This is an optimization exercise on Yosys and OpenROAD, whose aim is small area and a short achievable clock period, not a production implementation. Where RTL was checked, it was by simulation tests only, not by an equivalence proof against the original. Not every run is shown, and edits may drop behaviour that the tests do not exercise. Only the layout flow was run in runs 2, 3, 9 and 11 to 13; the RTL was not checked for function there.

Run 1, met1 routing:
Supply wires on this layer in gray.
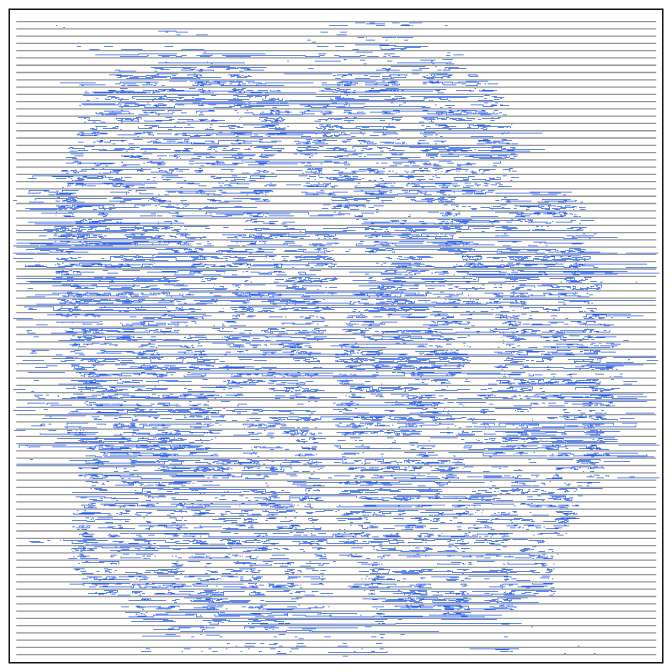
Run 1, signal wires on met2:
The bar under the picture is 50 um long. Cells faint in the background.
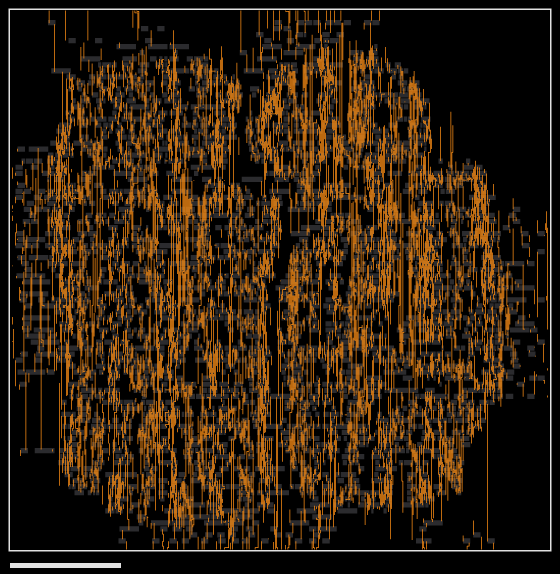
Run 1, metal 3:
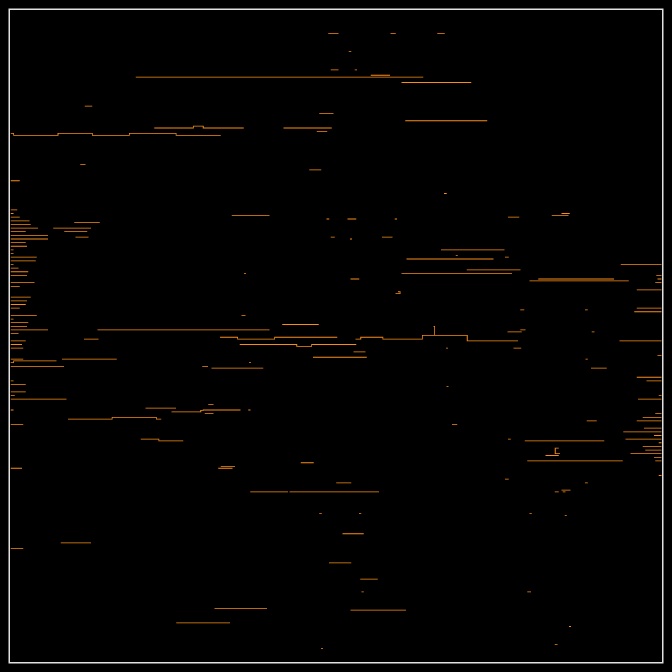
Run 1, signal wires on met4:
Supply wires on this layer in gray.
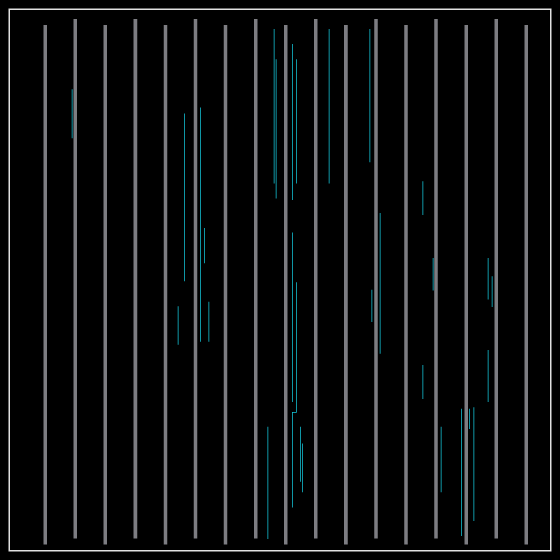
File: design/flow/run.sh
#!/bin/bash
# synth_recipe.tcl (not shown) runs the flow's synth.tcl, then flattens the netlist and writes it again
# the make line also repeats each setting of config.mk as NAME=value (left out here)
make -C /OpenROAD-flow-scripts/flow DESIGN_CONFIG=/design/flow/config.mk WORK_HOME=/design/flow/orfs CLKGATE_MAP_FILE= SYNTH_SCRIPT=/design/flow/synth_recipe.tcl finish
File: design/flow/config.mk
export PLATFORM = sky130hd
export DESIGN_NAME = top
export DESIGN_NICKNAME = top
export VERILOG_FILES = /design/flow/design.v
export SDC_FILE = /design/flow/constraint.sdc
export NUM_CORES = 4
export LEC_CHECK = 0
export CAP_MARGIN = 20
export CORE_MARGIN = 2
export CORE_UTILIZATION = 40
export SLEW_MARGIN = 20
File: design/flow/constraint.sdc
create_clock -name core_clock -period 12.0 [get_ports {clk}]
set_input_delay 2.4000 -clock core_clock [delete_from_list [all_inputs] [get_ports {clk}]]
set_output_delay 2.4000 -clock core_clock [all_outputs]
set_load 0.01 [all_outputs]
File: design/flow/design.v
module ksa16(
    input  [15:0] a,
    input  [15:0] b,
    output [16:0] sum
);
    wire [15:0] g, p;   
    wire [15:0] c;      
    assign g = a & b;
    assign p = a ^ b;
    assign c[0]  = g[0];
    assign c[1]  = g[1] | (p[1] & g[0]);
    assign c[2]  = g[2] | (p[2] & g[1]) | (p[2] & p[1] & g[0]);
    assign c[3]  = g[3] | (p[3] & g[2]) | (p[3] & p[2] & g[1]) | (p[3] & p[2] & p[1] & g[0]);
    assign c[4]  = g[4] | (p[4] & g[3]) | (p[4] & p[3] & g[2]) | (p[4] & p[3] & p[2] & g[1]) | (p[4] & p[3] & p[2] & p[1] & g[0]);
    assign c[5]  = g[5] | (p[5] & g[4]) | (p[5] & p[4] & g[3]) | (p[5] & p[4] & p[3] & g[2]) | (p[5] & p[4] & p[3] & p[2] & g[1]) | (p[5] & p[4] & p[3] & p[2] & p[1] & g[0]);
    assign c[6]  = g[6] | (p[6] & g[5]) | (p[6] & p[5] & g[4]) | (p[6] & p[5] & p[4] & g[3]) | (p[6] & p[5] & p[4] & p[3] & g[2]) | (p[6] & p[5] & p[4] & p[3] & p[2] & g[1]) | (p[6] & p[5] & p[4] & p[3] & p[2] & p[1] & g[0]);
    assign c[7]  = g[7] | (p[7] & g[6]) | (p[7] & p[6] & g[5]) | (p[7] & p[6] & p[5] & g[4]) | (p[7] & p[6] & p[5] & p[4] & g[3]) | (p[7] & p[6] & p[5] & p[4] & p[3] & g[2]) | (p[7] & p[6] & p[5] & p[4] & p[3] & p[2] & g[1]) | (p[7] & p[6] & p[5] & p[4] & p[3] & p[2] & p[1] & g[0]);
    assign c[8]  = g[8] | (p[8] & g[7]) | (p[8] & p[7] & g[6]) | (p[8] & p[7] & p[6] & g[5]) | (p[8] & p[7] & p[6] & p[5] & g[4]) | (p[8] & p[7] & p[6] & p[5] & p[4] & g[3]) | (p[8] & p[7] & p[6] & p[5] & p[4] & p[3] & g[2]) | (p[8] & p[7] & p[6] & p[5] & p[4] & p[3] & p[2] & g[1]) | (p[8] & p[7] & p[6] & p[5] & p[4] & p[3] & p[2] & p[1] & g[0]);
    assign c[9]  = g[9] | (p[9] & g[8]) | (p[9] & p[8] & g[7]) | (p[9] & p[8] & p[7] & g[6]) | (p[9] & p[8] & p[7] & p[6] & g[5]) | (p[9] & p[8] & p[7] & p[6] & p[5] & g[4]) | (p[9] & p[8] & p[7] & p[6] & p[5] & p[4] & g[3]) | (p[9] & p[8] & p[7] & p[6] & p[5] & p[4] & p[3] & g[2]) | (p[9] & p[8] & p[7] & p[6] & p[5] & p[4] & p[3] & p[2] & g[1]) | (p[9] & p[8] & p[7] & p[6] & p[5] & p[4] & p[3] & p[2] & p[1] & g[0]);
    assign c[10] = g[10] | (p[10] & g[9]) | (p[10] & p[9] & g[8]) | (p[10] & p[9] & p[8] & g[7]) | (p[10] & p[9] & p[8] & p[7] & g[6]) | (p[10] & p[9] & p[8] & p[7] & p[6] & g[5]) | (p[10] & p[9] & p[8] & p[7] & p[6] & p[5] & g[4]) | (p[10] & p[9] & p[8] & p[7] & p[6] & p[5] & p[4] & g[3]) | (p[10] & p[9] & p[8] & p[7] & p[6] & p[5] & p[4] & p[3] & g[2]) | (p[10] & p[9] & p[8] & p[7] & p[6] & p[5] & p[4] & p[3] & p[2] & g[1]) | (p[10] & p[9] & p[8] & p[7] & p[6] & p[5] & p[4] & p[3] & p[2] & p[1] & g[0]);
    assign c[11] = g[11] | (p[11] & g[10]) | (p[11] & p[10] & g[9]) | (p[11] & p[10] & p[9] & g[8]) | (p[11] & p[10] & p[9] & p[8] & g[7]) | (p[11] & p[10] & p[9] & p[8] & p[7] & g[6]) | (p[11] & p[10] & p[9] & p[8] & p[7] & p[6] & g[5]) | (p[11] & p[10] & p[9] & p[8] & p[7] & p[6] & p[5] & g[4]) | (p[11] & p[10] & p[9] & p[8] & p[7] & p[6] & p[5] & p[4] & g[3]) | (p[11] & p[10] & p[9] & p[8] & p[7] & p[6] & p[5] & p[4] & p[3] & g[2]) | (p[11] & p[10] & p[9] & p[8] & p[7] & p[6] & p[5] & p[4] & p[3] & p[2] & g[1]) | (p[11] & p[10] & p[9] & p[8] & p[7] & p[6] & p[5] & p[4] & p[3] & p[2] & p[1] & g[0]);
    assign c[12] = g[12] | (p[12]&g[11]) | (p[12]&p[11]&g[10]) | (p[12]&p[11]&p[10]&g[9]) | (p[12]&p[11]&p[10]&p[9]&g[8]) | (p[12]&p[11]&p[10]&p[9]&p[8]&g[7]) | (p[12]&p[11]&p[10]&p[9]&p[8]&p[7]&g[6]) | (p[12]&p[11]&p[10]&p[9]&p[8]&p[7]&p[6]&g[5]) | (p[12]&p[11]&p[10]&p[9]&p[8]&p[7]&p[6]&p[5]&g[4]) | (p[12]&p[11]&p[10]&p[9]&p[8]&p[7]&p[6]&p[5]&p[4]&g[3]) | (p[12]&p[11]&p[10]&p[9]&p[8]&p[7]&p[6]&p[5]&p[4]&p[3]&g[2]) | (p[12]&p[11]&p[10]&p[9]&p[8]&p[7]&p[6]&p[5]&p[4]&p[3]&p[2]&g[1]) | (p[12]&p[11]&p[10]&p[9]&p[8]&p[7]&p[6]&p[5]&p[4]&p[3]&p[2]&p[1]&g[0]);
    assign c[13] = g[13] | (p[13]&g[12]) | (p[13]&p[12]&g[11]) | (p[13]&p[12]&p[11]&g[10]) | (p[13]&p[12]&p[11]&p[10]&g[9]) | (p[13]&p[12]&p[11]&p[10]&p[9]&g[8]) | (p[13]&p[12]&p[11]&p[10]&p[9]&p[8]&g[7]) | (p[13]&p[12]&p[11]&p[10]&p[9]&p[8]&p[7]&g[6]) | (p[13]&p[12]&p[11]&p[10]&p[9]&p[8]&p[7]&p[6]&g[5]) | (p[13]&p[12]&p[11]&p[10]&p[9]&p[8]&p[7]&p[6]&p[5]&g[4]) | (p[13]&p[12]&p[11]&p[10]&p[9]&p[8]&p[7]&p[6]&p[5]&p[4]&g[3]) | (p[13]&p[12]&p[11]&p[10]&p[9]&p[8]&p[7]&p[6]&p[5]&p[4]&p[3]&g[2]) | (p[13]&p[12]&p[11]&p[10]&p[9]&p[8]&p[7]&p[6]&p[5]&p[4]&p[3]&p[2]&g[1]) | (p[13]&p[12]&p[11]&p[10]&p[9]&p[8]&p[7]&p[6]&p[5]&p[4]&p[3]&p[2]&p[1]&g[0]);
    assign c[14] = g[14] | (p[14]&g[13]) | (p[14]&p[13]&g[12]) | (p[14]&p[13]&p[12]&g[11]) | (p[14]&p[13]&p[12]&p[11]&g[10]) | (p[14]&p[13]&p[12]&p[11]&p[10]&g[9]) | (p[14]&p[13]&p[12]&p[11]&p[10]&p[9]&g[8]) | (p[14]&p[13]&p[12]&p[11]&p[10]&p[9]&p[8]&g[7]) | (p[14]&p[13]&p[12]&p[11]&p[10]&p[9]&p[8]&p[7]&g[6]) | (p[14]&p[13]&p[12]&p[11]&p[10]&p[9]&p[8]&p[7]&p[6]&g[5]) | (p[14]&p[13]&p[12]&p[11]&p[10]&p[9]&p[8]&p[7]&p[6]&p[5]&g[4]) | (p[14]&p[13]&p[12]&p[11]&p[10]&p[9]&p[8]&p[7]&p[6]&p[5]&p[4]&g[3]) | (p[14]&p[13]&p[12]&p[11]&p[10]&p[9]&p[8]&p[7]&p[6]&p[5]&p[4]&p[3]&g[2]) | (p[14]&p[13]&p[12]&p[11]&p[10]&p[9]&p[8]&p[7]&p[6]&p[5]&p[4]&p[3]&p[2]&g[1]) | (p[14]&p[13]&p[12]&p[11]&p[10]&p[9]&p[8]&p[7]&p[6]&p[5]&p[4]&p[3]&p[2]&p[1]&g[0]);
    assign c[15] = g[15] | (p[15]&g[14]) | (p[15]&p[14]&g[13]) | (p[15]&p[14]&p[13]&g[12]) | (p[15]&p[14]&p[13]&p[12]&g[11]) | (p[15]&p[14]&p[13]&p[12]&p[11]&g[10]) | (p[15]&p[14]&p[13]&p[12]&p[11]&p[10]&g[9]) | (p[15]&p[14]&p[13]&p[12]&p[11]&p[10]&p[9]&g[8]) | (p[15]&p[14]&p[13]&p[12]&p[11]&p[10]&p[9]&p[8]&g[7]) | (p[15]&p[14]&p[13]&p[12]&p[11]&p[10]&p[9]&p[8]&p[7]&g[6]) | (p[15]&p[14]&p[13]&p[12]&p[11]&p[10]&p[9]&p[8]&p[7]&p[6]&g[5]) | (p[15]&p[14]&p[13]&p[12]&p[11]&p[10]&p[9]&p[8]&p[7]&p[6]&p[5]&g[4]) | (p[15]&p[14]&p[13]&p[12]&p[11]&p[10]&p[9]&p[8]&p[7]&p[6]&p[5]&p[4]&g[3]) | (p[15]&p[14]&p[13]&p[12]&p[11]&p[10]&p[9]&p[8]&p[7]&p[6]&p[5]&p[4]&p[3]&g[2]) | (p[15]&p[14]&p[13]&p[12]&p[11]&p[10]&p[9]&p[8]&p[7]&p[6]&p[5]&p[4]&p[3]&p[2]&g[1]) | (p[15]&p[14]&p[13]&p[12]&p[11]&p[10]&p[9]&p[8]&p[7]&p[6]&p[5]&p[4]&p[3]&p[2]&p[1]&g[0]);
    assign sum[0]  = p[0];
    assign sum[1]  = p[1]  ^ c[0];
    assign sum[2]  = p[2]  ^ c[1];
    assign sum[3]  = p[3]  ^ c[2];
    assign sum[4]  = p[4]  ^ c[3];
    assign sum[5]  = p[5]  ^ c[4];
    assign sum[6]  = p[6]  ^ c[5];
    assign sum[7]  = p[7]  ^ c[6];
    assign sum[8]  = p[8]  ^ c[7];
    assign sum[9]  = p[9]  ^ c[8];
    assign sum[10] = p[10] ^ c[9];
    assign sum[11] = p[11] ^ c[10];
    assign sum[12] = p[12] ^ c[11];
    assign sum[13] = p[13] ^ c[12];
    assign sum[14] = p[14] ^ c[13];
    assign sum[15] = p[15] ^ c[14];
    assign sum[16] = c[15];   
endmodule
module my_mult #(parameter N=8)(
	input [N-1:0]a,
	input [N-1:0]b,
	output [2*N-1:0]y
	);
wire [N-1:0]rt[N-2:0];
assign {rt[0],y[0]} = { N-1 + 1{b[0]}} & a;
genvar i;
generate
	for (i=1;i<N-1;i=i+1) begin
		assign {rt[i],y[i]} = rt[i-1] + ( { N-1 + 1{b[i]}} & a);
	end
	endgenerate
assign y[15:7] = rt[6] + ({N-1 +1{b[N-1]}} & a);
endmodule
module top #(N=4) (
	input clk,
	input rst,
	input [N*8-1:0] a,
	input [N*8-1:0] b,
	output [N*17-1:0] y
	);
	reg [7:0] p [1:N];
	reg [7:0] q [1:N];
	always @(posedge clk or posedge rst) begin
		if(rst) begin		
			p[1]<=0;
			p[2]<=0;
			p[3]<=0;
			p[4]<=0;
			q[1]<=0;
			q[2]<=0;
			q[3]<=0;
			q[4]<=0;
		end
		else begin	 
			p[1]<= a[7:0];
			p[2]<= a[15:8];
			p[3]<= a[23:16];
			p[4]<= a[31:24];
			q[1]<= b[7:0];
			q[2]<= b[15:8];
			q[3]<= b[23:16];
			q[4]<= b[31:24];
	end
	end
	wire [15:0] x [1:2*N];
	wire [16:0] z [1:N];
	my_mult mut_inst1(p[1],q[1],x[1]);
	my_mult mut_inst2(p[2],q[3],x[2]);
	my_mult mut_inst3(p[1],q[2],x[3]);
	my_mult mut_inst4(p[2],q[4],x[4]);
	my_mult mut_inst5(p[3],q[1],x[5]);
	my_mult mut_inst6(p[4],q[3],x[6]);
	my_mult mut_inst7(p[3],q[2],x[7]);
	my_mult mut_inst8(p[4],q[4],x[8]);
	(*dont_touch ="true" *)ksa16 ksa_i1(x[1],x[2],z[1]);
	(*dont_touch ="true" *)ksa16 ksa_i2(x[3],x[4],z[2]);
	(*dont_touch ="true" *)ksa16 ksa_i3(x[5],x[6],z[3]);
	(*dont_touch ="true" *)ksa16 ksa_i4(x[7],x[8],z[4]);
	assign y[16:0]=z[1];
	assign y[33:17]=z[2];
	assign y[50:34]=z[3];
	assign y[67:51]=z[4];
	endmodule
==> flow_metrics.py, run 1 <==
metrics = {
    "status": {
        "outcome": "timing/DRC/antenna clean",
    },
    "yosys": {
        "synthesis.area_sq_um": 22980,
        "synthMuxAreaShare_pct": 0,
        "syn_nets": 3545,
        "synthXorXnorAreaFrac_pct": 14.71,
        "synth_compound_area_share_pct": 17.45,
        "synth_commonest_cells": "ha_1 (504), and2_1 (466), xnor2_1 (298)",
        "synthTopCellsByArea": "ha_1 (27%), and2_1 (13%), xnor2_1 (11%)",
        "async_reset_ff_share_pct": 100.0,
        "synth.yosys.warnings": 5,
    },
    "cts": {
        "cts-root-buf": "clkbuf_16",
        "ctsResizeCount": 0,
        "cts_buffer_depth": 2,
    },
    "global_routing": {
        "first_global_vias": 20100,
        "grt_overflow": 0,
    },
    "setup_path": {
        "critical_path_arrival_ps": 9000,
        "crit_slowest_cell": "clkdlybuf4s50_1",
        "crit_family": "adder cells",
        "crit_path_frequent_cell": "ha_1",
        "path_class": "reg2out",
    },
    "final_layout": {
        "fin_nets": 3635,
        "final_common_cell": "ha_1",
        "syn_to_final_growth_pct": 11.10,
        "stdcell_area_sq_um": 25530,
        "n_fill_cell": 5672,
    },
    "placement": {
        "dp_hpwl_um": 48370,
        "placed_cell_area_sq_um": 25090,
        "place_inst": 3750,
    },
    "drt": {
        "drt_iter0_drc": 616,
        "via_per_inst": 5.267,
        "highest_layer": "met4",
        "route.met2.wl_um": 28220,
    },
    "timing": {
        "post-route-period-util_pct": 95.01,
        "setup_viol": 0,
    },
}
Notes on 'met1 routing' above:
wire length on this layer: 27.1 mm
longest straight run: 71.3 um
share of all routed wire: 46%
nets with wire on the layer: 3431
main direction: horizontal
Total Wirelength: 58240 um
vias: 19860
GR Util met1: 25.00%

Notes on 'signal wires on met2' above:
main direction: vertical
nets with wire on the layer: 3152
share of all routed wire: 48%
longest straight run: 83.6 um

Notes on 'metal 3' above:
nets with wire on the layer: 139
main direction: horizontal
wire length on this layer: 1720 um
GRT met3 Usage: 2.148%

Notes on 'signal wires on met4' above:
share of all routed wire: 2.1%
longest straight run: 105 um
main direction: vertical
wire length on this layer: 1240 um
nets with wire on the layer: 26

[run 1: logic make-up after synthesis]
kind of cell,Yosys count
compound gates,616
xor+xnor,386
fa+ha+maj,564
buf+inv,278
flops,64
simple gates,1007
[run 1: area by class of cell]
class	instances	area, sq um	share of cell area, %
Clock inverter	7	101.3	0.3970
Inverter	214	804.5	3.151
Sequential cell	64	1614	6.322
Tap cell	756	945.9	3.705
Timing Repair Buffer	143	1410	5.523
Multi-Input combinational cell	2573	20420	79.97
Antenna cell	5	12.51	0.04901
Clock buffer	9	225.2	0.8821
[run 1: final timing paths]
path	from	to	slack (ps)	cells past startpoint
max in group asynchronous	rst	p[4][2]	8900	3
min	b[7]	q[1][7]	2440	1
min in group asynchronous	rst	q[1][7]	2530	3
max	p[1][0]	y[15]	600	32
[run 1: registers in the layout (all words and copies together) (netlist names)]
signal,cells
q,32
p,32
[run 1: per-stage QoR]
stage                     worst slack, ps  TNS, ps  hold slack [ps]  util, %
after floorplan                      1977        0             2431        -
after global placement              991.9        0             2845    44.33
after detailed placement            695.4        0             2848    44.33
after CTS                           235.9        0             2412    44.91
after global routing               -13.88   -13.88             2425    45.08
final                               598.9        0             2438    45.10
## Run 2: large edit since run 1, in outline
design/flow/design.v: 108 -> 1376 lines; modules unchanged: 0
  top: edited, 50 -> 1376 lines
  removed: ksa16, my_mult
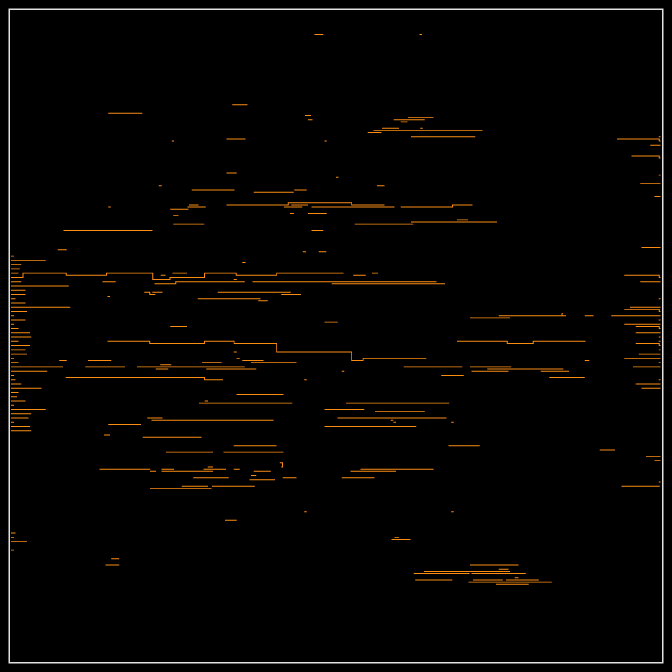
Run 2: metal 3
main direction: horizontal
longest straight run: 58.4 um
nets with wire on the layer: 168
wire length on this layer: 2170 um
share of all routed wire: 5.3%
Total Wirelength: 41170 um
GRT met3 Usage: 2.928%

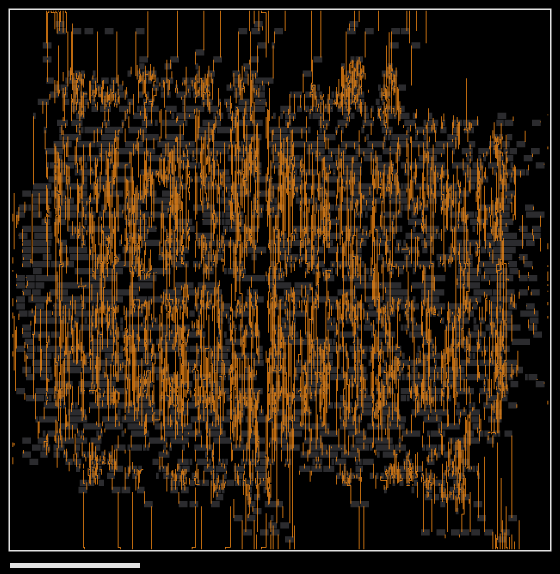
Run 2: signal wires on met2
The bar under the picture is 50 um long. Cells faint in the background.
longest straight run: 77.4 um
wire length on this layer: 21.0 mm
nets with wire on the layer: 2151
main direction: vertical
share of all routed wire: 51%

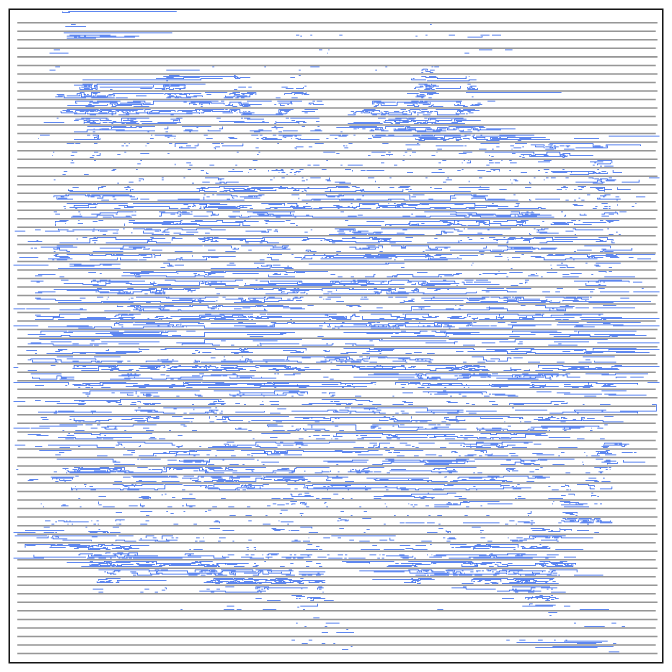
Run 2: met1 routing
Supply wires on this layer in gray.
GR Util met1: 26.19%
vias: 12320

==> flow_metrics.py, run 2 <==
metrics = {
    "final_layout": {
        "dominant-cell-class": "multi-input gates",
        "clock_buffers": 9,
        "multi_input_area_share_pct": 73.74,
        "final_common_cell": "fa_1",
        "multi_input_cells": 1353,
        "nFlopsAndLatches": 64,
        "diodes": 0,
        "seq-cell-share_pct": 7.691,
        "syn_to_final_growth_pct": 12.50,
        "n_all_buffers": 134,
        "seqCellArea_sq_um": 1441,
        "buf_share_pct": 7.143,
        "stdcell_area_sq_um": 18740,
        "nNonClkInverters": 300,
        "fin_nets": 2416,
    },
    "setup_path": {
        "crit_family": "adder cells",
        "cp-end-kind": "output pin",
        "path_class": "reg2out",
        "critical_path.startpoint": "q0[3]",
        "critical_path_arrival_ps": 6300,
        "crit_path_frequent_cell": "fa_1",
    },
    "status": {
        "outcome": "timing/DRC/antenna clean",
    },
    "yosys": {
        "synthTopCellsByArea": "fa_1 (47%), and2_1 (9.7%), ha_1 (7.5%)",
        "async_reset_ff_share_pct": 50.00,
        "synthesis.area_sq_um": 16660,
        "syn_nets": 2343,
        "yosys.area.top_type": "fa_1",
        "synthXorXnorAreaFrac_pct": 2.313,
        "synth_commonest_cells": "fa_1 (388), inv_1 (300), nand2_1 (287)",
        "synthMuxAreaShare_pct": 0.1277,
        "synth_compound_area_share_pct": 6.894,
        "synth.yosys.warnings": 1,
    },
    "global_routing": {
        "first_global_vias": 13560,
        "grt_overflow": 0,
    },
    "timing": {
        "setup_viol": 0,
        "setup-tns-final_ps": 0,
        "post-route-period-util_pct": 72.53,
        "hold_slack_ps": 2431,
        "hold_viol_final": 0,
    },
    "cts": {
        "cts_buffer_depth": 2,
        "ctsResizeCount": 0,
        "cts-root-buf": "clkbuf_16",
    },
    "drt": {
        "drt_iter0_drc": 595,
    },
    "die": {
        "std_cell_rows": 74,
    },
    "placement": {
        "place_ws_ps": 3639,
        "dp_hpwl_um": 33860,
        "place_inst": 2383,
        "placed_cell_area_sq_um": 18390,
    },
}
run 2: cell types whose count changed after synthesis, moves of 74 or more:
| cell | before | now |
|---|---|---|
| nand2_1 | 118 | 287 |
| and2_1 | 466 | 259 |
| a21o_1 | 127 | 17 |
| nor2b_1 | 98 | 10 |
| o21ai_0 | 103 | 29 |
| ha_1 | 504 | 100 |
| a21oi_1 | 210 | 49 |
| fa_1 | 60 | 388 |
| xnor2_1 | 298 | 29 |
| nor2_1 | 196 | 38 |
| inv_1 | 214 | 300 |
run 2: how the worst max path moves through the flow:
stage | end | depth (start not counted) | slack, ps
finish | y[48] | 16 | 3300
global route | y[48] | 16 | 2900
CTS | y[65] | 16 | 3260
detailed placement | y[65] | 16 | 3640
global placement | y[65] | 16 | 3740
floorplan | y[65] | 17 | 4400
run 2: layer usage:
layer | vias to the layer above | global-route usage [%] | part of all wire, %
li1 | 5573 | - | -
met1 | 6326 | 26.19 | 42
met2 | 360 | 35.35 | 51
met3 | 56 | 2.928 | 5.3
met4 | 0 | 4.887 | 2.2
met5 | - | 0 | 0
run 2: worst min-delay path: stages:
cell,delay [ps]
clkdlybuf4s50_1,390
inv_1,50
buf_4,380
==> run 3: changes to the inputs <==
--- a/design/flow/config.mk
+++ b/design/flow/config.mk
@@ -10,2 +10,3 @@
 export CORE_UTILIZATION = 40
+export SETUP_SLACK_MARGIN = 5
 export SLEW_MARGIN = 20
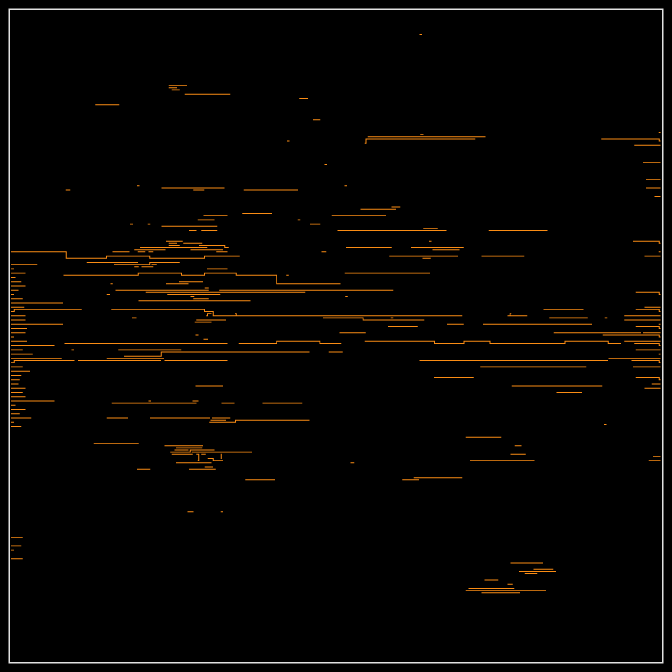
Run 3: metal 3
Total Wirelength: 47160 um
vias: 13350
GRT met3 Usage: 3.804%

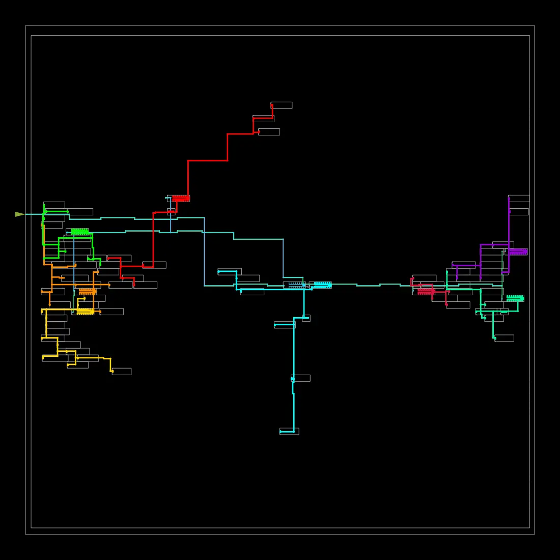
Run 3: CTS result over the die
Root Buffer: clkbuf_16
final sequential cell count: 64
clock buffer count from CTS: 9

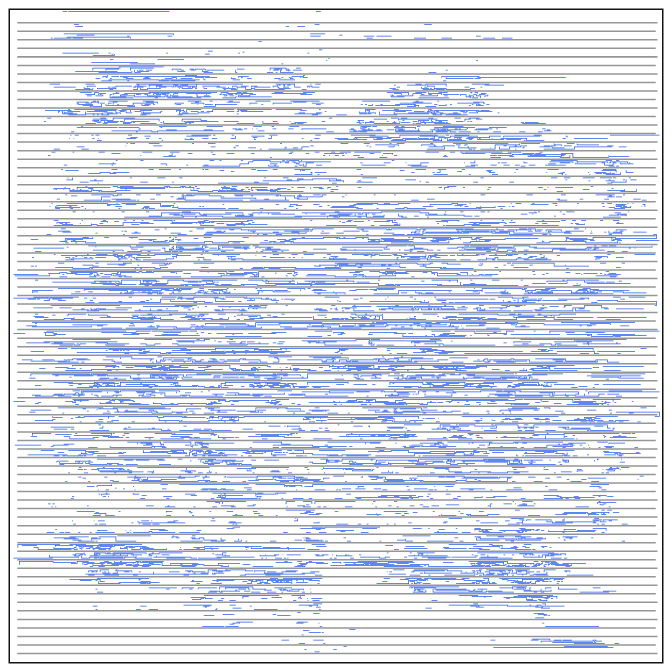
Run 3: met1 routing
Supply wires on this layer in gray.
longest straight run: 56.6 um
nets with wire on the layer: 2283
share of all routed wire: 41%
wire length on this layer: 19100 um
main direction: horizontal
GR Util met1: 28.40%

==> flow_metrics.py, run 3 <==
metrics = {
    "yosys": {
        "synth_commonest_cells": "fa_1 (388), inv_1 (300), nand2_1 (287)",
        "synth_compound_area_share_pct": 6.894,
        "yosys.area.top_type": "fa_1",
        "synth.yosys.warnings": 1,
        "synthesis.area_sq_um": 16660,
        "async_reset_ff_share_pct": 50.00,
        "synthMuxAreaShare_pct": 0.1277,
        "synthTopCellsByArea": "fa_1 (47%), and2_1 (9.7%), ha_1 (7.5%)",
        "syn_nets": 2343,
        "synth-simple-area-share_pct": 19.48,
        "synthXorXnorAreaFrac_pct": 2.313,
    },
    "global_routing": {
        "grtUsageMet2_pct": 41.11,
        "grt_overflow": 0,
        "first_global_vias": 15010,
        "gr-max-usage-layer": "met2",
    },
    "timing": {
        "hold_slack_ps": 2455,
        "hold_viol_final": 0,
        "period_needed_ps": 7698,
        "slew_headroom_pct": 69.27,
        "setup_viol": 0,
        "fmax_mhz": 129.9,
        "post-route-period-util_pct": 64.15,
        "setup-tns-final_ps": 0,
    },
    "drt": {
        "wl_met1_um": 19120,
        "drt_iter0_drc": 693,
        "highest_layer": "met4",
        "via_per_inst": 5.179,
        "route.met2.wl_um": 24720,
        "route.met3.wl_um": 2499,
        "drc": 0,
    },
    "cts": {
        "ctsResizeCount": 477,
        "cts_buffer_depth": 2,
        "cts_tree": "built",
        "cts-htree-levels": 3,
    },
    "setup_path": {
        "crit_path_frequent_cell": "fa_2",
        "critical_path.startpoint": "p2[2]",
        "critical_path_arrival_ps": 5300,
        "startpoint_type": "flop",
        "crit_chain": "buf_6 > and2_4 > ha_4 > fa_1 > inv_1 > fa_2 > fa_2 > fa_2 > fa_1 > inv_1 > ha_4 > buf_4 > nand2_1 > o211ai_2 > a221o_1 > or4b_4 > buf_6",
        "path_class": "reg2out",
        "crit_family": "adder cells",
        "cp-end-kind": "output pin",
    },
    "placement": {
        "place_inst": 2383,
        "placed_cell_area_sq_um": 18510,
        "dp_hpwl_um": 34290,
        "place_ws_ps": 3871,
    },
    "final_layout": {
        "syn_to_final_growth_pct": 29.52,
        "final_common_cell": "fa_1",
        "diodes": 0,
        "fin_nets": 2595,
        "stdcell_area_sq_um": 21580,
    },
    "die": {
        "std_cell_rows": 74,
    },
    "status": {
        "outcome": "timing/DRC/antenna clean",
    },
}
[run 3: cell count changes in the layout (fill, tap and decap cells not counted), moves of 32 or more]
| cell | before | now |
|---|---|---|
| fa_1 | 388 | 330 |
| dfxtp_1 | 32 | 0 |
| fa_2 | 0 | 58 |
| clkdlybuf4s50_1 | 133 | 85 |
| buf_6 | 0 | 37 |
| ha_1 | 100 | 55 |
| buf_2 | 0 | 36 |
| dfrtp_1 | 32 | 0 |
| ha_4 | 0 | 39 |
| buf_4 | 1 | 138 |
[run 3: worst paths after layout]
kind	to	slack [ps]	cells past startpoint
setup / recovery	y[65]	4300	17
hold / removal	p0[0]	2460	3
max in group asynchronous	p3[5]	9150	3
min in group core_clock	q2[3]	2470	1
[run 3: cell type report]
class	count	area, sq um	share of cell area [%]
Multi-Input combinational cell	1353	15160	70.28
Sequential cell	64	1592	7.376
Timing Repair Buffer	313	2700	12.51
Clock inverter	7	102.6	0.4755
Tap cell	532	665.6	3.085
Clock buffer	9	225.2	1.044
Inverter	300	1129	5.231
==> run 4: too many edits to list; what changed since run 3 <==
design/flow/design.v: 1376 -> 1429 lines; modules unchanged: 0
  top: edited, 1376 -> 1429 lines
--- a/design/flow/config.mk
+++ b/design/flow/config.mk
@@ -9,4 +9,3 @@
 export CORE_MARGIN = 2
 export CORE_UTILIZATION = 40
-export SETUP_SLACK_MARGIN = 5
 export SLEW_MARGIN = 20
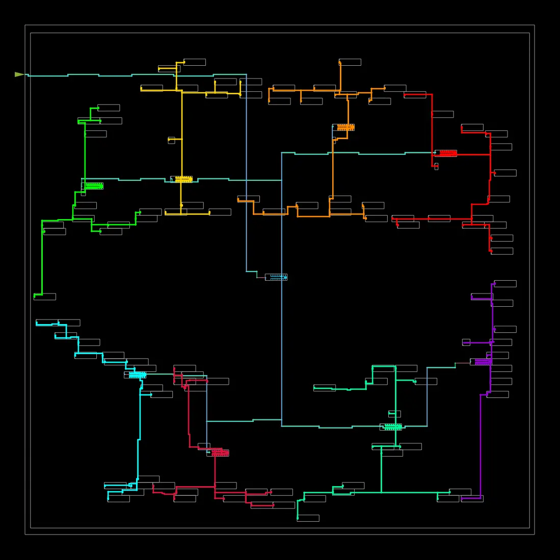
Run 4: CTS result over the die
final sequential cell count: 108
H-tree Lvls: 3

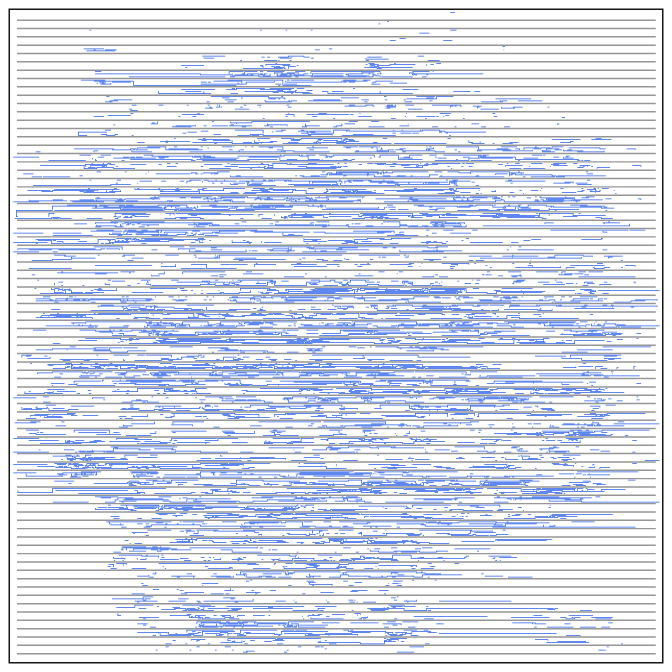
Run 4: met1 routing
Supply wires on this layer in gray.
wire length on this layer: 20.2 mm
nets with wire on the layer: 2061

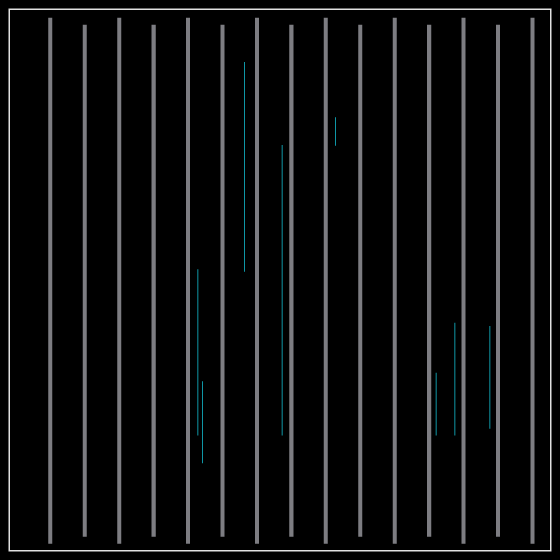
Run 4: signal wires on met4
Supply wires on this layer in gray.
longest straight run: 114 um
wire length on this layer: 413 um
nets with wire on the layer: 5
share of all routed wire: 0.94%
main direction: vertical
vias: 11790
Total Wirelength: 43850 um

==> flow_metrics.py, run 4 <==
metrics = {
    "global_routing": {
        "grt_use_met1_pct": 30.92,
        "gr-max-usage-layer": "met2",
        "first_global_vias": 13070,
        "use_met3_pct": 5.015,
    },
    "setup_path": {
        "path_class": "in2reg",
        "startpoint_type": "input pin",
        "crit_family": "adder cells",
    },
    "status": {
        "outcome": "timing/DRC/antenna clean",
    },
    "yosys": {
        "synth.yosys.warnings": 1,
        "async_reset_ff_share_pct": 100.0,
        "yosys.area.top_type": "fa_1",
        "synth_commonest_cells": "fa_1 (396), inv_1 (335), nand2_1 (262)",
        "synthTopCellsByArea": "fa_1 (45%), dfrtp_1 (16%), and2_1 (9.3%)",
    },
    "drt": {
        "drt_iter0_drc": 669,
        "drc": 0,
        "route.met2.wl_um": 19740,
        "route.met3.wl_um": 3525,
        "wl_met1_um": 20170,
    },
    "final_layout": {
        "stdcell_area_sq_um": 19400,
        "syn_to_final_growth_pct": 11.29,
        "fin_nets": 2363,
    },
    "timing": {
        "hold_slack_ps": 2480,
        "period_needed_ps": 6283,
        "slew_headroom_pct": 37.70,
        "setup_viol": 0,
        "post-route-period-util_pct": 52.36,
    },
    "placement": {
        "placed_cell_area_sq_um": 19120,
        "place_ws_ps": 5336,
        "place_inst": 2379,
    },
    "cts": {
        "cts_tree": "built",
        "ctsResizeCount": 0,
        "numCtsBuffers": 9,
        "cts_buffer_depth": 2,
    },
}
[run 4: layout make-up]
type                       instances  area (sq um)
clock buffer                      13         260.3
clock inverter                     3         21.27
fill                            4106         23680
inverter                         335          1260
multi-input combinational       1211         13040
sequential                       108          2703
tap                              585         732.0
timing repair buffer             140          1384
[run 4: final timing paths]
| check | startpoint | end | slack, ps | depth (start not counted) |
|---|---|---|---|---|
| max | b[12] | c22_q1[3] | 5720 | 9 |
| min | rst | c22_ql[3] | 2480 | 2 |
| max in group asynchronous | rst | c12_q0[6] | 8320 | 3 |
| min in group core_clock | b[25] | c12_ql[2] | 3300 | 6 |
[run 4: cell families (layout without fill, tap and decap cells)]
| kind of cell | count (synthesis) | in the layout | share of synthesized area, % |
|---|---|---|---|
| AND/OR/NAND/NOR | 569 | 569 | 16.28 |
| flip-flops | 108 | 108 | 15.50 |
| XOR/XNOR | 44 | 44 | 2.211 |
| buffers and inverters | 426 | 491 | 9.690 |
| adder cells (fa/ha/maj) | 492 | 492 | 52.37 |
| AO/OA/AOI/OAI | 106 | 106 | 3.948 |
==> run 5: changes to the inputs <==
--- a/design/flow/config.mk
+++ b/design/flow/config.mk
@@ -7,2 +7,3 @@
 export LEC_CHECK = 0
+export ABC_CLOCK_PERIOD_IN_PS = 1500
 export CAP_MARGIN = 20
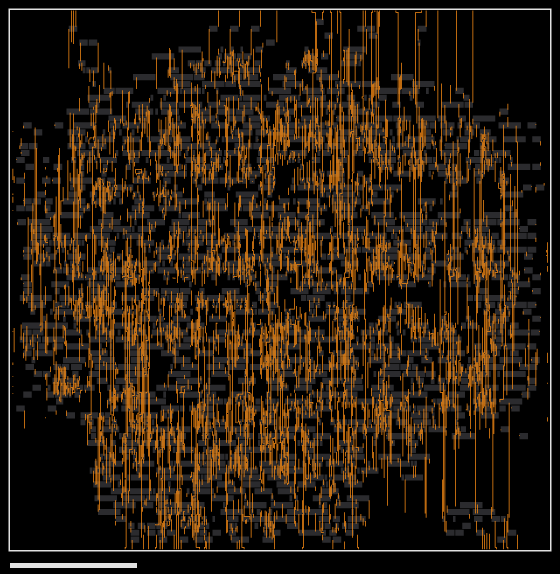
Run 5: signal wires on met2
The bar under the picture is 50 um long. Cells faint in the background.
met2 usage: 32.45%

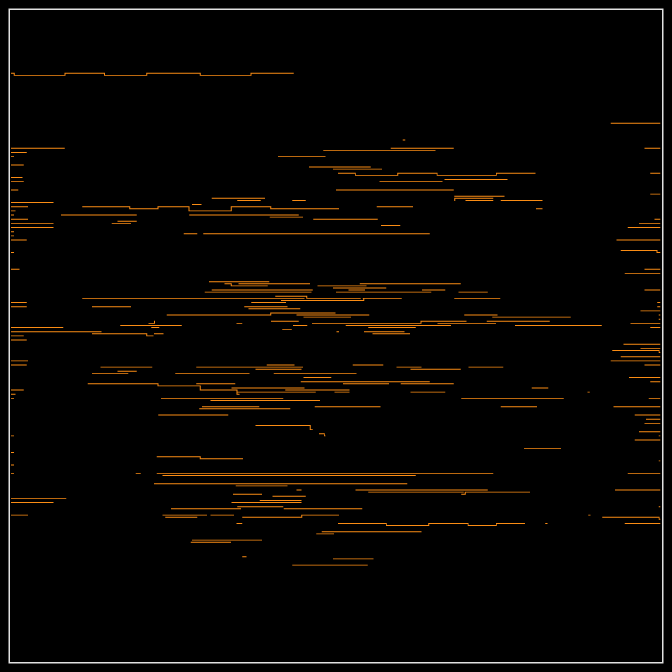
Run 5: metal 3
GRT met3 Usage: 5.015%

==> flow_metrics.py, run 5 <==
metrics = {
    "status": {
        "outcome": "timing/DRC/antenna clean",
    },
    "drt": {
        "drt_iter0_drc": 669,
        "routed_wl_um": 43850,
        "wl_met1_um": 20170,
        "route.met3.wl_um": 3525,
        "drc": 0,
    },
    "global_routing": {
        "gr-max-usage-layer": "met2",
        "first_global_vias": 13070,
        "grt_use_met1_pct": 30.92,
    },
    "placement": {
        "placed_cell_area_sq_um": 19120,
        "place_ws_ps": 5336,
    },
    "cts": {
        "cts-htree-levels": 3,
        "cts_tree": "built",
        "cts_buffer_depth": 2,
    },
    "yosys": {
        "synth.yosys.warnings": 1,
        "synth_commonest_cells": "fa_1 (396), inv_1 (335), nand2_1 (262)",
        "yosys.area.top_type": "fa_1",
        "synthTopCellsByArea": "fa_1 (45%), dfrtp_1 (16%), and2_1 (9.3%)",
    },
    "final_layout": {
        "nNonClkInverters": 335,
        "syn_to_final_growth_pct": 11.29,
        "final-clk-cell-share_pct": 1.451,
        "seq-cell-share_pct": 13.93,
        "stdcell_area_sq_um": 19400,
        "multi_input_area_share_pct": 67.22,
        "clock_buffers": 13,
        "seqCellArea_sq_um": 2703,
        "fin_nets": 2363,
        "buf_share_pct": 7.133,
        "n_fill_cell": 4106,
    },
    "timing": {
        "slew_headroom_pct": 37.70,
        "setup_viol": 0,
        "period_needed_ps": 6283,
        "hold_slack_ps": 2480,
        "post-route-period-util_pct": 52.36,
    },
    "die": {
        "tap_cells": 585,
    },
    "setup_path": {
        "crit_family": "adder cells",
        "startpoint_type": "input pin",
    },
}
[run 5: cell counts after synthesis]
No cell type changed its count.
[run 5: path summary, 6_finish.rpt]
| check | to | cells after the start | start | slack, ps |
|---|---|---|---|---|
| min in group core_clock | c12_ql[2] | 6 | b[25] | 3300 |
| hold / removal | c22_ql[3] | 2 | rst | 2480 |
| max in group asynchronous | c12_q0[6] | 3 | rst | 8320 |
| setup / recovery | c22_q1[3] | 9 | b[12] | 5720 |
[run 5: cell families (layout without fill, tap and decap cells)]
| group | count (synthesis) | count (layout) | share of synthesized area (%) |
|---|---|---|---|
| AO/OA/AOI/OAI | 106 | 106 | 3.948 |
| XOR/XNOR | 44 | 44 | 2.211 |
| adder cells (fa/ha/maj) | 492 | 492 | 52.37 |
| buffers and inverters | 426 | 491 | 9.690 |
| flip-flops | 108 | 108 | 15.50 |
| AND/OR/NAND/NOR | 569 | 569 | 16.28 |
==> run 6: changes to the inputs <==
--- a/design/flow/config.mk
+++ b/design/flow/config.mk
@@ -7,3 +7,2 @@
 export LEC_CHECK = 0
-export ABC_CLOCK_PERIOD_IN_PS = 1500
 export CAP_MARGIN = 20
@@ -11,2 +10,2 @@
 export CORE_UTILIZATION = 40
-export SLEW_MARGIN = 20
+export SLEW_MARGIN = 70
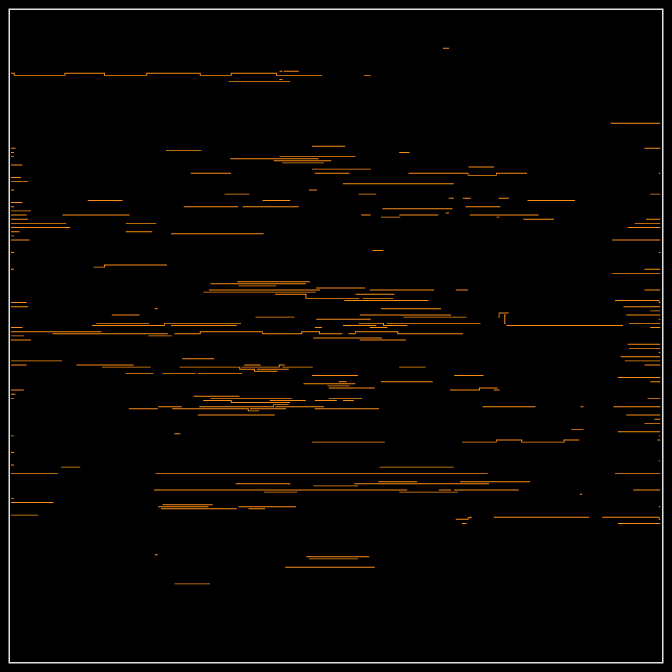
Run 6: metal 3
share of all routed wire: 7.0%
wire length on this layer: 3080 um
GRT met3 Usage: 4.574%
Total Wirelength: 43930 um
vias: 11850

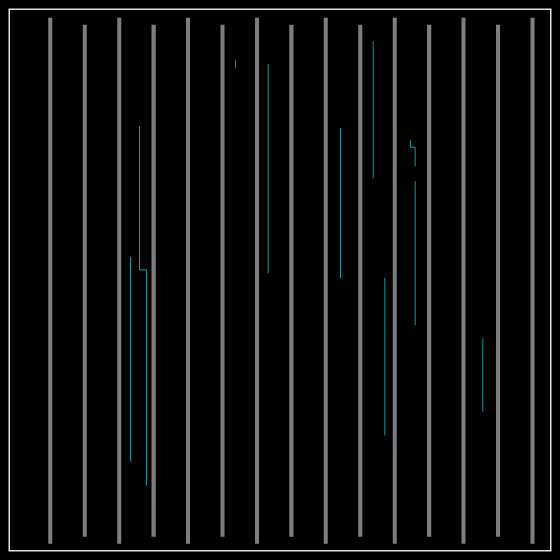
Run 6: signal wires on met4
Supply wires on this layer in gray.

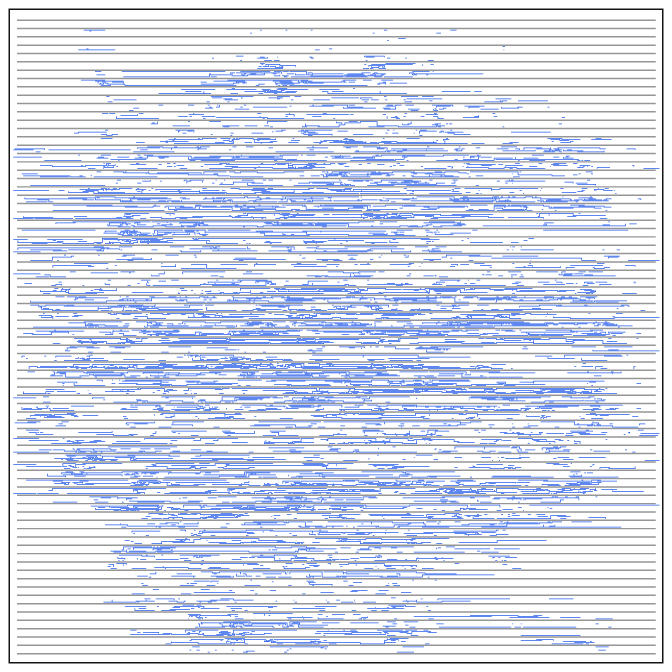
Run 6: met1 routing
Supply wires on this layer in gray.
GR Util met1: 31.11%

==> flow_metrics.py, run 6 <==
metrics = {
    "yosys": {
        "synth_fa_ha_area_share_pct": 52.37,
        "synth_top_area_share_pct": 45.48,
        "synth-simple-area-share_pct": 16.28,
        "synth.yosys.warnings": 1,
        "synth_commonest_cells": "fa_1 (396), inv_1 (335), nand2_1 (262)",
        "synth_top_family_by_area": "adder cells",
        "synthXorXnorAreaFrac_pct": 2.211,
        "yosys.area.top_type": "fa_1",
        "synth_compound_area_share_pct": 3.948,
        "synthMuxAreaShare_pct": 0,
        "synth_seq_area_share_pct": 15.50,
    },
    "placement": {
        "place_inst": 2379,
        "place_ws_ps": 5682,
        "placed_cell_area_sq_um": 18850,
    },
    "timing": {
        "period_needed_ps": 5898,
        "hold_slack_ps": 2440,
        "setup_viol": 0,
        "post-route-period-util_pct": 49.15,
    },
    "drt": {
        "drc": 0,
        "drt_iter0_drc": 652,
        "wl_met1_um": 20550,
        "route.met3.wl_um": 3076,
    },
    "setup_path": {
        "cp-end-kind": "flop",
        "crit_family": "adder cells",
        "startpoint_type": "input pin",
    },
    "global_routing": {
        "first_global_vias": 13050,
        "grt_max_degree": 59,
        "grtUsageMet2_pct": 32.26,
    },
    "cts": {
        "cts_buffer_depth": 2,
        "cts_tree": "built",
        "cts-htree-levels": 3,
    },
    "die": {
        "std_cell_rows": 76,
    },
    "final_layout": {
        "syn_to_final_growth_pct": 10.43,
        "n_fill_cell": 4164,
        "fin_nets": 2366,
        "stdcell_area_sq_um": 19250,
    },
    "status": {
        "outcome": "timing/DRC/antenna clean",
    },
}
run 6: cell counts after synthesis:
Identical to the previous run, type by type.
run 6: area by class of cell:
| class | instances | area, sq um | share of cell area (%) |
|---|---|---|---|
| tap | 585 | 732.0 | 3.802 |
| inverter | 335 | 1270 | 6.597 |
| clock inverter | 5 | 100.1 | 0.5200 |
| sequential | 108 | 2703 | 14.04 |
| multi-input combinational | 1211 | 13040 | 67.74 |
| timing repair buffer | 143 | 1166 | 6.058 |
| clock buffer | 10 | 239.0 | 1.241 |
run 6: worst paths after layout:
path                        from   endpoint  slack (ps)  cells past startpoint
max in group asynchronous    rst  c12_q0[6]        8810                      4
worst min-delay path         rst  c22_ql[4]        2440                      2
min in group core_clock    a[24]  c21_ql[0]        2650                      3
worst max-delay path       b[10]  c22_q1[3]        6100                     10
run 6: cell families after synthesis:
group,after synthesis
flops,108
xor+xnor,44
buf+inv,426
simple gates,569
fa+ha+maj,492
compound gates,106
==> run 7: changes to the inputs <==
--- a/design/flow/config.mk
+++ b/design/flow/config.mk
@@ -10,2 +10,2 @@
 export CORE_UTILIZATION = 40
-export SLEW_MARGIN = 70
+export SLEW_MARGIN = 90
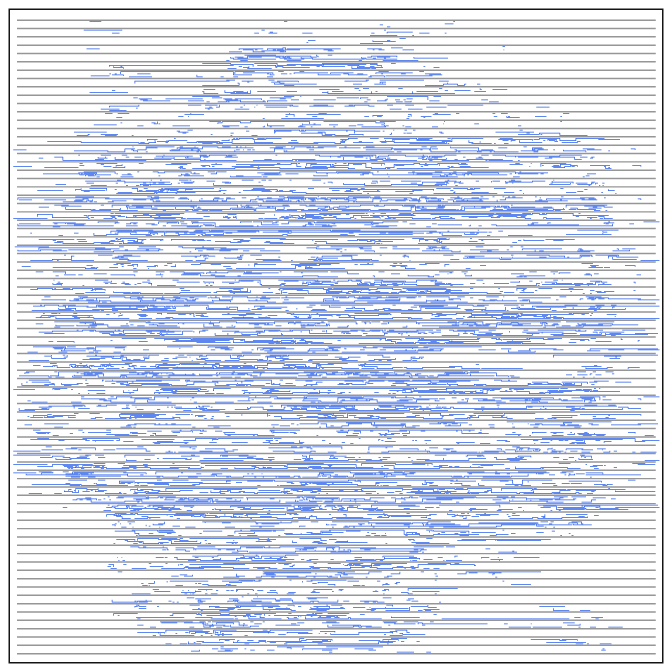
Run 7: met1 routing
Supply wires on this layer in gray.
nets with wire on the layer: 2298
wire length on this layer: 22.1 mm
share of all routed wire: 46%
longest straight run: 63.5 um

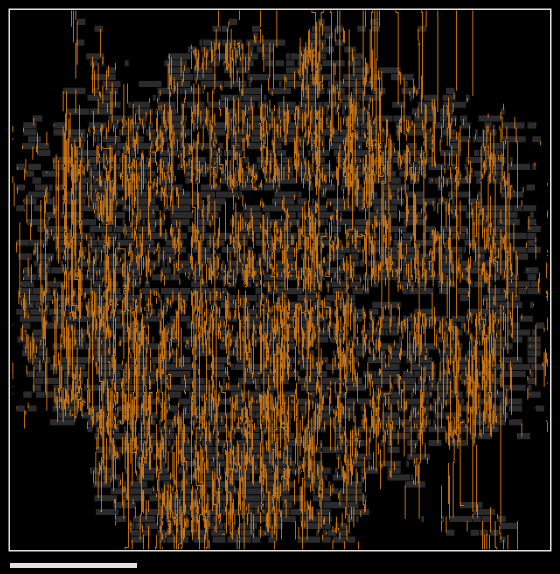
Run 7: signal wires on met2
The bar under the picture is 50 um long. Cells faint in the background.
wire length on this layer: 22.5 mm
share of all routed wire: 47%
main direction: vertical
longest straight run: 58.0 um
nets with wire on the layer: 2255
met2 usage: 35.72%
vias: 12560
Total Wirelength: 48110 um

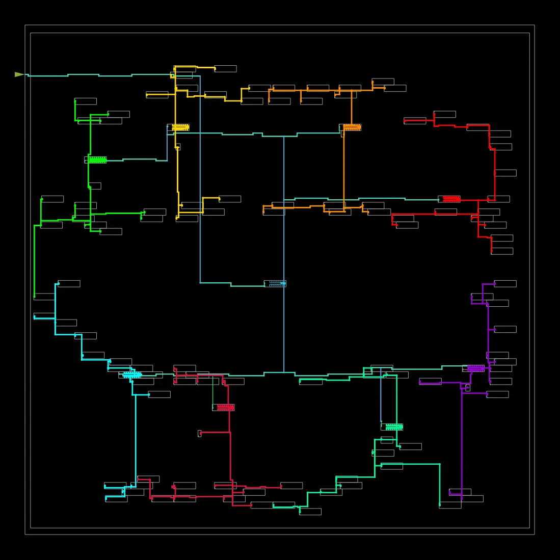
Run 7: CTS result over the die
CTS sink count: 108

==> flow_metrics.py, run 7 <==
metrics = {
    "status": {
        "outcome": "timing/DRC/antenna clean",
    },
    "yosys": {
        "synth_compound_area_share_pct": 3.948,
        "synth_fa_ha_area_share_pct": 52.37,
        "synth-simple-area-share_pct": 16.28,
        "synthMuxAreaShare_pct": 0,
        "synth_commonest_cells": "fa_1 (396), inv_1 (335), nand2_1 (262)",
        "synth_seq_area_share_pct": 15.50,
        "synthXorXnorAreaFrac_pct": 2.211,
        "yosys.area.top_type": "fa_1",
        "synth.yosys.warnings": 1,
        "synth_top_area_share_pct": 45.48,
        "synth_top_family_by_area": "adder cells",
    },
    "global_routing": {
        "track_usage_pct": 22.72,
        "grt_overflow": 0,
        "grt_max_degree": 20,
        "first_global_vias": 14130,
    },
    "setup_path": {
        "startpoint_type": "flop",
        "cp-end-kind": "output pin",
        "crit_family": "buffers and inverters",
    },
    "final_layout": {
        "fin_nets": 2555,
        "syn_to_final_growth_pct": 39.87,
        "stdcell_area_sq_um": 24380,
    },
    "timing": {
        "post-route-period-util_pct": 93.88,
        "setup_viol": 0,
        "hold_slack_ps": 1893,
        "period_needed_ps": 11270,
    },
    "cts": {
        "cts_tree": "built",
        "cts_buffer_depth": 2,
    },
    "drt": {
        "drc": 0,
    },
    "die": {
        "std_cell_rows": 76,
    },
    "placement": {
        "place.gp.congestion": 0.8214,
        "place_ws_ps": 318.6,
        "place_inst": 2536,
        "placed_cell_area_sq_um": 23260,
    },
}
[run 7: final cells by class]
cell class	instances	area, sq um
clock buffers	13	260.3
well taps	585	732.0
flip-flops and latches	108	2706
repair buffers	332	3593
multi-input cells	1211	15810
fillers	3554	18690
inverters	335	1274
clock inverters	2	10.01
[run 7: worst paths after layout]
check                          start        end
worst max-delay path       c22_ql[6]      y[65]
max in group asynchronous        rst  c12_q1[7]
worst min-delay path             rst  c22_ql[4]
min in group core_clock         b[0]  c11_ql[0]
[run 7: per-layer routing]
layer	track usage (%)	wire length, um	vias to the layer above
met4	3.617	620	0
met3	4.427	2863	33
li1	-	-	5597
met1	33.30	22080	6585
met5	0	0	-
met2	35.72	22540	340
[run 7: timing repair]
action                     4_1_cts  5_1_grt
pin swaps                        1        2
setup endpoints to repair        1        2
hold buffers                     0        0
gates resized for setup          1        5
buffers inserted                 1        0
==> run 8: changes to the inputs <==
--- a/design/flow/config.mk
+++ b/design/flow/config.mk
@@ -7,5 +7,5 @@
 export LEC_CHECK = 0
-export CAP_MARGIN = 20
+export CAP_MARGIN = 60
 export CORE_MARGIN = 2
 export CORE_UTILIZATION = 40
-export SLEW_MARGIN = 90
+export SLEW_MARGIN = 70
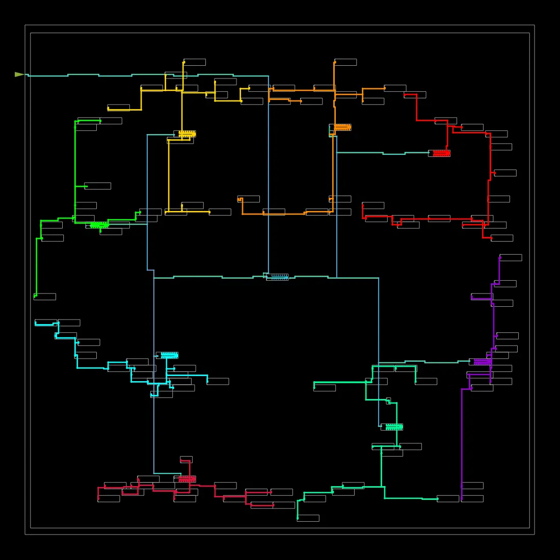
Run 8: CTS result over the die

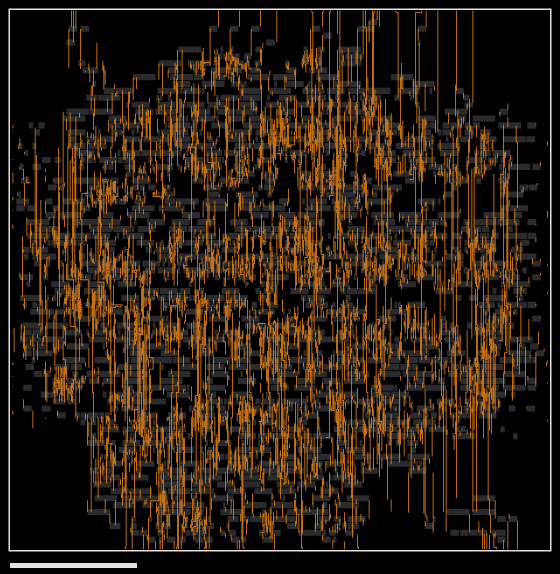
Run 8: signal wires on met2
The bar under the picture is 50 um long. Cells faint in the background.
Total Wirelength: 43930 um
met2 usage: 32.26%
vias: 11850

==> flow_metrics.py, run 8 <==
metrics = {
    "status": {
        "outcome": "timing/DRC/antenna clean",
    },
    "final_layout": {
        "seqCellArea_sq_um": 2703,
        "syn_to_final_growth_pct": 10.43,
        "fin_nets": 2366,
        "n_fill_cell": 4164,
    },
    "cts": {
        "ctsResizeCount": 0,
        "cts_buffer_depth": 2,
        "cts_sinks": 108,
        "cts_hold_buf": 0,
        "postCtsSetupBuffers": 0,
    },
    "setup_path": {
        "critical_path.startpoint": "b[10]",
        "startpoint_type": "input pin",
        "cp-end-kind": "flop",
    },
    "yosys": {
        "synth_top_family_by_area": "adder cells",
        "synthMuxAreaShare_pct": 0,
        "synthXorXnorAreaFrac_pct": 2.211,
        "synth_fa_ha_area_share_pct": 52.37,
        "synth-simple-area-share_pct": 16.28,
        "synth_top_area_share_pct": 45.48,
        "synth_seq_area_share_pct": 15.50,
    },
    "die": {
        "std_cell_rows": 76,
    },
    "timing": {
        "period_needed_ps": 5898,
        "setup_viol": 0,
    },
    "global_routing": {
        "first_global_vias": 13050,
        "grt_max_degree": 59,
        "track_usage_pct": 21.18,
        "gr-max-usage-layer": "met2",
        "use_met3_pct": 4.574,
    },
    "drt": {
        "wl_met1_um": 20550,
        "drc": 0,
        "route.met2.wl_um": 19730,
    },
    "placement": {
        "place_ws_ps": 5682,
        "place.gp.congestion": 0.8214,
    },
}
run 8: cell count changes in the layout (fill, tap and decap cells not counted), moves of 19 or more:
cell / previous run / this run
xnor2_2: 19 / 0
buf_8: 82 / 1
ha_4: 26 / 0
nand2_1: 26 / 262
clkdlybuf4s50_1: 101 / 75
a21oi_4: 23 / 0
nand2_2: 78 / 0
a21oi_1: 3 / 36
nand2_4: 158 / 0
buf_2: 15 / 49
xnor2_1: 5 / 27
buf_6: 79 / 2
ha_1: 53 / 96
run 8: area by class of cell:
type / instances / share of cell area (%)
inverters: 335 / 6.597
repair buffers: 143 / 6.058
clock buffers: 10 / 1.241
flip-flops and latches: 108 / 14.04
clock inverters: 5 / 0.5200
well taps: 585 / 3.802
multi-input cells: 1211 / 67.74
run 8: per-stage QoR:
stage	area [sq um]	std cells	utilization [%]
after floorplan	17430	1745	-
after global placement	19120	2379	44.38
after detailed placement	18850	2379	43.76
after CTS	19190	2394	44.54
after global routing	19250	2397	44.69
final	19250	2397	44.69
run 8: cells by family after synthesis:
family	count (synthesis)
simple gates	569
flops	108
buf+inv	426
compound gates	106
fa+ha+maj	492
xor+xnor	44
==> run 9: changes to the inputs <==
--- a/design/flow/design.v
+++ b/design/flow/design.v
@@ -1424,6 +1424,10 @@
   wire [10:0] c22_q1_d = {1'b0, c22_c1324, c22_s1351, c22_s1349, c22_s1347, c22_s1345, c22_s1343, c22_s1341, c22_s1339, c22_s1337, c22_s1335};
-  assign y[16:0] = {c11_q0 + c11_q1 + c11_ql[6], c11_ql[5:0]};
-  assign y[33:17] = {c12_q0 + c12_q1 + c12_ql[6], c12_ql[5:0]};
-  assign y[50:34] = {c21_q0 + c21_q1 + c21_ql[6], c21_ql[5:0]};
-  assign y[67:51] = {c22_q0 + c22_q1 + c22_ql[6], c22_ql[5:0]};
+  wire [12:0] c11_hs = {1'b0, c11_q0, c11_ql[6]} + {1'b0, c11_q1, c11_ql[6]};
+  assign y[16:0] = {c11_hs[11:1], c11_ql[5:0]};
+  wire [12:0] c12_hs = {1'b0, c12_q0, c12_ql[6]} + {1'b0, c12_q1, c12_ql[6]};
+  assign y[33:17] = {c12_hs[11:1], c12_ql[5:0]};
+  wire [12:0] c21_hs = {1'b0, c21_q0, c21_ql[6]} + {1'b0, c21_q1, c21_ql[6]};
+  assign y[50:34] = {c21_hs[11:1], c21_ql[5:0]};
+  wire [12:0] c22_hs = {1'b0, c22_q0, c22_ql[6]} + {1'b0, c22_q1, c22_ql[6]};
+  assign y[67:51] = {c22_hs[11:1], c22_ql[5:0]};
 endmodule
==> design/flow/flow/run.sh (new file) <==
#!/bin/bash
# Own layout flow: the standard flow, with two changes.
#  1. After the standard synthesis, polarity.py removes inverters around the full adders
#     (a netlist rewrite that keeps every register and the logic function).
#  2. Port buffers are buf_2 cells instead of the default delay-buffer cells.
# Each tool's output goes to a log file of its own in this folder.
set -euo pipefail
here=$(pwd)
R=$here/orfs/results/$FLOW_PLATFORM/top/base
bash standard.sh "$R/1_2_yosys.v" > synth.log 2>&1
cp "$R/1_2_yosys.v" "$here/1_2_yosys.std.v"
python3 flow/polarity.py "$here/1_2_yosys.std.v" "$R/1_2_yosys.v" > polarity.log 2>&1
export BUFFER_PORTS_ARGS="-buffer_cell sky130_fd_sc_hd__buf_2"
bash standard.sh > layout.log 2>&1
==> design/flow/flow/polarity.py (new file) <==
#!/usr/bin/env python3
"""Remove inverters around full adders in a flat sky130hd netlist from Yosys.

A full adder is self-dual: inverting its three inputs inverts both outputs. Yosys's
full-adder extraction often leaves an inverter between two adders. For each full adder
this pass checks whether computing it on inverted inputs (and so giving inverted outputs)
needs fewer inverters, counting AND2<->NAND2 swaps of single-load partial products, and
rewires it when the cell area goes down. The logic function of every register input and
output port is unchanged. Usage: polarity.py IN.v OUT.v"""
import re, sys
from collections import defaultdict

P = 'sky130_fd_sc_hd__'
AREA = {'inv': 3.7536, 'and2': 6.256, 'nand2': 3.7536}
OUTPINS = {'X', 'Y', 'Q', 'Q_N', 'COUT', 'SUM', 'HI', 'LO'}

src = open(sys.argv[1]).read()
m = re.search(r'^module\s+(\w+)\s*\(', src, re.M)
start = m.start()
endm = src.index('endmodule', start)
body = src[start:endm]
pre, post = src[:start], src[endm:]

decl_lines, ports = [], set()
cells = {}          # name -> [type, {pin: net}]
order = []
cell_re = re.compile(r'^\s*(\S+)\s+(\S+)\s*\((.*?)\);', re.S | re.M)
pin_re = re.compile(r'\.(\w+)\s*\(\s*(.*?)\s*\)\s*(?:,|$)', re.S)
header_end = body.index(';') + 1
header = body[:header_end]
rest = body[header_end:]
pos = 0
for st in re.finditer(r'[^;]*;', rest, re.S):
    s = st.group(0).strip()
    if not s:
        continue
    if re.match(r'(input|output|inout)\b', s):
        decl_lines.append(s)
        for nm in re.findall(r'([\\\w][^\s,;]*)\s*(?=[,;]|$)', s.split(']')[-1] if ']' in s else s[len(s.split()[0]):]):
            ports.add(nm.strip())
        continue
    if re.match(r'wire\b', s):
        w = re.match(r'wire\s+(\[[^\]]*\]\s*)?(.*);', s, re.S)
        nm = w.group(2).strip()
        if nm in ports:
            decl_lines.append(s)
        continue
    if s.startswith('assign'):
        raise SystemExit('polarity.py: unexpected assign: ' + s[:80])
    mm = re.match(r'(\S+)\s+(\\\S+\s|\S+)\s*\((.*)\)\s*;', s, re.S)
    if not mm:
        raise SystemExit('polarity.py: cannot parse: ' + s[:120])
    typ, name, pins = mm.group(1), mm.group(2).strip(), mm.group(3)
    pd = {}
    for pm in re.finditer(r'\.(\w+)\s*\(\s*((?:\\\S+\s)|[^()]*?)\s*\)', pins):
        pd[pm.group(1)] = pm.group(2).strip()
    cells[name] = [typ, pd]
    order.append(name)

def base(t):
    return t[len(P):].rsplit('_', 1)[0] if t.startswith(P) else t

def is_port_net(n):
    return n.split('[')[0] in ports or n in ports

drv, loads = {}, defaultdict(set)
def rebuild():
    drv.clear(); loads.clear()
    for c, (t, pd) in cells.items():
        for p, n in pd.items():
            if p in OUTPINS:
                drv[n] = (c, p)
            else:
                loads[n].add((c, p))
rebuild()

cnt = [0]
def newnet():
    cnt[0] += 1
    return f'_pol{cnt[0]}_'
def newcell():
    cnt[0] += 1
    return f'_polc{cnt[0]}_'

def connect(c, p, n):
    old = cells[c][1][p]
    if p in OUTPINS:
        if drv.get(old) == (c, p):
            del drv[old]
        drv[n] = (c, p)
    else:
        loads[old].discard((c, p))
        loads[n].add((c, p))
    cells[c][1][p] = n

def add_inv(a, y):
    c = newcell()
    cells[c] = [P + 'inv_1', {'A': a, 'Y': y}]
    order.append(c)
    drv[y] = (c, 'Y'); loads[a].add((c, 'A'))
    return c

def del_cell(c):
    t, pd = cells.pop(c)
    for p, n in pd.items():
        if p in OUTPINS:
            if drv.get(n) == (c, p):
                del drv[n]
        else:
            loads[n].discard((c, p))

def inv_loads(n):
    return [c for (c, p) in loads[n] if base(cells[c][0]) in ('inv', 'clkinv')]

def plan_input(n, fa):
    """cost and action to get ~n at one input of fa"""
    d = drv.get(n)
    if d and base(cells[d[0]][0]) in ('inv', 'clkinv'):
        m = cells[d[0]][1]['A']
        others = [l for l in loads[n] if l[0] != fa]
        cost = -AREA['inv'] if not others and not is_port_net(n) else 0.0
        return cost, ('use', m, d[0] if cost else None)
    il = inv_loads(n)
    if il:
        return 0.0, ('use', cells[il[0]][1]['Y'], None)
    if d and not is_port_net(n) and len(loads[n]) == 1:
        b = base(cells[d[0]][0])
        if b == 'and2':
            return AREA['nand2'] - AREA['and2'], ('swap', d[0], 'nand2')
        if b == 'nand2':
            return AREA['and2'] - AREA['nand2'], ('swap', d[0], 'and2')
    return AREA['inv'], ('newinv', n)

def plan_output(o):
    il = [c for c in inv_loads(o) if not is_port_net(cells[c][1]['Y'])]
    pil = [c for c in inv_loads(o) if is_port_net(cells[c][1]['Y'])]
    if len(pil) > 1:
        return None
    invs = pil + il
    rest = [l for l in loads[o] if l[0] not in invs]
    cost = -AREA['inv'] * len(invs)
    if rest or is_port_net(o) or not invs:
        cost += AREA['inv']
    return cost

def flip(fa):
    t, pd = cells[fa]
    for p in ('A', 'B', 'CIN'):
        n = pd[p]
        cost, act = plan_input(n, fa)
        if act[0] == 'use':
            connect(fa, p, act[1])
            if act[2] and not loads[n]:
                del_cell(act[2])
        elif act[0] == 'swap':
            dc = act[1]
            dt, dpd = cells[dc]
            op = 'X' if 'X' in dpd else 'Y'
            out = dpd.pop(op)
            del drv[out]
            np_ = 'Y' if act[2] == 'nand2' else 'X'
            dpd[np_] = out
            drv[out] = (dc, np_)
            cells[dc][0] = P + act[2] + '_1'
        else:
            m = newnet()
            add_inv(n, m)
            connect(fa, p, m)
    for p in ('SUM', 'COUT'):
        o = pd[p]
        il = inv_loads(o)
        pil = [c for c in il if is_port_net(cells[c][1]['Y'])]
        il = pil + [c for c in il if c not in pil]
        if il:
            target = cells[il[0]][1]['Y']
            del_cell(il[0])
            for c in il[1:]:
                q = cells[c][1]['Y']
                del_cell(c)
                for (lc, lp) in list(loads[q]):
                    connect(lc, lp, target)
            connect(fa, p, target)
            if loads[o] or is_port_net(o):
                add_inv(target, o)
        else:
            m = newnet()
            connect(fa, p, m)
            add_inv(m, o)

def area():
    a = 0
    for t, _ in cells.values():
        b = base(t)
        if b in AREA:
            a += AREA[b]
    return a

a0 = area()
for it in range(30):
    changed = 0
    for fa in list(order):
        if fa not in cells or base(cells[fa][0]) != 'fa':
            continue
        pd = cells[fa][1]
        cost = 0.0
        ok = True
        seen = set()
        for p in ('A', 'B', 'CIN'):
            n = pd[p]
            c, act = plan_input(n, fa)
            if n in seen:
                ok = False
            seen.add(n)
            cost += c
        for p in ('SUM', 'COUT'):
            c = plan_output(pd[p])
            if c is None:
                ok = False
                break
            cost += c
        if ok and cost < -0.5:
            flip(fa)
            changed += 1
    if not changed:
        break
order = [c for c in order if c in cells]
a1 = area()
sys.stderr.write(f'polarity.py: {it+1} passes, inv/and2/nand2 area {a0:.1f} -> {a1:.1f}\n')

nets = set()
for c in order:
    for n in cells[c][1].values():
        if not n.startswith("1'") and not is_port_net(n):
            nets.add(n)
out = [pre, header, '\n']
for d in decl_lines:
    out.append('  ' + d + '\n')
for n in sorted(nets):
    out.append(f'  wire {n}{" " if n.startswith(chr(92)) else ""};\n')
for c in order:
    t, pd = cells[c]
    pins = ',\n'.join(f'    .{p}({n}{" " if n.startswith(chr(92)) else ""})' for p, n in pd.items())
    out.append(f'  {t} {c}{" " if c.startswith(chr(92)) else ""} (\n{pins}\n  );\n')
out.append(post)
open(sys.argv[2], 'w').write(''.join(out))
==> design/flow/standard.sh (new file) <==
#!/bin/bash
# synth_recipe.tcl (not shown) runs the flow's synth.tcl, then flattens the netlist and writes it again
# the make line also repeats each setting of config.mk as NAME=value (left out here)
make -C /OpenROAD-flow-scripts/flow DESIGN_CONFIG=/design/flow/config.mk WORK_HOME=/design/flow/orfs CLKGATE_MAP_FILE= SYNTH_SCRIPT=/design/flow/synth_recipe.tcl "${@:-finish}"
--- a/design/flow/config.mk
+++ b/design/flow/config.mk
@@ -7,3 +7,3 @@
 export LEC_CHECK = 0
-export CAP_MARGIN = 60
+export CAP_MARGIN = 20
 export CORE_MARGIN = 2
removed: design/flow/run.sh
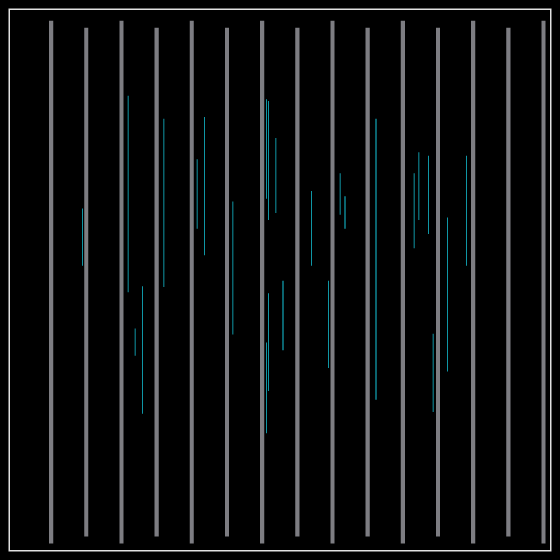
Run 9: signal wires on met4
Supply wires on this layer in gray.
longest straight run: 108 um
nets with wire on the layer: 23
wire length on this layer: 976 um

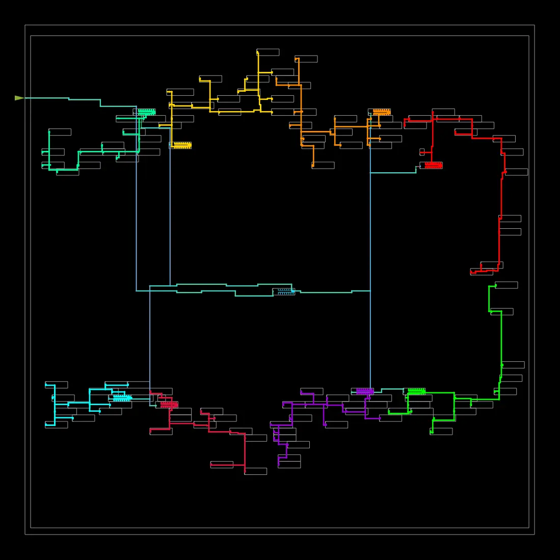
Run 9: CTS result over the die

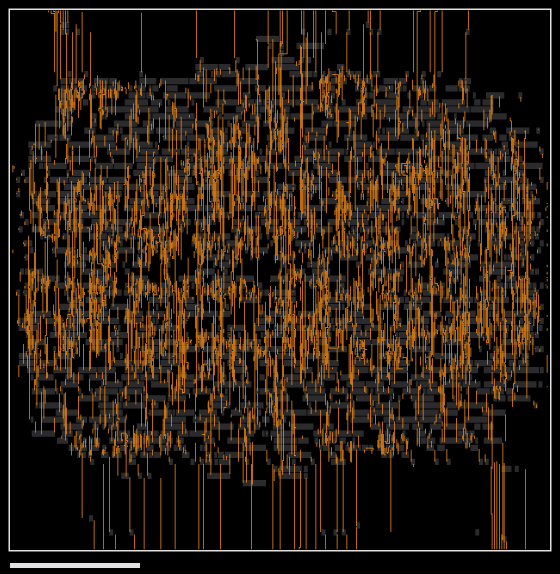
Run 9: signal wires on met2
The bar under the picture is 50 um long. Cells faint in the background.
vias: 11490
Total Wirelength: 38270 um
met2 usage: 33.65%

==> flow_metrics.py, run 9 <==
metrics = {
    "final_layout": {
        "final_cells": 2216,
        "fin_nets": 2237,
        "n_fill_cell": 3963,
        "syn_to_final_growth_pct": 7.699,
        "final_common_cell": "nand2_1",
    },
    "yosys": {
        "netlist_instances": 1627,
        "avgSynthCellArea_sq_um": 10.27,
    },
    "drt": {
        "drt_iter0_drc": 706,
        "drc": 0,
        "first_pass_iters": 4,
    },
    "setup_path": {
        "cp-end-kind": "flop",
        "crit_slowest_cell": "fa_1",
        "startpoint_type": "input pin",
        "worstPathRequired_ps": 12280,
    },
    "placement": {
        "place_ws_ps": 6061,
        "dp_hpwl_um": 31420,
        "place.gp.congestion": 0.8298,
        "place_inst": 2200,
    },
    "cts": {
        "ctsResizeCount": 0,
        "cts_hold_buf": 0,
        "numCtsBuffers": 9,
        "cts_buffer_depth": 2,
        "cts_sinks": 108,
        "postCtsSetupBuffers": 0,
    },
    "die": {
        "io_pins": 134,
        "std_cell_rows": 74,
        "die_w_um": 208.4,
    },
    "timing": {
        "hold_viol_final": 0,
        "fmax_mhz": 180.6,
        "setup_viol": 0,
        "period_needed_ps": 5536,
    },
    "global_routing": {
        "track_usage_pct": 19.24,
        "grt_max_degree": 50,
        "first_global_vias": 12940,
    },
    "status": {
        "outcome": "timing/DRC/antenna clean",
    },
}
-- run 9: metrics by stage --
| stage | cell area [sq um] | util, % |
|---|---|---|
| 2_1_floorplan | 16710 | - |
| 3_3_place_gp | 17600 | 42.91 |
| 3_5_place_dp | 17630 | 42.99 |
| 4_1_cts | 17980 | 43.85 |
| 5_1_grt | 17990 | 43.87 |
| 6_report | 17990 | 43.87 |
-- run 9: worst paths after layout --
check                      slack (ps)  start        end  cells after the start
worst max-delay path             6460   b[4]  c21_q1[3]                      9
worst min-delay path             2000    rst  c12_ql[6]                      2
max in group asynchronous        9230    rst  c21_q1[8]                      4
min in group core_clock          2630   a[0]  c12_ql[0]                      3
-- run 9: area by class of cell --
cell class	count	area, sq um	share of cell area [%]
Multi-Input combinational cell	1242	12880	71.56
Sequential cell	108	2703	15.02
Timing Repair Buffer	135	703.2	3.908
Clock buffer	10	239.0	1.328
Clock inverter	6	111.4	0.6189
Inverter	183	694.4	3.860
Tap cell	532	665.6	3.700
-- run 9: layer usage --
| metal | global-route usage (%) | wire [um] |
|---|---|---|
| met1 | 25.00 | 15600 |
| met2 | 33.65 | 19890 |
| met3 | 2.355 | 1809 |
| met4 | 6.003 | 975 |
| met5 | 0 | 0 |
==> run 10: changes to the inputs <==
--- a/design/flow/design.v
+++ b/design/flow/design.v
@@ -1424,10 +1424,6 @@
   wire [10:0] c22_q1_d = {1'b0, c22_c1324, c22_s1351, c22_s1349, c22_s1347, c22_s1345, c22_s1343, c22_s1341, c22_s1339, c22_s1337, c22_s1335};
-  wire [12:0] c11_hs = {1'b0, c11_q0, c11_ql[6]} + {1'b0, c11_q1, c11_ql[6]};
-  assign y[16:0] = {c11_hs[11:1], c11_ql[5:0]};
-  wire [12:0] c12_hs = {1'b0, c12_q0, c12_ql[6]} + {1'b0, c12_q1, c12_ql[6]};
-  assign y[33:17] = {c12_hs[11:1], c12_ql[5:0]};
-  wire [12:0] c21_hs = {1'b0, c21_q0, c21_ql[6]} + {1'b0, c21_q1, c21_ql[6]};
-  assign y[50:34] = {c21_hs[11:1], c21_ql[5:0]};
-  wire [12:0] c22_hs = {1'b0, c22_q0, c22_ql[6]} + {1'b0, c22_q1, c22_ql[6]};
-  assign y[67:51] = {c22_hs[11:1], c22_ql[5:0]};
+  assign y[16:0] = {c11_q0 + c11_q1 + c11_ql[6], c11_ql[5:0]};
+  assign y[33:17] = {c12_q0 + c12_q1 + c12_ql[6], c12_ql[5:0]};
+  assign y[50:34] = {c21_q0 + c21_q1 + c21_ql[6], c21_ql[5:0]};
+  assign y[67:51] = {c22_q0 + c22_q1 + c22_ql[6], c22_ql[5:0]};
 endmodule
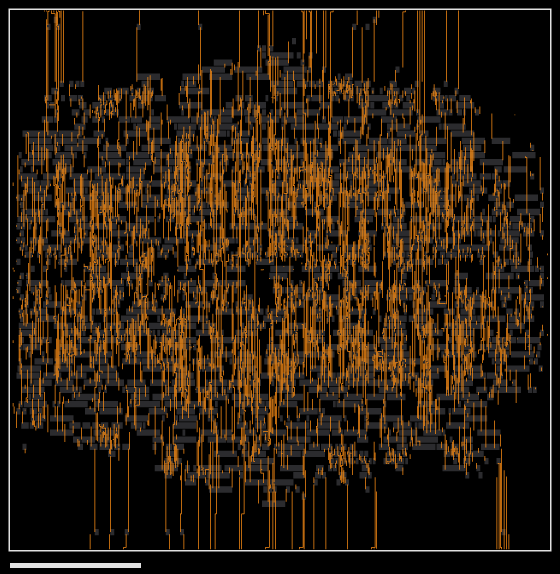
Run 10: signal wires on met2
The bar under the picture is 50 um long. Cells faint in the background.
wire length on this layer: 20.1 mm
longest straight run: 61.2 um
share of all routed wire: 53%
nets with wire on the layer: 2017
main direction: vertical
Total Wirelength: 37670 um
vias: 11230

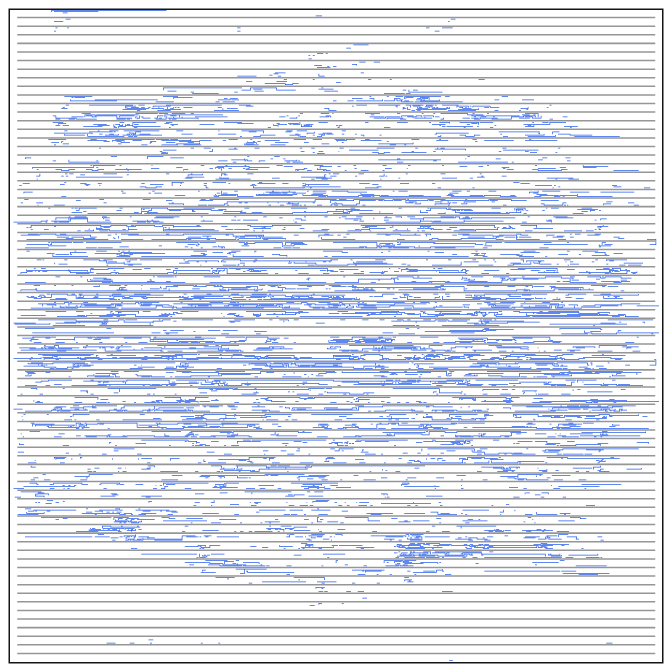
Run 10: met1 routing
Supply wires on this layer in gray.
wire length on this layer: 14500 um
longest straight run: 98.0 um
share of all routed wire: 39%

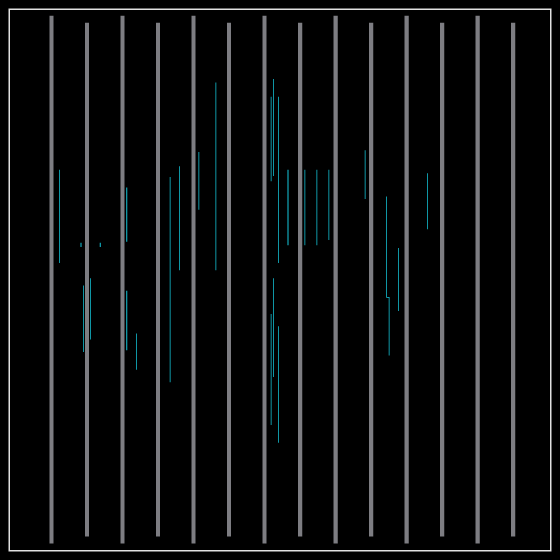
Run 10: signal wires on met4
Supply wires on this layer in gray.

==> flow_metrics.py, run 10 <==
metrics = {
    "status": {
        "outcome": "timing/DRC/antenna clean",
    },
    "die": {
        "die_w_um": 206.4,
        "io_pins": 134,
        "std_cell_rows": 74,
    },
    "final_layout": {
        "final_cells": 2185,
        "multi_input_area_sq_um": 12580,
        "final_util_pct": 43.43,
        "n_fill_cell": 3888,
        "stdcell_area_sq_um": 17650,
        "syn_to_final_growth_pct": 7.734,
        "fin_nets": 2203,
    },
    "timing": {
        "hold_viol_final": 0,
        "period_needed_ps": 5583,
        "fmax_mhz": 179.1,
        "setup_viol": 0,
    },
    "setup_path": {
        "worstPathRequired_ps": 12280,
        "startpoint_type": "input pin",
        "critical_path.startpoint": "a[3]",
    },
    "placement": {
        "place_inst": 2163,
        "dp_hpwl_um": 31140,
    },
    "cts": {
        "cts_buffer_depth": 2,
        "cts_sinks": 108,
        "postCtsSetupBuffers": 0,
        "ctsResizeCount": 0,
    },
    "global_routing": {
        "gr-max-usage-layer": "met2",
        "grt_max_degree": 56,
        "grtUsageMet2_pct": 34.79,
        "use_met3_pct": 2.870,
        "grt_use_met1_pct": 24.36,
        "track_usage_pct": 19.41,
        "first_global_vias": 12590,
    },
    "drt": {
        "drc": 0,
    },
    "yosys": {
        "avgSynthCellArea_sq_um": 10.32,
        "netlist_instances": 1588,
    },
}
-- run 10: per-layer routing --
layer | wire, um | vias up | share of wire (%)
li1 | - | 4883 | -
met1 | 14520 | 5935 | 39
met2 | 20060 | 360 | 53
met3 | 2236 | 54 | 5.9
met4 | 846 | 2 | 2.2
met5 | 7 | - | 0.019
-- run 10: cell type report --
cell class,instances,area share [%]
antenna,3,0.04252
clock buffer,10,1.354
clock inverter,6,0.2622
inverter,178,3.855
multi-input combinational,1211,71.28
sequential,108,15.31
tap,532,3.770
timing repair buffer,137,4.125
-- run 10: worst max-delay path, stage by stage --
cell	delay [ps]
buf_2	310
nand2_1	150
fa_1	480
fa_1	590
fa_1	450
fa_1	440
fa_1	500
fa_1	510
inv_1	30
--- run 11: outline of the changes from run 10 ---
design/flow/design.v: 1429 -> 1385 lines; modules unchanged: 0
  top: edited, 1429 -> 1385 lines
--- a/design/flow/flow/polarity.py
+++ b/design/flow/flow/polarity.py
@@ -225,4 +225,82 @@
         break
 order = [c for c in order if c in cells]
+
+# Timing-driven input order of the full adders: the latest input goes to CIN, the fastest
+# pin, and the earliest to A, the slowest. Arrival times come from a rough delay model.
+FA_D = {'A': (0.60, 0.48), 'B': (0.57, 0.46), 'CIN': (0.55, 0.43)}   # (SUM, COUT)
+def cell_delay(t):
+    b = base(t)
+    return {'inv': 0.10, 'clkinv': 0.10, 'nand2': 0.13, 'nor2': 0.15, 'ha': 0.35,
+            'buf': 0.15, 'clkbuf': 0.15}.get(b, 0.20)
+rebuild()
+arr = {}
+SEQ = ('df', 'sdf', 'edf')
+def arrival(n, stack=0):
+    if n in arr:
+        return arr[n]
+    d = drv.get(n)
+    if d is None:
+        arr[n] = 0.4
+        return 0.4
+    c, p = d
+    t, pd = cells[c]
+    b = base(t)
+    if b.startswith(SEQ) or b in ('conb',):
+        arr[n] = 0.4
+        return 0.4
+    ins = [pd[q] for q in pd if q not in OUTPINS]
+    if b == 'fa':
+        ats = {q: arrival(pd[q], stack + 1) for q in ('A', 'B', 'CIN')}
+        res = {}
+        for q in ('A', 'B', 'CIN'):
+            res[q] = ats[q]
+        su = max(res[q] + FA_D[q][0] for q in res)
+        co = max(res[q] + FA_D[q][1] for q in res)
+        arr[pd['SUM']] = su
+        arr[pd['COUT']] = co
+        return arr[n]
+    a = max([arrival(x, stack + 1) for x in ins] or [0.0]) + cell_delay(t)
+    for q in pd:
+        if q in OUTPINS:
+            arr[pd[q]] = a
+    return a
+import sys as _s
+_s.setrecursionlimit(100000)
+swaps = 0
+def fa_topo():
+    seen, out = set(), []
+    def visit(c):
+        if c in seen:
+            return
+        seen.add(c)
+        t, pd = cells[c]
+        if not base(t).startswith(SEQ):
+            for q, n in pd.items():
+                if q not in OUTPINS and n in drv:
+                    visit(drv[n][0])
+        out.append(c)
+    for c in list(cells):
+        visit(c)
+    return out
+for c in fa_topo():
+    t, pd = cells[c]
+    if base(t) == 'fa':
+        nets = [pd['A'], pd['B'], pd['CIN']]
+        ats = sorted(nets, key=lambda n: arrival(n))
+        if ats != nets:
+            for q in ('A', 'B', 'CIN'):
+                loads[pd[q]].discard((c, q))
+            pd['A'], pd['B'], pd['CIN'] = ats
+            for q in ('A', 'B', 'CIN'):
+                loads[pd[q]].add((c, q))
+            swaps += 1
+    # recompute this cell's outputs
+    for q in pd:
+        if q in OUTPINS:
+            arr.pop(pd[q], None)
+    for q in pd:
+        if q in OUTPINS:
+            arrival(pd[q])
+sys.stderr.write(f'polarity.py: reordered the inputs of {swaps} full adders\n')
 a1 = area()
 sys.stderr.write(f'polarity.py: {it+1} passes, inv/and2/nand2 area {a0:.1f} -> {a1:.1f}\n')
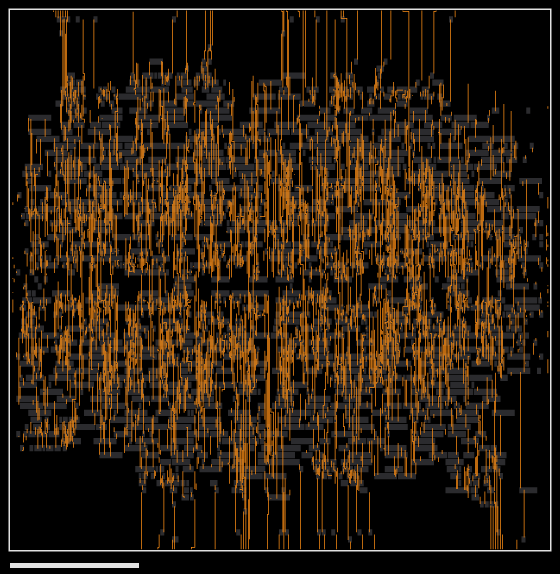
Run 11: signal wires on met2
The bar under the picture is 50 um long. Cells faint in the background.
met2 usage: 33.67%
vias: 11210
Total Wirelength: 38670 um

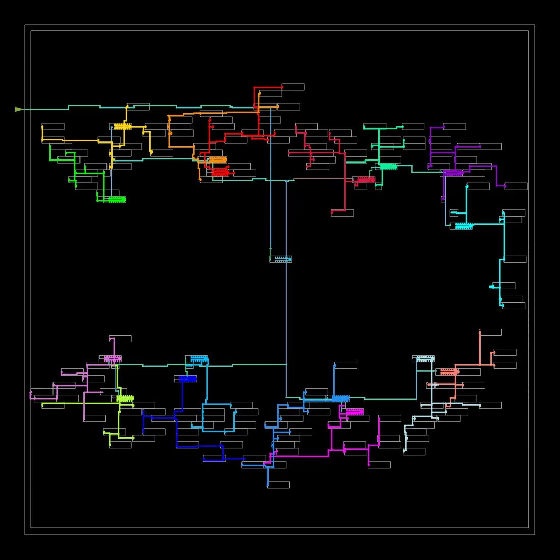
Run 11: CTS result over the die
CTS sink count: 144
final sequential cell count: 144
H-tree Lvls: 4
clock buffer count from CTS: 17

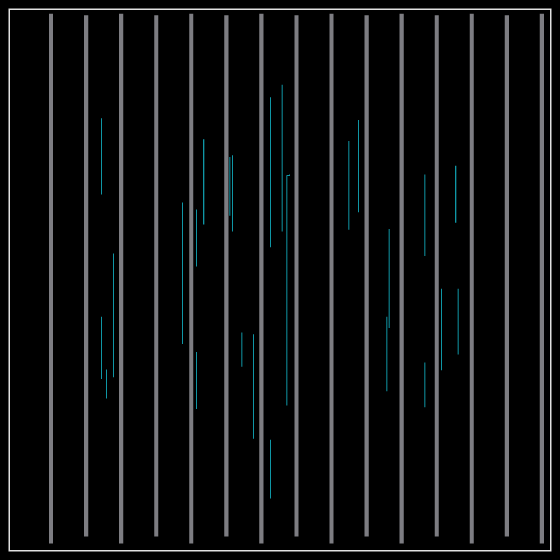
Run 11: signal wires on met4
Supply wires on this layer in gray.
wire length on this layer: 836 um
share of all routed wire: 2.2%
longest straight run: 88.8 um
nets with wire on the layer: 21
main direction: vertical

==> flow_metrics.py, run 11 <==
metrics = {
    "timing": {
        "hold_viol_final": 0,
        "setup_viol": 0,
        "period_needed_ps": 5734,
        "fmax_mhz": 174.4,
    },
    "setup_path": {
        "critPathBufInv": 1,
        "crit_slowest_cell": "fa_1",
        "cp_num_cells": 10,
        "critPathMaxStageDelay_ps": 470,
        "crit_chain": "fa_1 > ha_1 > fa_1 > ha_1 > nand2_1 > o311ai_4 > nand3_1 > and3_1 > xnor2_1 > buf_2",
        "critical_path.startpoint": "c22_r[9]",
        "worstPathRequired_ps": 9600,
        "startpoint_type": "flop",
    },
    "global_routing": {
        "first_global_vias": 12740,
        "grt_max_degree": 75,
        "gr-max-usage-layer": "met2",
        "grt_use_met1_pct": 23.97,
    },
    "final_layout": {
        "stdcell_area_sq_um": 18450,
        "layout-drive-gt1-share_pct": 11.41,
        "multi_input_area_sq_um": 12310,
        "n_fill_cell": 3985,
        "final_cells": 2173,
        "fin_nets": 2147,
        "seqCellArea_sq_um": 3603,
        "syn_to_final_growth_pct": 9.790,
    },
    "die": {
        "std_cell_rows": 75,
        "io_pins": 134,
    },
    "status": {
        "outcome": "timing/DRC/antenna clean",
    },
    "yosys": {
        "netlist_instances": 1548,
    },
    "placement": {
        "place.gp.congestion": 0.8195,
        "place_inst": 2136,
        "dp_hpwl_um": 31110,
    },
    "drt": {
        "wl_met1_um": 14690,
        "route.met3.wl_um": 2665,
        "route.met2.wl_um": 20480,
        "highest_layer": "met4",
        "drc": 0,
    },
    "cts": {
        "ctsResizeCount": 0,
        "postCtsSetupBuffers": 0,
        "cts_tree": "built",
    },
}
[run 11: changes by cell type in the layout (fill, tap and decap cells not counted), sizes merged, moves of 13 or more]
| cell | change |
|---|---|
| nand2 | +58 |
| ha | -44 |
| and2 | -43 |
| inv | -41 |
| dfrtp | +36 |
| fa | +16 |
| a21o | -13 |
[run 11: final cells by class]
class                   count  share of cell area (%)
repair buffers            136                   3.886
inverters                 137                   2.875
diodes                      4                 0.05425
clock inverters            13                  0.8815
multi-input cells        1181                   66.72
well taps                 539                   3.655
flip-flops and latches    144                   19.53
clock buffers              19                   2.400
[run 11: metrics by stage]
step / worst slack [ps] / hold WS, ps / util (%)
final: 6266 / 1969 / 44.29
after global routing: 6111 / 1981 / 44.26
after CTS: 6187 / 1982 / 44.19
after detailed placement: 6691 / 2465 / 42.73
after global placement: 6704 / 2545 / 42.63
after floorplan: 5734 / 2640 / -
==> run 12: changes to the inputs <==
--- a/design/flow/design.v
+++ b/design/flow/design.v
@@ -7,12 +7,12 @@
 );
-  reg [35:0] c11_r;
-  reg [35:0] c12_r;
-  reg [35:0] c21_r;
-  reg [35:0] c22_r;
+  reg [34:0] c11_r;
+  reg [34:0] c12_r;
+  reg [34:0] c21_r;
+  reg [34:0] c22_r;
   always @(posedge clk or posedge rst) begin
     if (rst) begin
-      c11_r <= 36'd0;
-      c12_r <= 36'd0;
-      c21_r <= 36'd0;
-      c22_r <= 36'd0;
+      c11_r <= 35'd0;
+      c12_r <= 35'd0;
+      c21_r <= 35'd0;
+      c22_r <= 35'd0;
     end else begin
@@ -330,2 +330,4 @@
   assign {c11_c330, c11_s329} = c11_s325 + c11_c318 + c11_s327;
+  wire c11_s331, c11_c332;
+  assign {c11_c332, c11_s331} = c11_c320 + c11_s329 + c11_c322;
   wire c11_s333, c11_c334;
@@ -335,3 +337,3 @@
   wire [5:0] c11_lo337 = {c11_s159, c11_s145, c11_s135, c11_pp73, c11_pp1} + {1'b0, 1'b0, 1'b0, c11_s129, c11_pp65};
-  wire [35:0] c11_d = {c11_c336, c11_s335, c11_c334, c11_lo337[5], c11_lo337[4], c11_lo337[3], c11_lo337[2], c11_lo337[1], c11_lo337[0], c11_c322, c11_s329, c11_c320, c11_c310, c11_s321, c11_c308, c11_s309, c11_c292, c11_c272, c11_s291, c11_c270, c11_s289, c11_s271, c11_c248, c11_s269, c11_s247, c11_s245, c11_c222, c11_c198, c11_s221, c11_s219, c11_c196, c11_s197, c11_c176, c11_c160, c11_s175, c11_s173};
+  wire [34:0] c11_d = {c11_c332, c11_c336, c11_s331, c11_s335, c11_c334, c11_lo337[5], c11_lo337[4], c11_lo337[3], c11_lo337[2], c11_lo337[1], c11_lo337[0], c11_c310, c11_s321, c11_c308, c11_s309, c11_c292, c11_c272, c11_s291, c11_c270, c11_s289, c11_s271, c11_c248, c11_s269, c11_s247, c11_s245, c11_c222, c11_c198, c11_s221, c11_s219, c11_c196, c11_s197, c11_c176, c11_c160, c11_s175, c11_s173};
   wire c11_s177, c11_c178;
@@ -360,6 +362,4 @@
   assign {c11_c324, c11_s323} = c11_r[21] + c11_r[22] + c11_r[23];
-  wire c11_s331, c11_c332;
-  assign {c11_c332, c11_s331} = c11_r[24] + c11_r[25] + c11_r[26];
-  wire [13:0] c11_hs338 = {1'b0, {1'b0, c11_r[33], c11_r[34], c11_s331, c11_s323, c11_s311, c11_s295, c11_s275, c11_c226, c11_s225, c11_c178, c11_s177}, c11_r[32]} + {1'b0, {1'b0, c11_r[35], c11_c332, c11_c324, c11_c312, c11_c296, c11_c276, 1'b0, c11_s251, 1'b0, c11_s199, 1'b0}, c11_r[32]};
-  assign y[16:0] = {c11_hs338[12:1], {c11_r[31], c11_r[30], c11_r[29], c11_r[28], c11_r[27]}};
+  wire [13:0] c11_hs338 = {1'b0, {1'b0, c11_r[30], c11_r[31], c11_r[32], c11_s323, c11_s311, c11_s295, c11_s275, c11_c226, c11_s225, c11_c178, c11_s177}, c11_r[29]} + {1'b0, {1'b0, c11_r[33], c11_r[34], c11_c324, c11_c312, c11_c296, c11_c276, 1'b0, c11_s251, 1'b0, c11_s199, 1'b0}, c11_r[29]};
+  assign y[16:0] = {c11_hs338[12:1], {c11_r[28], c11_r[27], c11_r[26], c11_r[25], c11_r[24]}};
   wire c12_pp1 = a[0] & b[8];
@@ -670,2 +670,4 @@
   assign {c12_c330, c12_s329} = c12_s325 + c12_c318 + c12_s327;
+  wire c12_s331, c12_c332;
+  assign {c12_c332, c12_s331} = c12_c320 + c12_s329 + c12_c322;
   wire c12_s333, c12_c334;
@@ -675,3 +677,3 @@
   wire [5:0] c12_lo337 = {c12_s159, c12_s145, c12_s135, c12_pp73, c12_pp1} + {1'b0, 1'b0, 1'b0, c12_s129, c12_pp65};
-  wire [35:0] c12_d = {c12_c336, c12_s335, c12_c334, c12_lo337[5], c12_lo337[4], c12_lo337[3], c12_lo337[2], c12_lo337[1], c12_lo337[0], c12_c322, c12_s329, c12_c320, c12_c310, c12_s321, c12_c308, c12_s309, c12_c292, c12_c272, c12_s291, c12_c270, c12_s289, c12_s271, c12_c248, c12_s269, c12_s247, c12_s245, c12_c222, c12_c198, c12_s221, c12_s219, c12_c196, c12_s197, c12_c176, c12_c160, c12_s175, c12_s173};
+  wire [34:0] c12_d = {c12_c332, c12_c336, c12_s331, c12_s335, c12_c334, c12_lo337[5], c12_lo337[4], c12_lo337[3], c12_lo337[2], c12_lo337[1], c12_lo337[0], c12_c310, c12_s321, c12_c308, c12_s309, c12_c292, c12_c272, c12_s291, c12_c270, c12_s289, c12_s271, c12_c248, c12_s269, c12_s247, c12_s245, c12_c222, c12_c198, c12_s221, c12_s219, c12_c196, c12_s197, c12_c176, c12_c160, c12_s175, c12_s173};
   wire c12_s177, c12_c178;
@@ -700,6 +702,4 @@
   assign {c12_c324, c12_s323} = c12_r[21] + c12_r[22] + c12_r[23];
-  wire c12_s331, c12_c332;
-  assign {c12_c332, c12_s331} = c12_r[24] + c12_r[25] + c12_r[26];
-  wire [13:0] c12_hs338 = {1'b0, {1'b0, c12_r[33], c12_r[34], c12_s331, c12_s323, c12_s311, c12_s295, c12_s275, c12_c226, c12_s225, c12_c178, c12_s177}, c12_r[32]} + {1'b0, {1'b0, c12_r[35], c12_c332, c12_c324, c12_c312, c12_c296, c12_c276, 1'b0, c12_s251, 1'b0, c12_s199, 1'b0}, c12_r[32]};
-  assign y[33:17] = {c12_hs338[12:1], {c12_r[31], c12_r[30], c12_r[29], c12_r[28], c12_r[27]}};
+  wire [13:0] c12_hs338 = {1'b0, {1'b0, c12_r[30], c12_r[31], c12_r[32], c12_s323, c12_s311, c12_s295, c12_s275, c12_c226, c12_s225, c12_c178, c12_s177}, c12_r[29]} + {1'b0, {1'b0, c12_r[33], c12_r[34], c12_c324, c12_c312, c12_c296, c12_c276, 1'b0, c12_s251, 1'b0, c12_s199, 1'b0}, c12_r[29]};
+  assign y[33:17] = {c12_hs338[12:1], {c12_r[28], c12_r[27], c12_r[26], c12_r[25], c12_r[24]}};
   wire c21_pp1 = a[16] & b[0];
@@ -1010,2 +1010,4 @@
   assign {c21_c330, c21_s329} = c21_s325 + c21_c318 + c21_s327;
+  wire c21_s331, c21_c332;
+  assign {c21_c332, c21_s331} = c21_c320 + c21_s329 + c21_c322;
   wire c21_s333, c21_c334;
@@ -1015,3 +1017,3 @@
   wire [5:0] c21_lo337 = {c21_s159, c21_s145, c21_s135, c21_pp73, c21_pp1} + {1'b0, 1'b0, 1'b0, c21_s129, c21_pp65};
-  wire [35:0] c21_d = {c21_c336, c21_s335, c21_c334, c21_lo337[5], c21_lo337[4], c21_lo337[3], c21_lo337[2], c21_lo337[1], c21_lo337[0], c21_c322, c21_s329, c21_c320, c21_c310, c21_s321, c21_c308, c21_s309, c21_c292, c21_c272, c21_s291, c21_c270, c21_s289, c21_s271, c21_c248, c21_s269, c21_s247, c21_s245, c21_c222, c21_c198, c21_s221, c21_s219, c21_c196, c21_s197, c21_c176, c21_c160, c21_s175, c21_s173};
+  wire [34:0] c21_d = {c21_c332, c21_c336, c21_s331, c21_s335, c21_c334, c21_lo337[5], c21_lo337[4], c21_lo337[3], c21_lo337[2], c21_lo337[1], c21_lo337[0], c21_c310, c21_s321, c21_c308, c21_s309, c21_c292, c21_c272, c21_s291, c21_c270, c21_s289, c21_s271, c21_c248, c21_s269, c21_s247, c21_s245, c21_c222, c21_c198, c21_s221, c21_s219, c21_c196, c21_s197, c21_c176, c21_c160, c21_s175, c21_s173};
   wire c21_s177, c21_c178;
@@ -1040,6 +1042,4 @@
   assign {c21_c324, c21_s323} = c21_r[21] + c21_r[22] + c21_r[23];
-  wire c21_s331, c21_c332;
-  assign {c21_c332, c21_s331} = c21_r[24] + c21_r[25] + c21_r[26];
-  wire [13:0] c21_hs338 = {1'b0, {1'b0, c21_r[33], c21_r[34], c21_s331, c21_s323, c21_s311, c21_s295, c21_s275, c21_c226, c21_s225, c21_c178, c21_s177}, c21_r[32]} + {1'b0, {1'b0, c21_r[35], c21_c332, c21_c324, c21_c312, c21_c296, c21_c276, 1'b0, c21_s251, 1'b0, c21_s199, 1'b0}, c21_r[32]};
-  assign y[50:34] = {c21_hs338[12:1], {c21_r[31], c21_r[30], c21_r[29], c21_r[28], c21_r[27]}};
+  wire [13:0] c21_hs338 = {1'b0, {1'b0, c21_r[30], c21_r[31], c21_r[32], c21_s323, c21_s311, c21_s295, c21_s275, c21_c226, c21_s225, c21_c178, c21_s177}, c21_r[29]} + {1'b0, {1'b0, c21_r[33], c21_r[34], c21_c324, c21_c312, c21_c296, c21_c276, 1'b0, c21_s251, 1'b0, c21_s199, 1'b0}, c21_r[29]};
+  assign y[50:34] = {c21_hs338[12:1], {c21_r[28], c21_r[27], c21_r[26], c21_r[25], c21_r[24]}};
   wire c22_pp1 = a[16] & b[8];
@@ -1350,2 +1350,4 @@
   assign {c22_c330, c22_s329} = c22_s325 + c22_c318 + c22_s327;
+  wire c22_s331, c22_c332;
+  assign {c22_c332, c22_s331} = c22_c320 + c22_s329 + c22_c322;
   wire c22_s333, c22_c334;
@@ -1355,3 +1357,3 @@
   wire [5:0] c22_lo337 = {c22_s159, c22_s145, c22_s135, c22_pp73, c22_pp1} + {1'b0, 1'b0, 1'b0, c22_s129, c22_pp65};
-  wire [35:0] c22_d = {c22_c336, c22_s335, c22_c334, c22_lo337[5], c22_lo337[4], c22_lo337[3], c22_lo337[2], c22_lo337[1], c22_lo337[0], c22_c322, c22_s329, c22_c320, c22_c310, c22_s321, c22_c308, c22_s309, c22_c292, c22_c272, c22_s291, c22_c270, c22_s289, c22_s271, c22_c248, c22_s269, c22_s247, c22_s245, c22_c222, c22_c198, c22_s221, c22_s219, c22_c196, c22_s197, c22_c176, c22_c160, c22_s175, c22_s173};
+  wire [34:0] c22_d = {c22_c332, c22_c336, c22_s331, c22_s335, c22_c334, c22_lo337[5], c22_lo337[4], c22_lo337[3], c22_lo337[2], c22_lo337[1], c22_lo337[0], c22_c310, c22_s321, c22_c308, c22_s309, c22_c292, c22_c272, c22_s291, c22_c270, c22_s289, c22_s271, c22_c248, c22_s269, c22_s247, c22_s245, c22_c222, c22_c198, c22_s221, c22_s219, c22_c196, c22_s197, c22_c176, c22_c160, c22_s175, c22_s173};
   wire c22_s177, c22_c178;
@@ -1380,6 +1382,4 @@
   assign {c22_c324, c22_s323} = c22_r[21] + c22_r[22] + c22_r[23];
-  wire c22_s331, c22_c332;
-  assign {c22_c332, c22_s331} = c22_r[24] + c22_r[25] + c22_r[26];
-  wire [13:0] c22_hs338 = {1'b0, {1'b0, c22_r[33], c22_r[34], c22_s331, c22_s323, c22_s311, c22_s295, c22_s275, c22_c226, c22_s225, c22_c178, c22_s177}, c22_r[32]} + {1'b0, {1'b0, c22_r[35], c22_c332, c22_c324, c22_c312, c22_c296, c22_c276, 1'b0, c22_s251, 1'b0, c22_s199, 1'b0}, c22_r[32]};
-  assign y[67:51] = {c22_hs338[12:1], {c22_r[31], c22_r[30], c22_r[29], c22_r[28], c22_r[27]}};
+  wire [13:0] c22_hs338 = {1'b0, {1'b0, c22_r[30], c22_r[31], c22_r[32], c22_s323, c22_s311, c22_s295, c22_s275, c22_c226, c22_s225, c22_c178, c22_s177}, c22_r[29]} + {1'b0, {1'b0, c22_r[33], c22_r[34], c22_c324, c22_c312, c22_c296, c22_c276, 1'b0, c22_s251, 1'b0, c22_s199, 1'b0}, c22_r[29]};
+  assign y[67:51] = {c22_hs338[12:1], {c22_r[28], c22_r[27], c22_r[26], c22_r[25], c22_r[24]}};
 endmodule
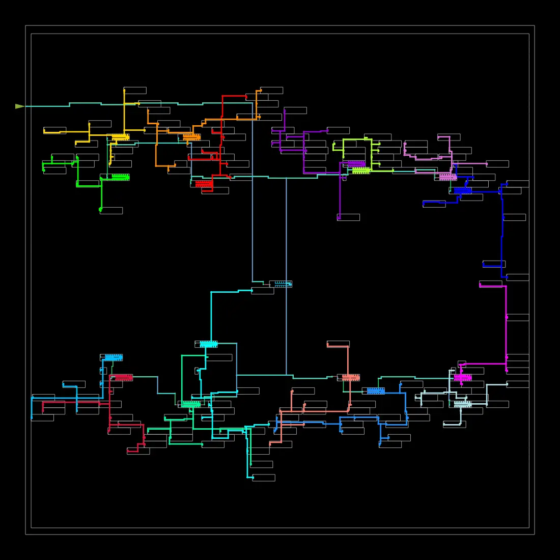
Run 12: CTS result over the die
final sequential cell count: 140
CTS sink count: 140

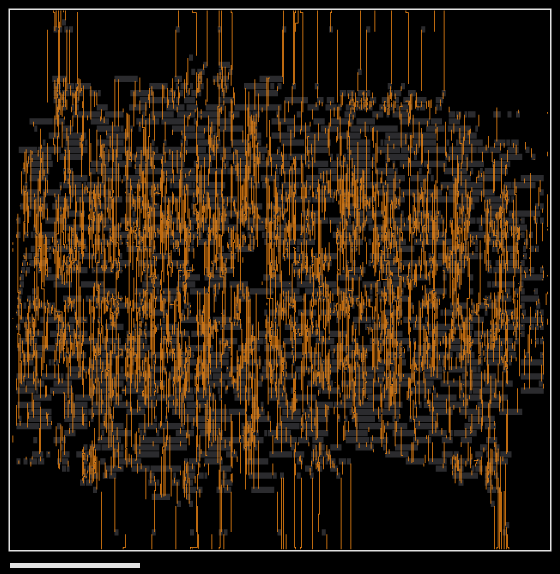
Run 12: signal wires on met2
The bar under the picture is 50 um long. Cells faint in the background.
longest straight run: 50.7 um
wire length on this layer: 20.4 mm

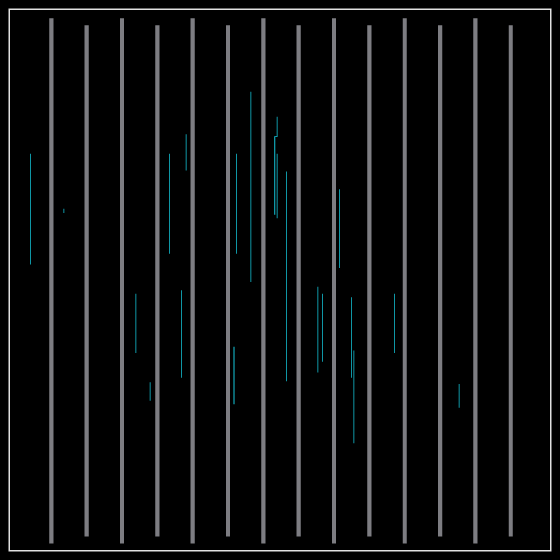
Run 12: signal wires on met4
Supply wires on this layer in gray.
vias: 10990
Total Wirelength: 38640 um

==> flow_metrics.py, run 12 <==
metrics = {
    "die": {
        "io_pins": 134,
        "std_cell_rows": 74,
        "tap_cells": 532,
    },
    "timing": {
        "hold_slack_ps": 1953,
        "fmax_mhz": 175.4,
        "setup_viol": 0,
        "hold_viol_final": 0,
        "period_needed_ps": 5702,
    },
    "placement": {
        "place.gp.congestion": 0.8403,
        "dp_hpwl_um": 30950,
    },
    "cts": {
        "postCtsSetupBuffers": 0,
        "numCtsBuffers": 17,
        "cts_tree": "built",
        "ctsResizeCount": 0,
        "cts-htree-levels": 4,
    },
    "final_layout": {
        "final-clk-cell-share_pct": 3.522,
        "n_all_buffers": 135,
        "layout-drive-gt1-share_pct": 10.91,
        "clock_buffers": 20,
        "diodes": 0,
        "buf_share_pct": 3.865,
        "nNonClkInverters": 138,
        "multi_input_area_sq_um": 12140,
        "multi_input_area_share_pct": 66.76,
        "seq-cell-share_pct": 19.26,
        "dominant-cell-class": "multi-input gates",
        "multi_input_cells": 1168,
        "seqCellArea_sq_um": 3503,
        "syn_to_final_growth_pct": 9.969,
    },
    "global_routing": {
        "first_global_vias": 12660,
        "grt_max_degree": 74,
    },
    "setup_path": {
        "crit_chain": "fa_1 > ha_1 > fa_1 > ha_1 > or3_1 > and3_1 > a21oi_1 > xnor2_1 > buf_2",
        "critical_path.startpoint": "c12_r[9]",
        "startpoint_type": "flop",
        "path_class": "reg2out",
        "critPathBufInv": 1,
        "cp_num_cells": 9,
        "critPathMaxStageDelay_ps": 480,
    },
    "status": {
        "outcome": "timing/DRC/antenna clean",
    },
    "drt": {
        "drc": 0,
    },
    "yosys": {
        "netlist_instances": 1531,
    },
}
[run 12: cell types whose count changed in the layout (fill, tap and decap cells not counted), sizes merged, moves of 3 or more]
| cell | before | now |
|---|---|---|
| a211oi | 5 | 1 |
| xor2 | 15 | 20 |
| nor2 | 27 | 19 |
| dfrtp | 144 | 140 |
| a21oi | 26 | 31 |
| nand2b | 3 | 8 |
| and3 | 5 | 2 |
| nand2 | 502 | 511 |
| nand3 | 8 | 5 |
| diode | 4 | 0 |
| xnor2 | 35 | 32 |
| and2 | 34 | 25 |
[run 12: stage by stage]
step	setup slack, ps	area [sq um]	util (%)	cells
after global placement	6689	17490	42.84	2112
after floorplan	5847	16540	-	1531
after detailed placement	6696	17540	42.97	2113
after CTS	6255	18180	44.54	2145
final	6298	18190	44.55	2145
after global routing	6046	18190	44.55	2145
[run 12: per-layer routing]
metal	vias to the layer above	global-route usage [%]	wire length, um
met4	2	4.803	619
met3	42	3.949	2519
met1	5871	24.60	15050
met2	375	33.85	20440
met5	-	0	11
li1	4702	-	-
--- run 13: outline of the changes from run 12 ---
design/flow/design.v: 1385 -> 1385 lines; modules unchanged: 0
  top: edited, 1385 -> 1385 lines
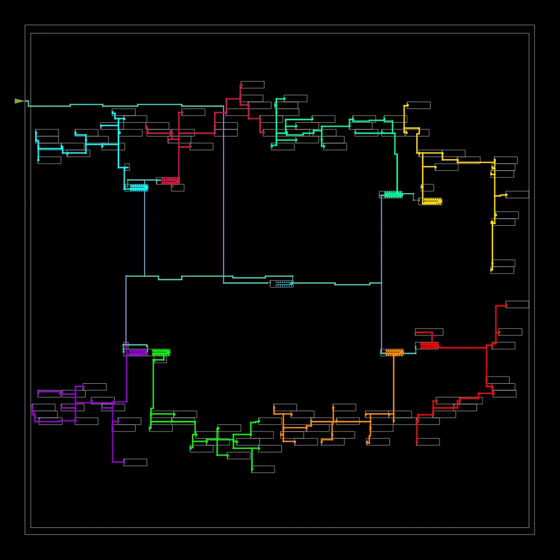
Run 13: CTS result over the die
final sequential cell count: 112
H-tree Lvls: 3
clock buffer count from CTS: 9
CTS sink count: 112

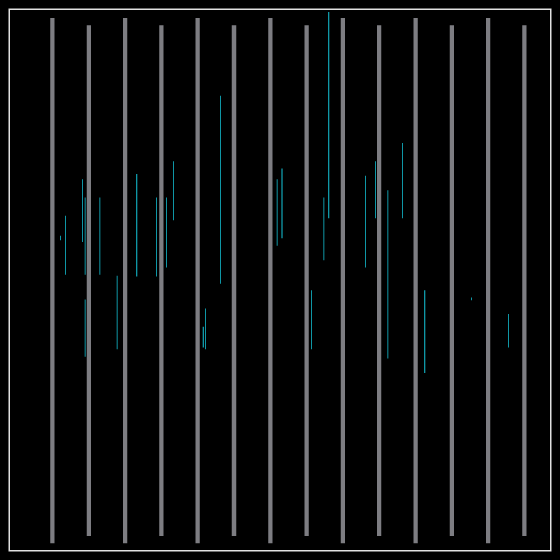
Run 13: signal wires on met4
Supply wires on this layer in gray.
main direction: vertical
longest straight run: 76.8 um
wire length on this layer: 720 um
Total Wirelength: 34680 um
vias: 10380

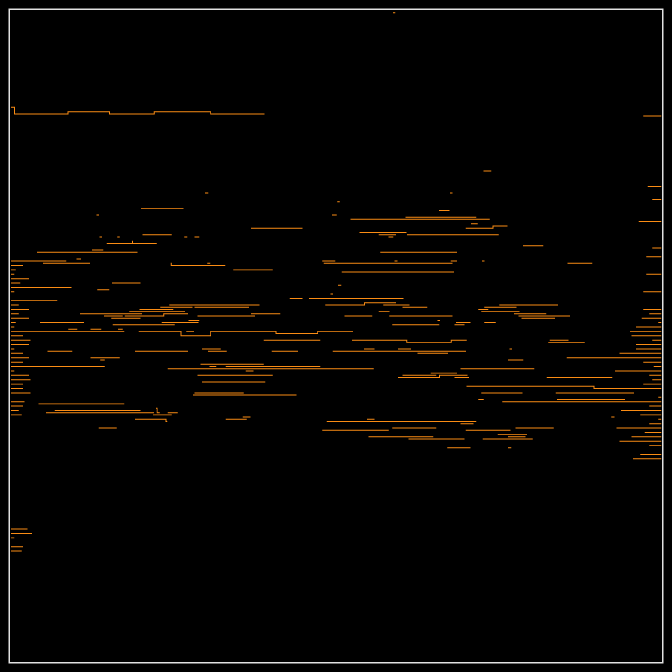
Run 13: metal 3
GRT met3 Usage: 3.176%

==> flow_metrics.py, run 13 <==
metrics = {
    "status": {
        "outcome": "timing/DRC/antenna clean",
    },
    "global_routing": {
        "grt_pass1_wl_um": 58280,
        "first_global_vias": 11640,
        "grt_max_degree": 53,
    },
    "final_layout": {
        "syn_to_final_growth_pct": 7.809,
        "diodes": 4,
        "multi_input_area_sq_um": 12020,
        "n_all_buffers": 135,
        "seqCellArea_sq_um": 2803,
        "layout-drive-gt1-share_pct": 11.08,
        "seq-cell-share_pct": 16.61,
        "final_common_cell": "nand2_1",
        "dominant-cell-class": "multi-input gates",
        "clock_buffers": 12,
        "multi_input_area_share_pct": 71.21,
        "buf_share_pct": 4.152,
        "multi_input_cells": 1143,
        "final-clk-cell-share_pct": 1.816,
        "nNonClkInverters": 102,
    },
    "cts": {
        "cts_buffer_depth": 2,
        "cts_tree": "built",
        "ctsResizeCount": 0,
        "postCtsSetupBuffers": 0,
    },
    "setup_path": {
        "startpoint_type": "input pin",
        "crit_path_frequent_cell": "fa_1",
        "path_class": "in2reg",
        "critPathMaxStageDelay_ps": 580,
        "crit_chain": "buf_2 > nand2_1 > fa_1 > fa_1 > fa_1 > fa_1 > inv_1 > ha_1 > ha_1 > a31o_2",
    },
    "timing": {
        "grt_setup_unrepaired": "false",
        "slew_violations": 0,
        "fmax_mhz": 183.3,
        "worst_pin_slew_ps": 416.9,
        "setup_viol": 0,
        "hold_viol_final": 0,
        "period_needed_ps": 5457,
    },
    "drt": {
        "first_pass_iters": 5,
        "drc": 0,
    },
    "placement": {
        "place.gp.congestion": 0.8372,
        "dp_hpwl_um": 29190,
    },
    "die": {
        "io_pins": 134,
        "std_cell_rows": 72,
        "core_sq_um": 38650,
        "tap_cells": 518,
    },
}
-- run 13: metrics by stage --
step	setup slack, ps	cells	util [%]	hold WS (ps)	area [sq um]
3_5_place_dp	6175	2010	42.85	2419	16560
4_1_cts	6560	2025	43.64	2024	16870
5_1_grt	6408	2027	43.65	2039	16870
3_3_place_gp	6206	2009	42.76	2510	16530
2_1_floorplan	6354	1449	-	2640	15650
6_report	6543	2029	43.67	2013	16880
-- run 13: path summary, 6_finish.rpt --
| kind | start | endpoint | slack [ps] |
|---|---|---|---|
| worst max-delay path | a[19] | c22_r[20] | 6540 |
| worst min-delay path | rst | c21_r[18] | 2010 |
| max in group asynchronous | rst | c12_r[26] | 9230 |
| min in group core_clock | b[31] | c12_r[21] | 2640 |
-- run 13: worst max-delay path: cells and delay by family --
kind	cells	cell delay, ps
buffers and inverters	2	360
AO/OA/AOI/OAI	1	200
adder cells (fa/ha/maj)	6	2610
AND/OR/NAND/NOR	1	130
-- run 13: metal layers --
layer / up-vias / global-route usage [%] / part of all wire (%)
met4: 4 / 5.436 / 2.1
met1: 5520 / 23.66 / 38
met5: - / 0 / 0.075
met3: 53 / 3.176 / 6.9
met2: 373 / 31.82 / 53
li1: 4434 / - / -

==> notes/layouts.md <==
Pictures saved along the way, in no particular order.

Metal 3.
shot_01.png
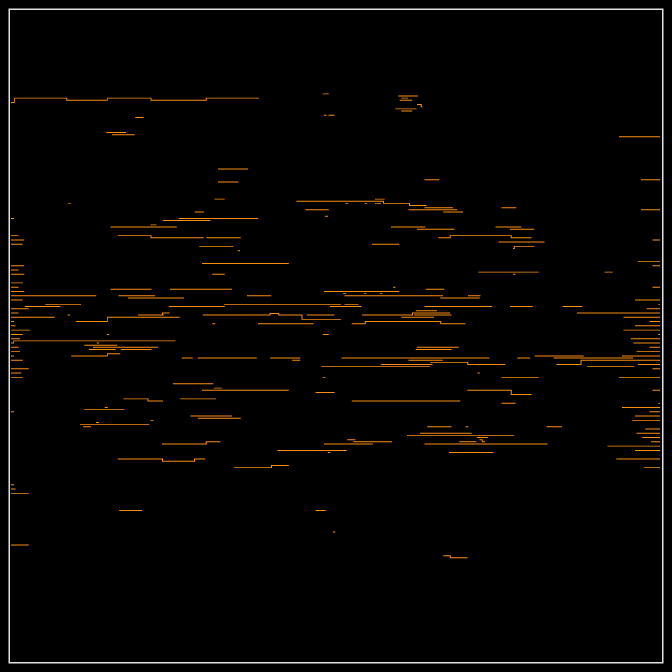
shot_02.png
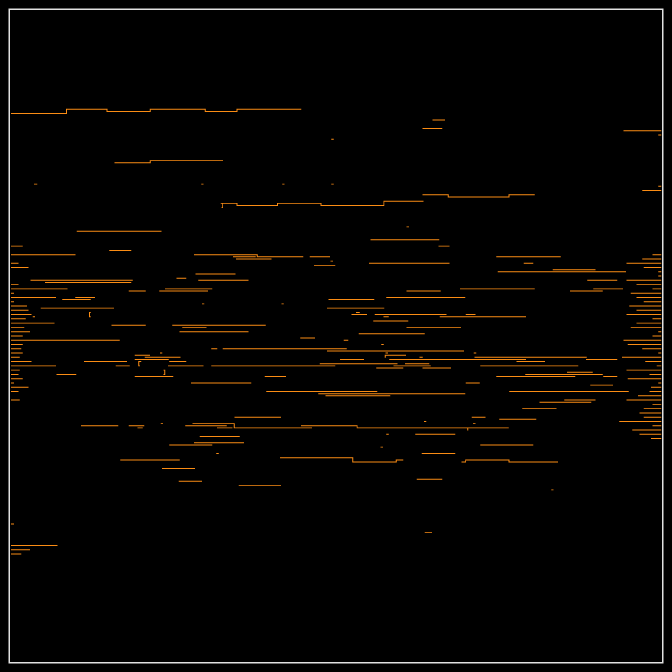
shot_03.png
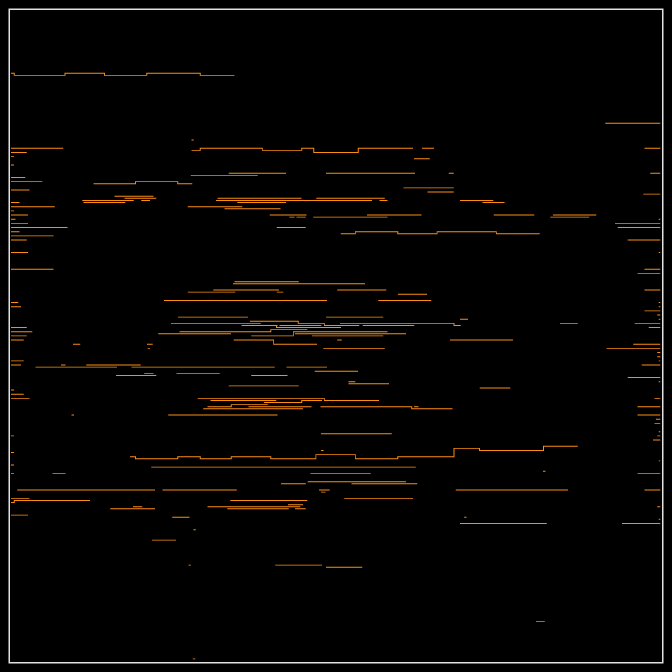
shot_04.png
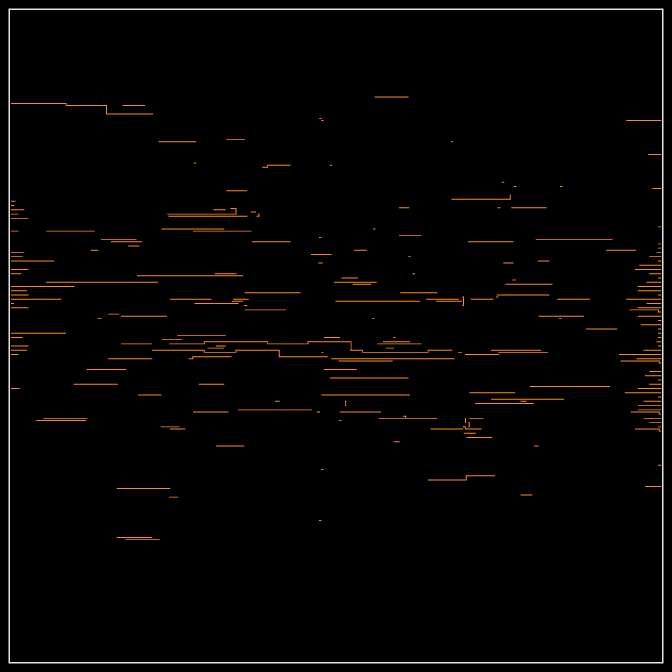
shot_05.png
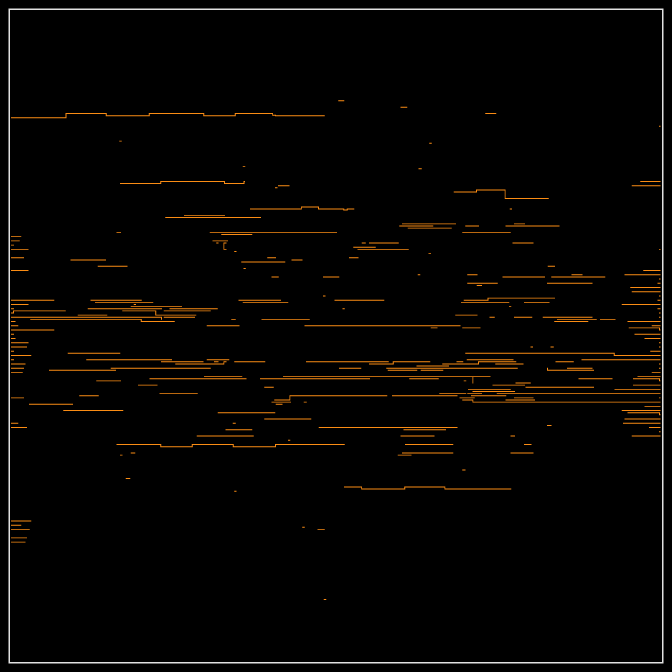
| picture | from |
|---|---|
| shot_04.png | run 9 |
| shot_02.png | run 12 |
| shot_03.png | run 7 |
| shot_05.png | run 11 |
| shot_01.png | run 10 |

[port drivers added, routing unchanged]
The results above use ideal ports. As a check the final layouts listed here were re-extracted and re-timed, cells and wires unchanged. Step 1 sets driving cells, clkbuf_16 on the clock port and buf_2 on the other inputs (assumed; they add their load-dependent delay and slew). Step 2 adds t to the input delays and takes it off the output delays; t is the mean of the earliest and latest rising clock arrival at the registers after step 1. Input paths then give back, and output paths get back, about the clock's delay inside the block. Slacks: no drivers / after step 1 / after step 2; pairs: no drivers / after step 1.
| run | shift t [ns] | slack for setup (ns) | cell pins on the clock port's net |
|---|---|---|---|
| run 1 | 0.445 | 0.599 / 0.541 / 0.986 | 1 |
| run 2 | 0.400 | 3.296 / 3.247 / 3.648 | 1 |
| run 3 | 0.396 | 4.302 / 4.254 / 4.650 | 1 |
| run 4 | 0.453 | 5.717 / 5.735 / 5.282 | 1 |
| run 5 | 0.453 | 5.717 / 5.735 / 5.282 | 1 |
| run 6 | 0.453 | 6.102 / 6.109 / 5.656 | 1 |
| run 7 | 0.450 | 0.735 / 0.679 / 1.129 | 1 |
| run 8 | 0.453 | 6.102 / 6.109 / 5.656 | 1 |
| run 9 | 0.437 | 6.464 / 6.479 / 6.042 | 1 |
| run 10 | 0.427 | 6.417 / 6.443 / 6.016 | 1 |
| run 11 | 0.494 | 6.266 / 6.215 / 6.707 | 1 |
| run 12 | 0.491 | 6.298 / 6.245 / 6.685 | 1 |
| run 13 | 0.414 | 6.543 / 6.565 / 6.150 | 1 |
After both steps every run listed still meets setup and hold.
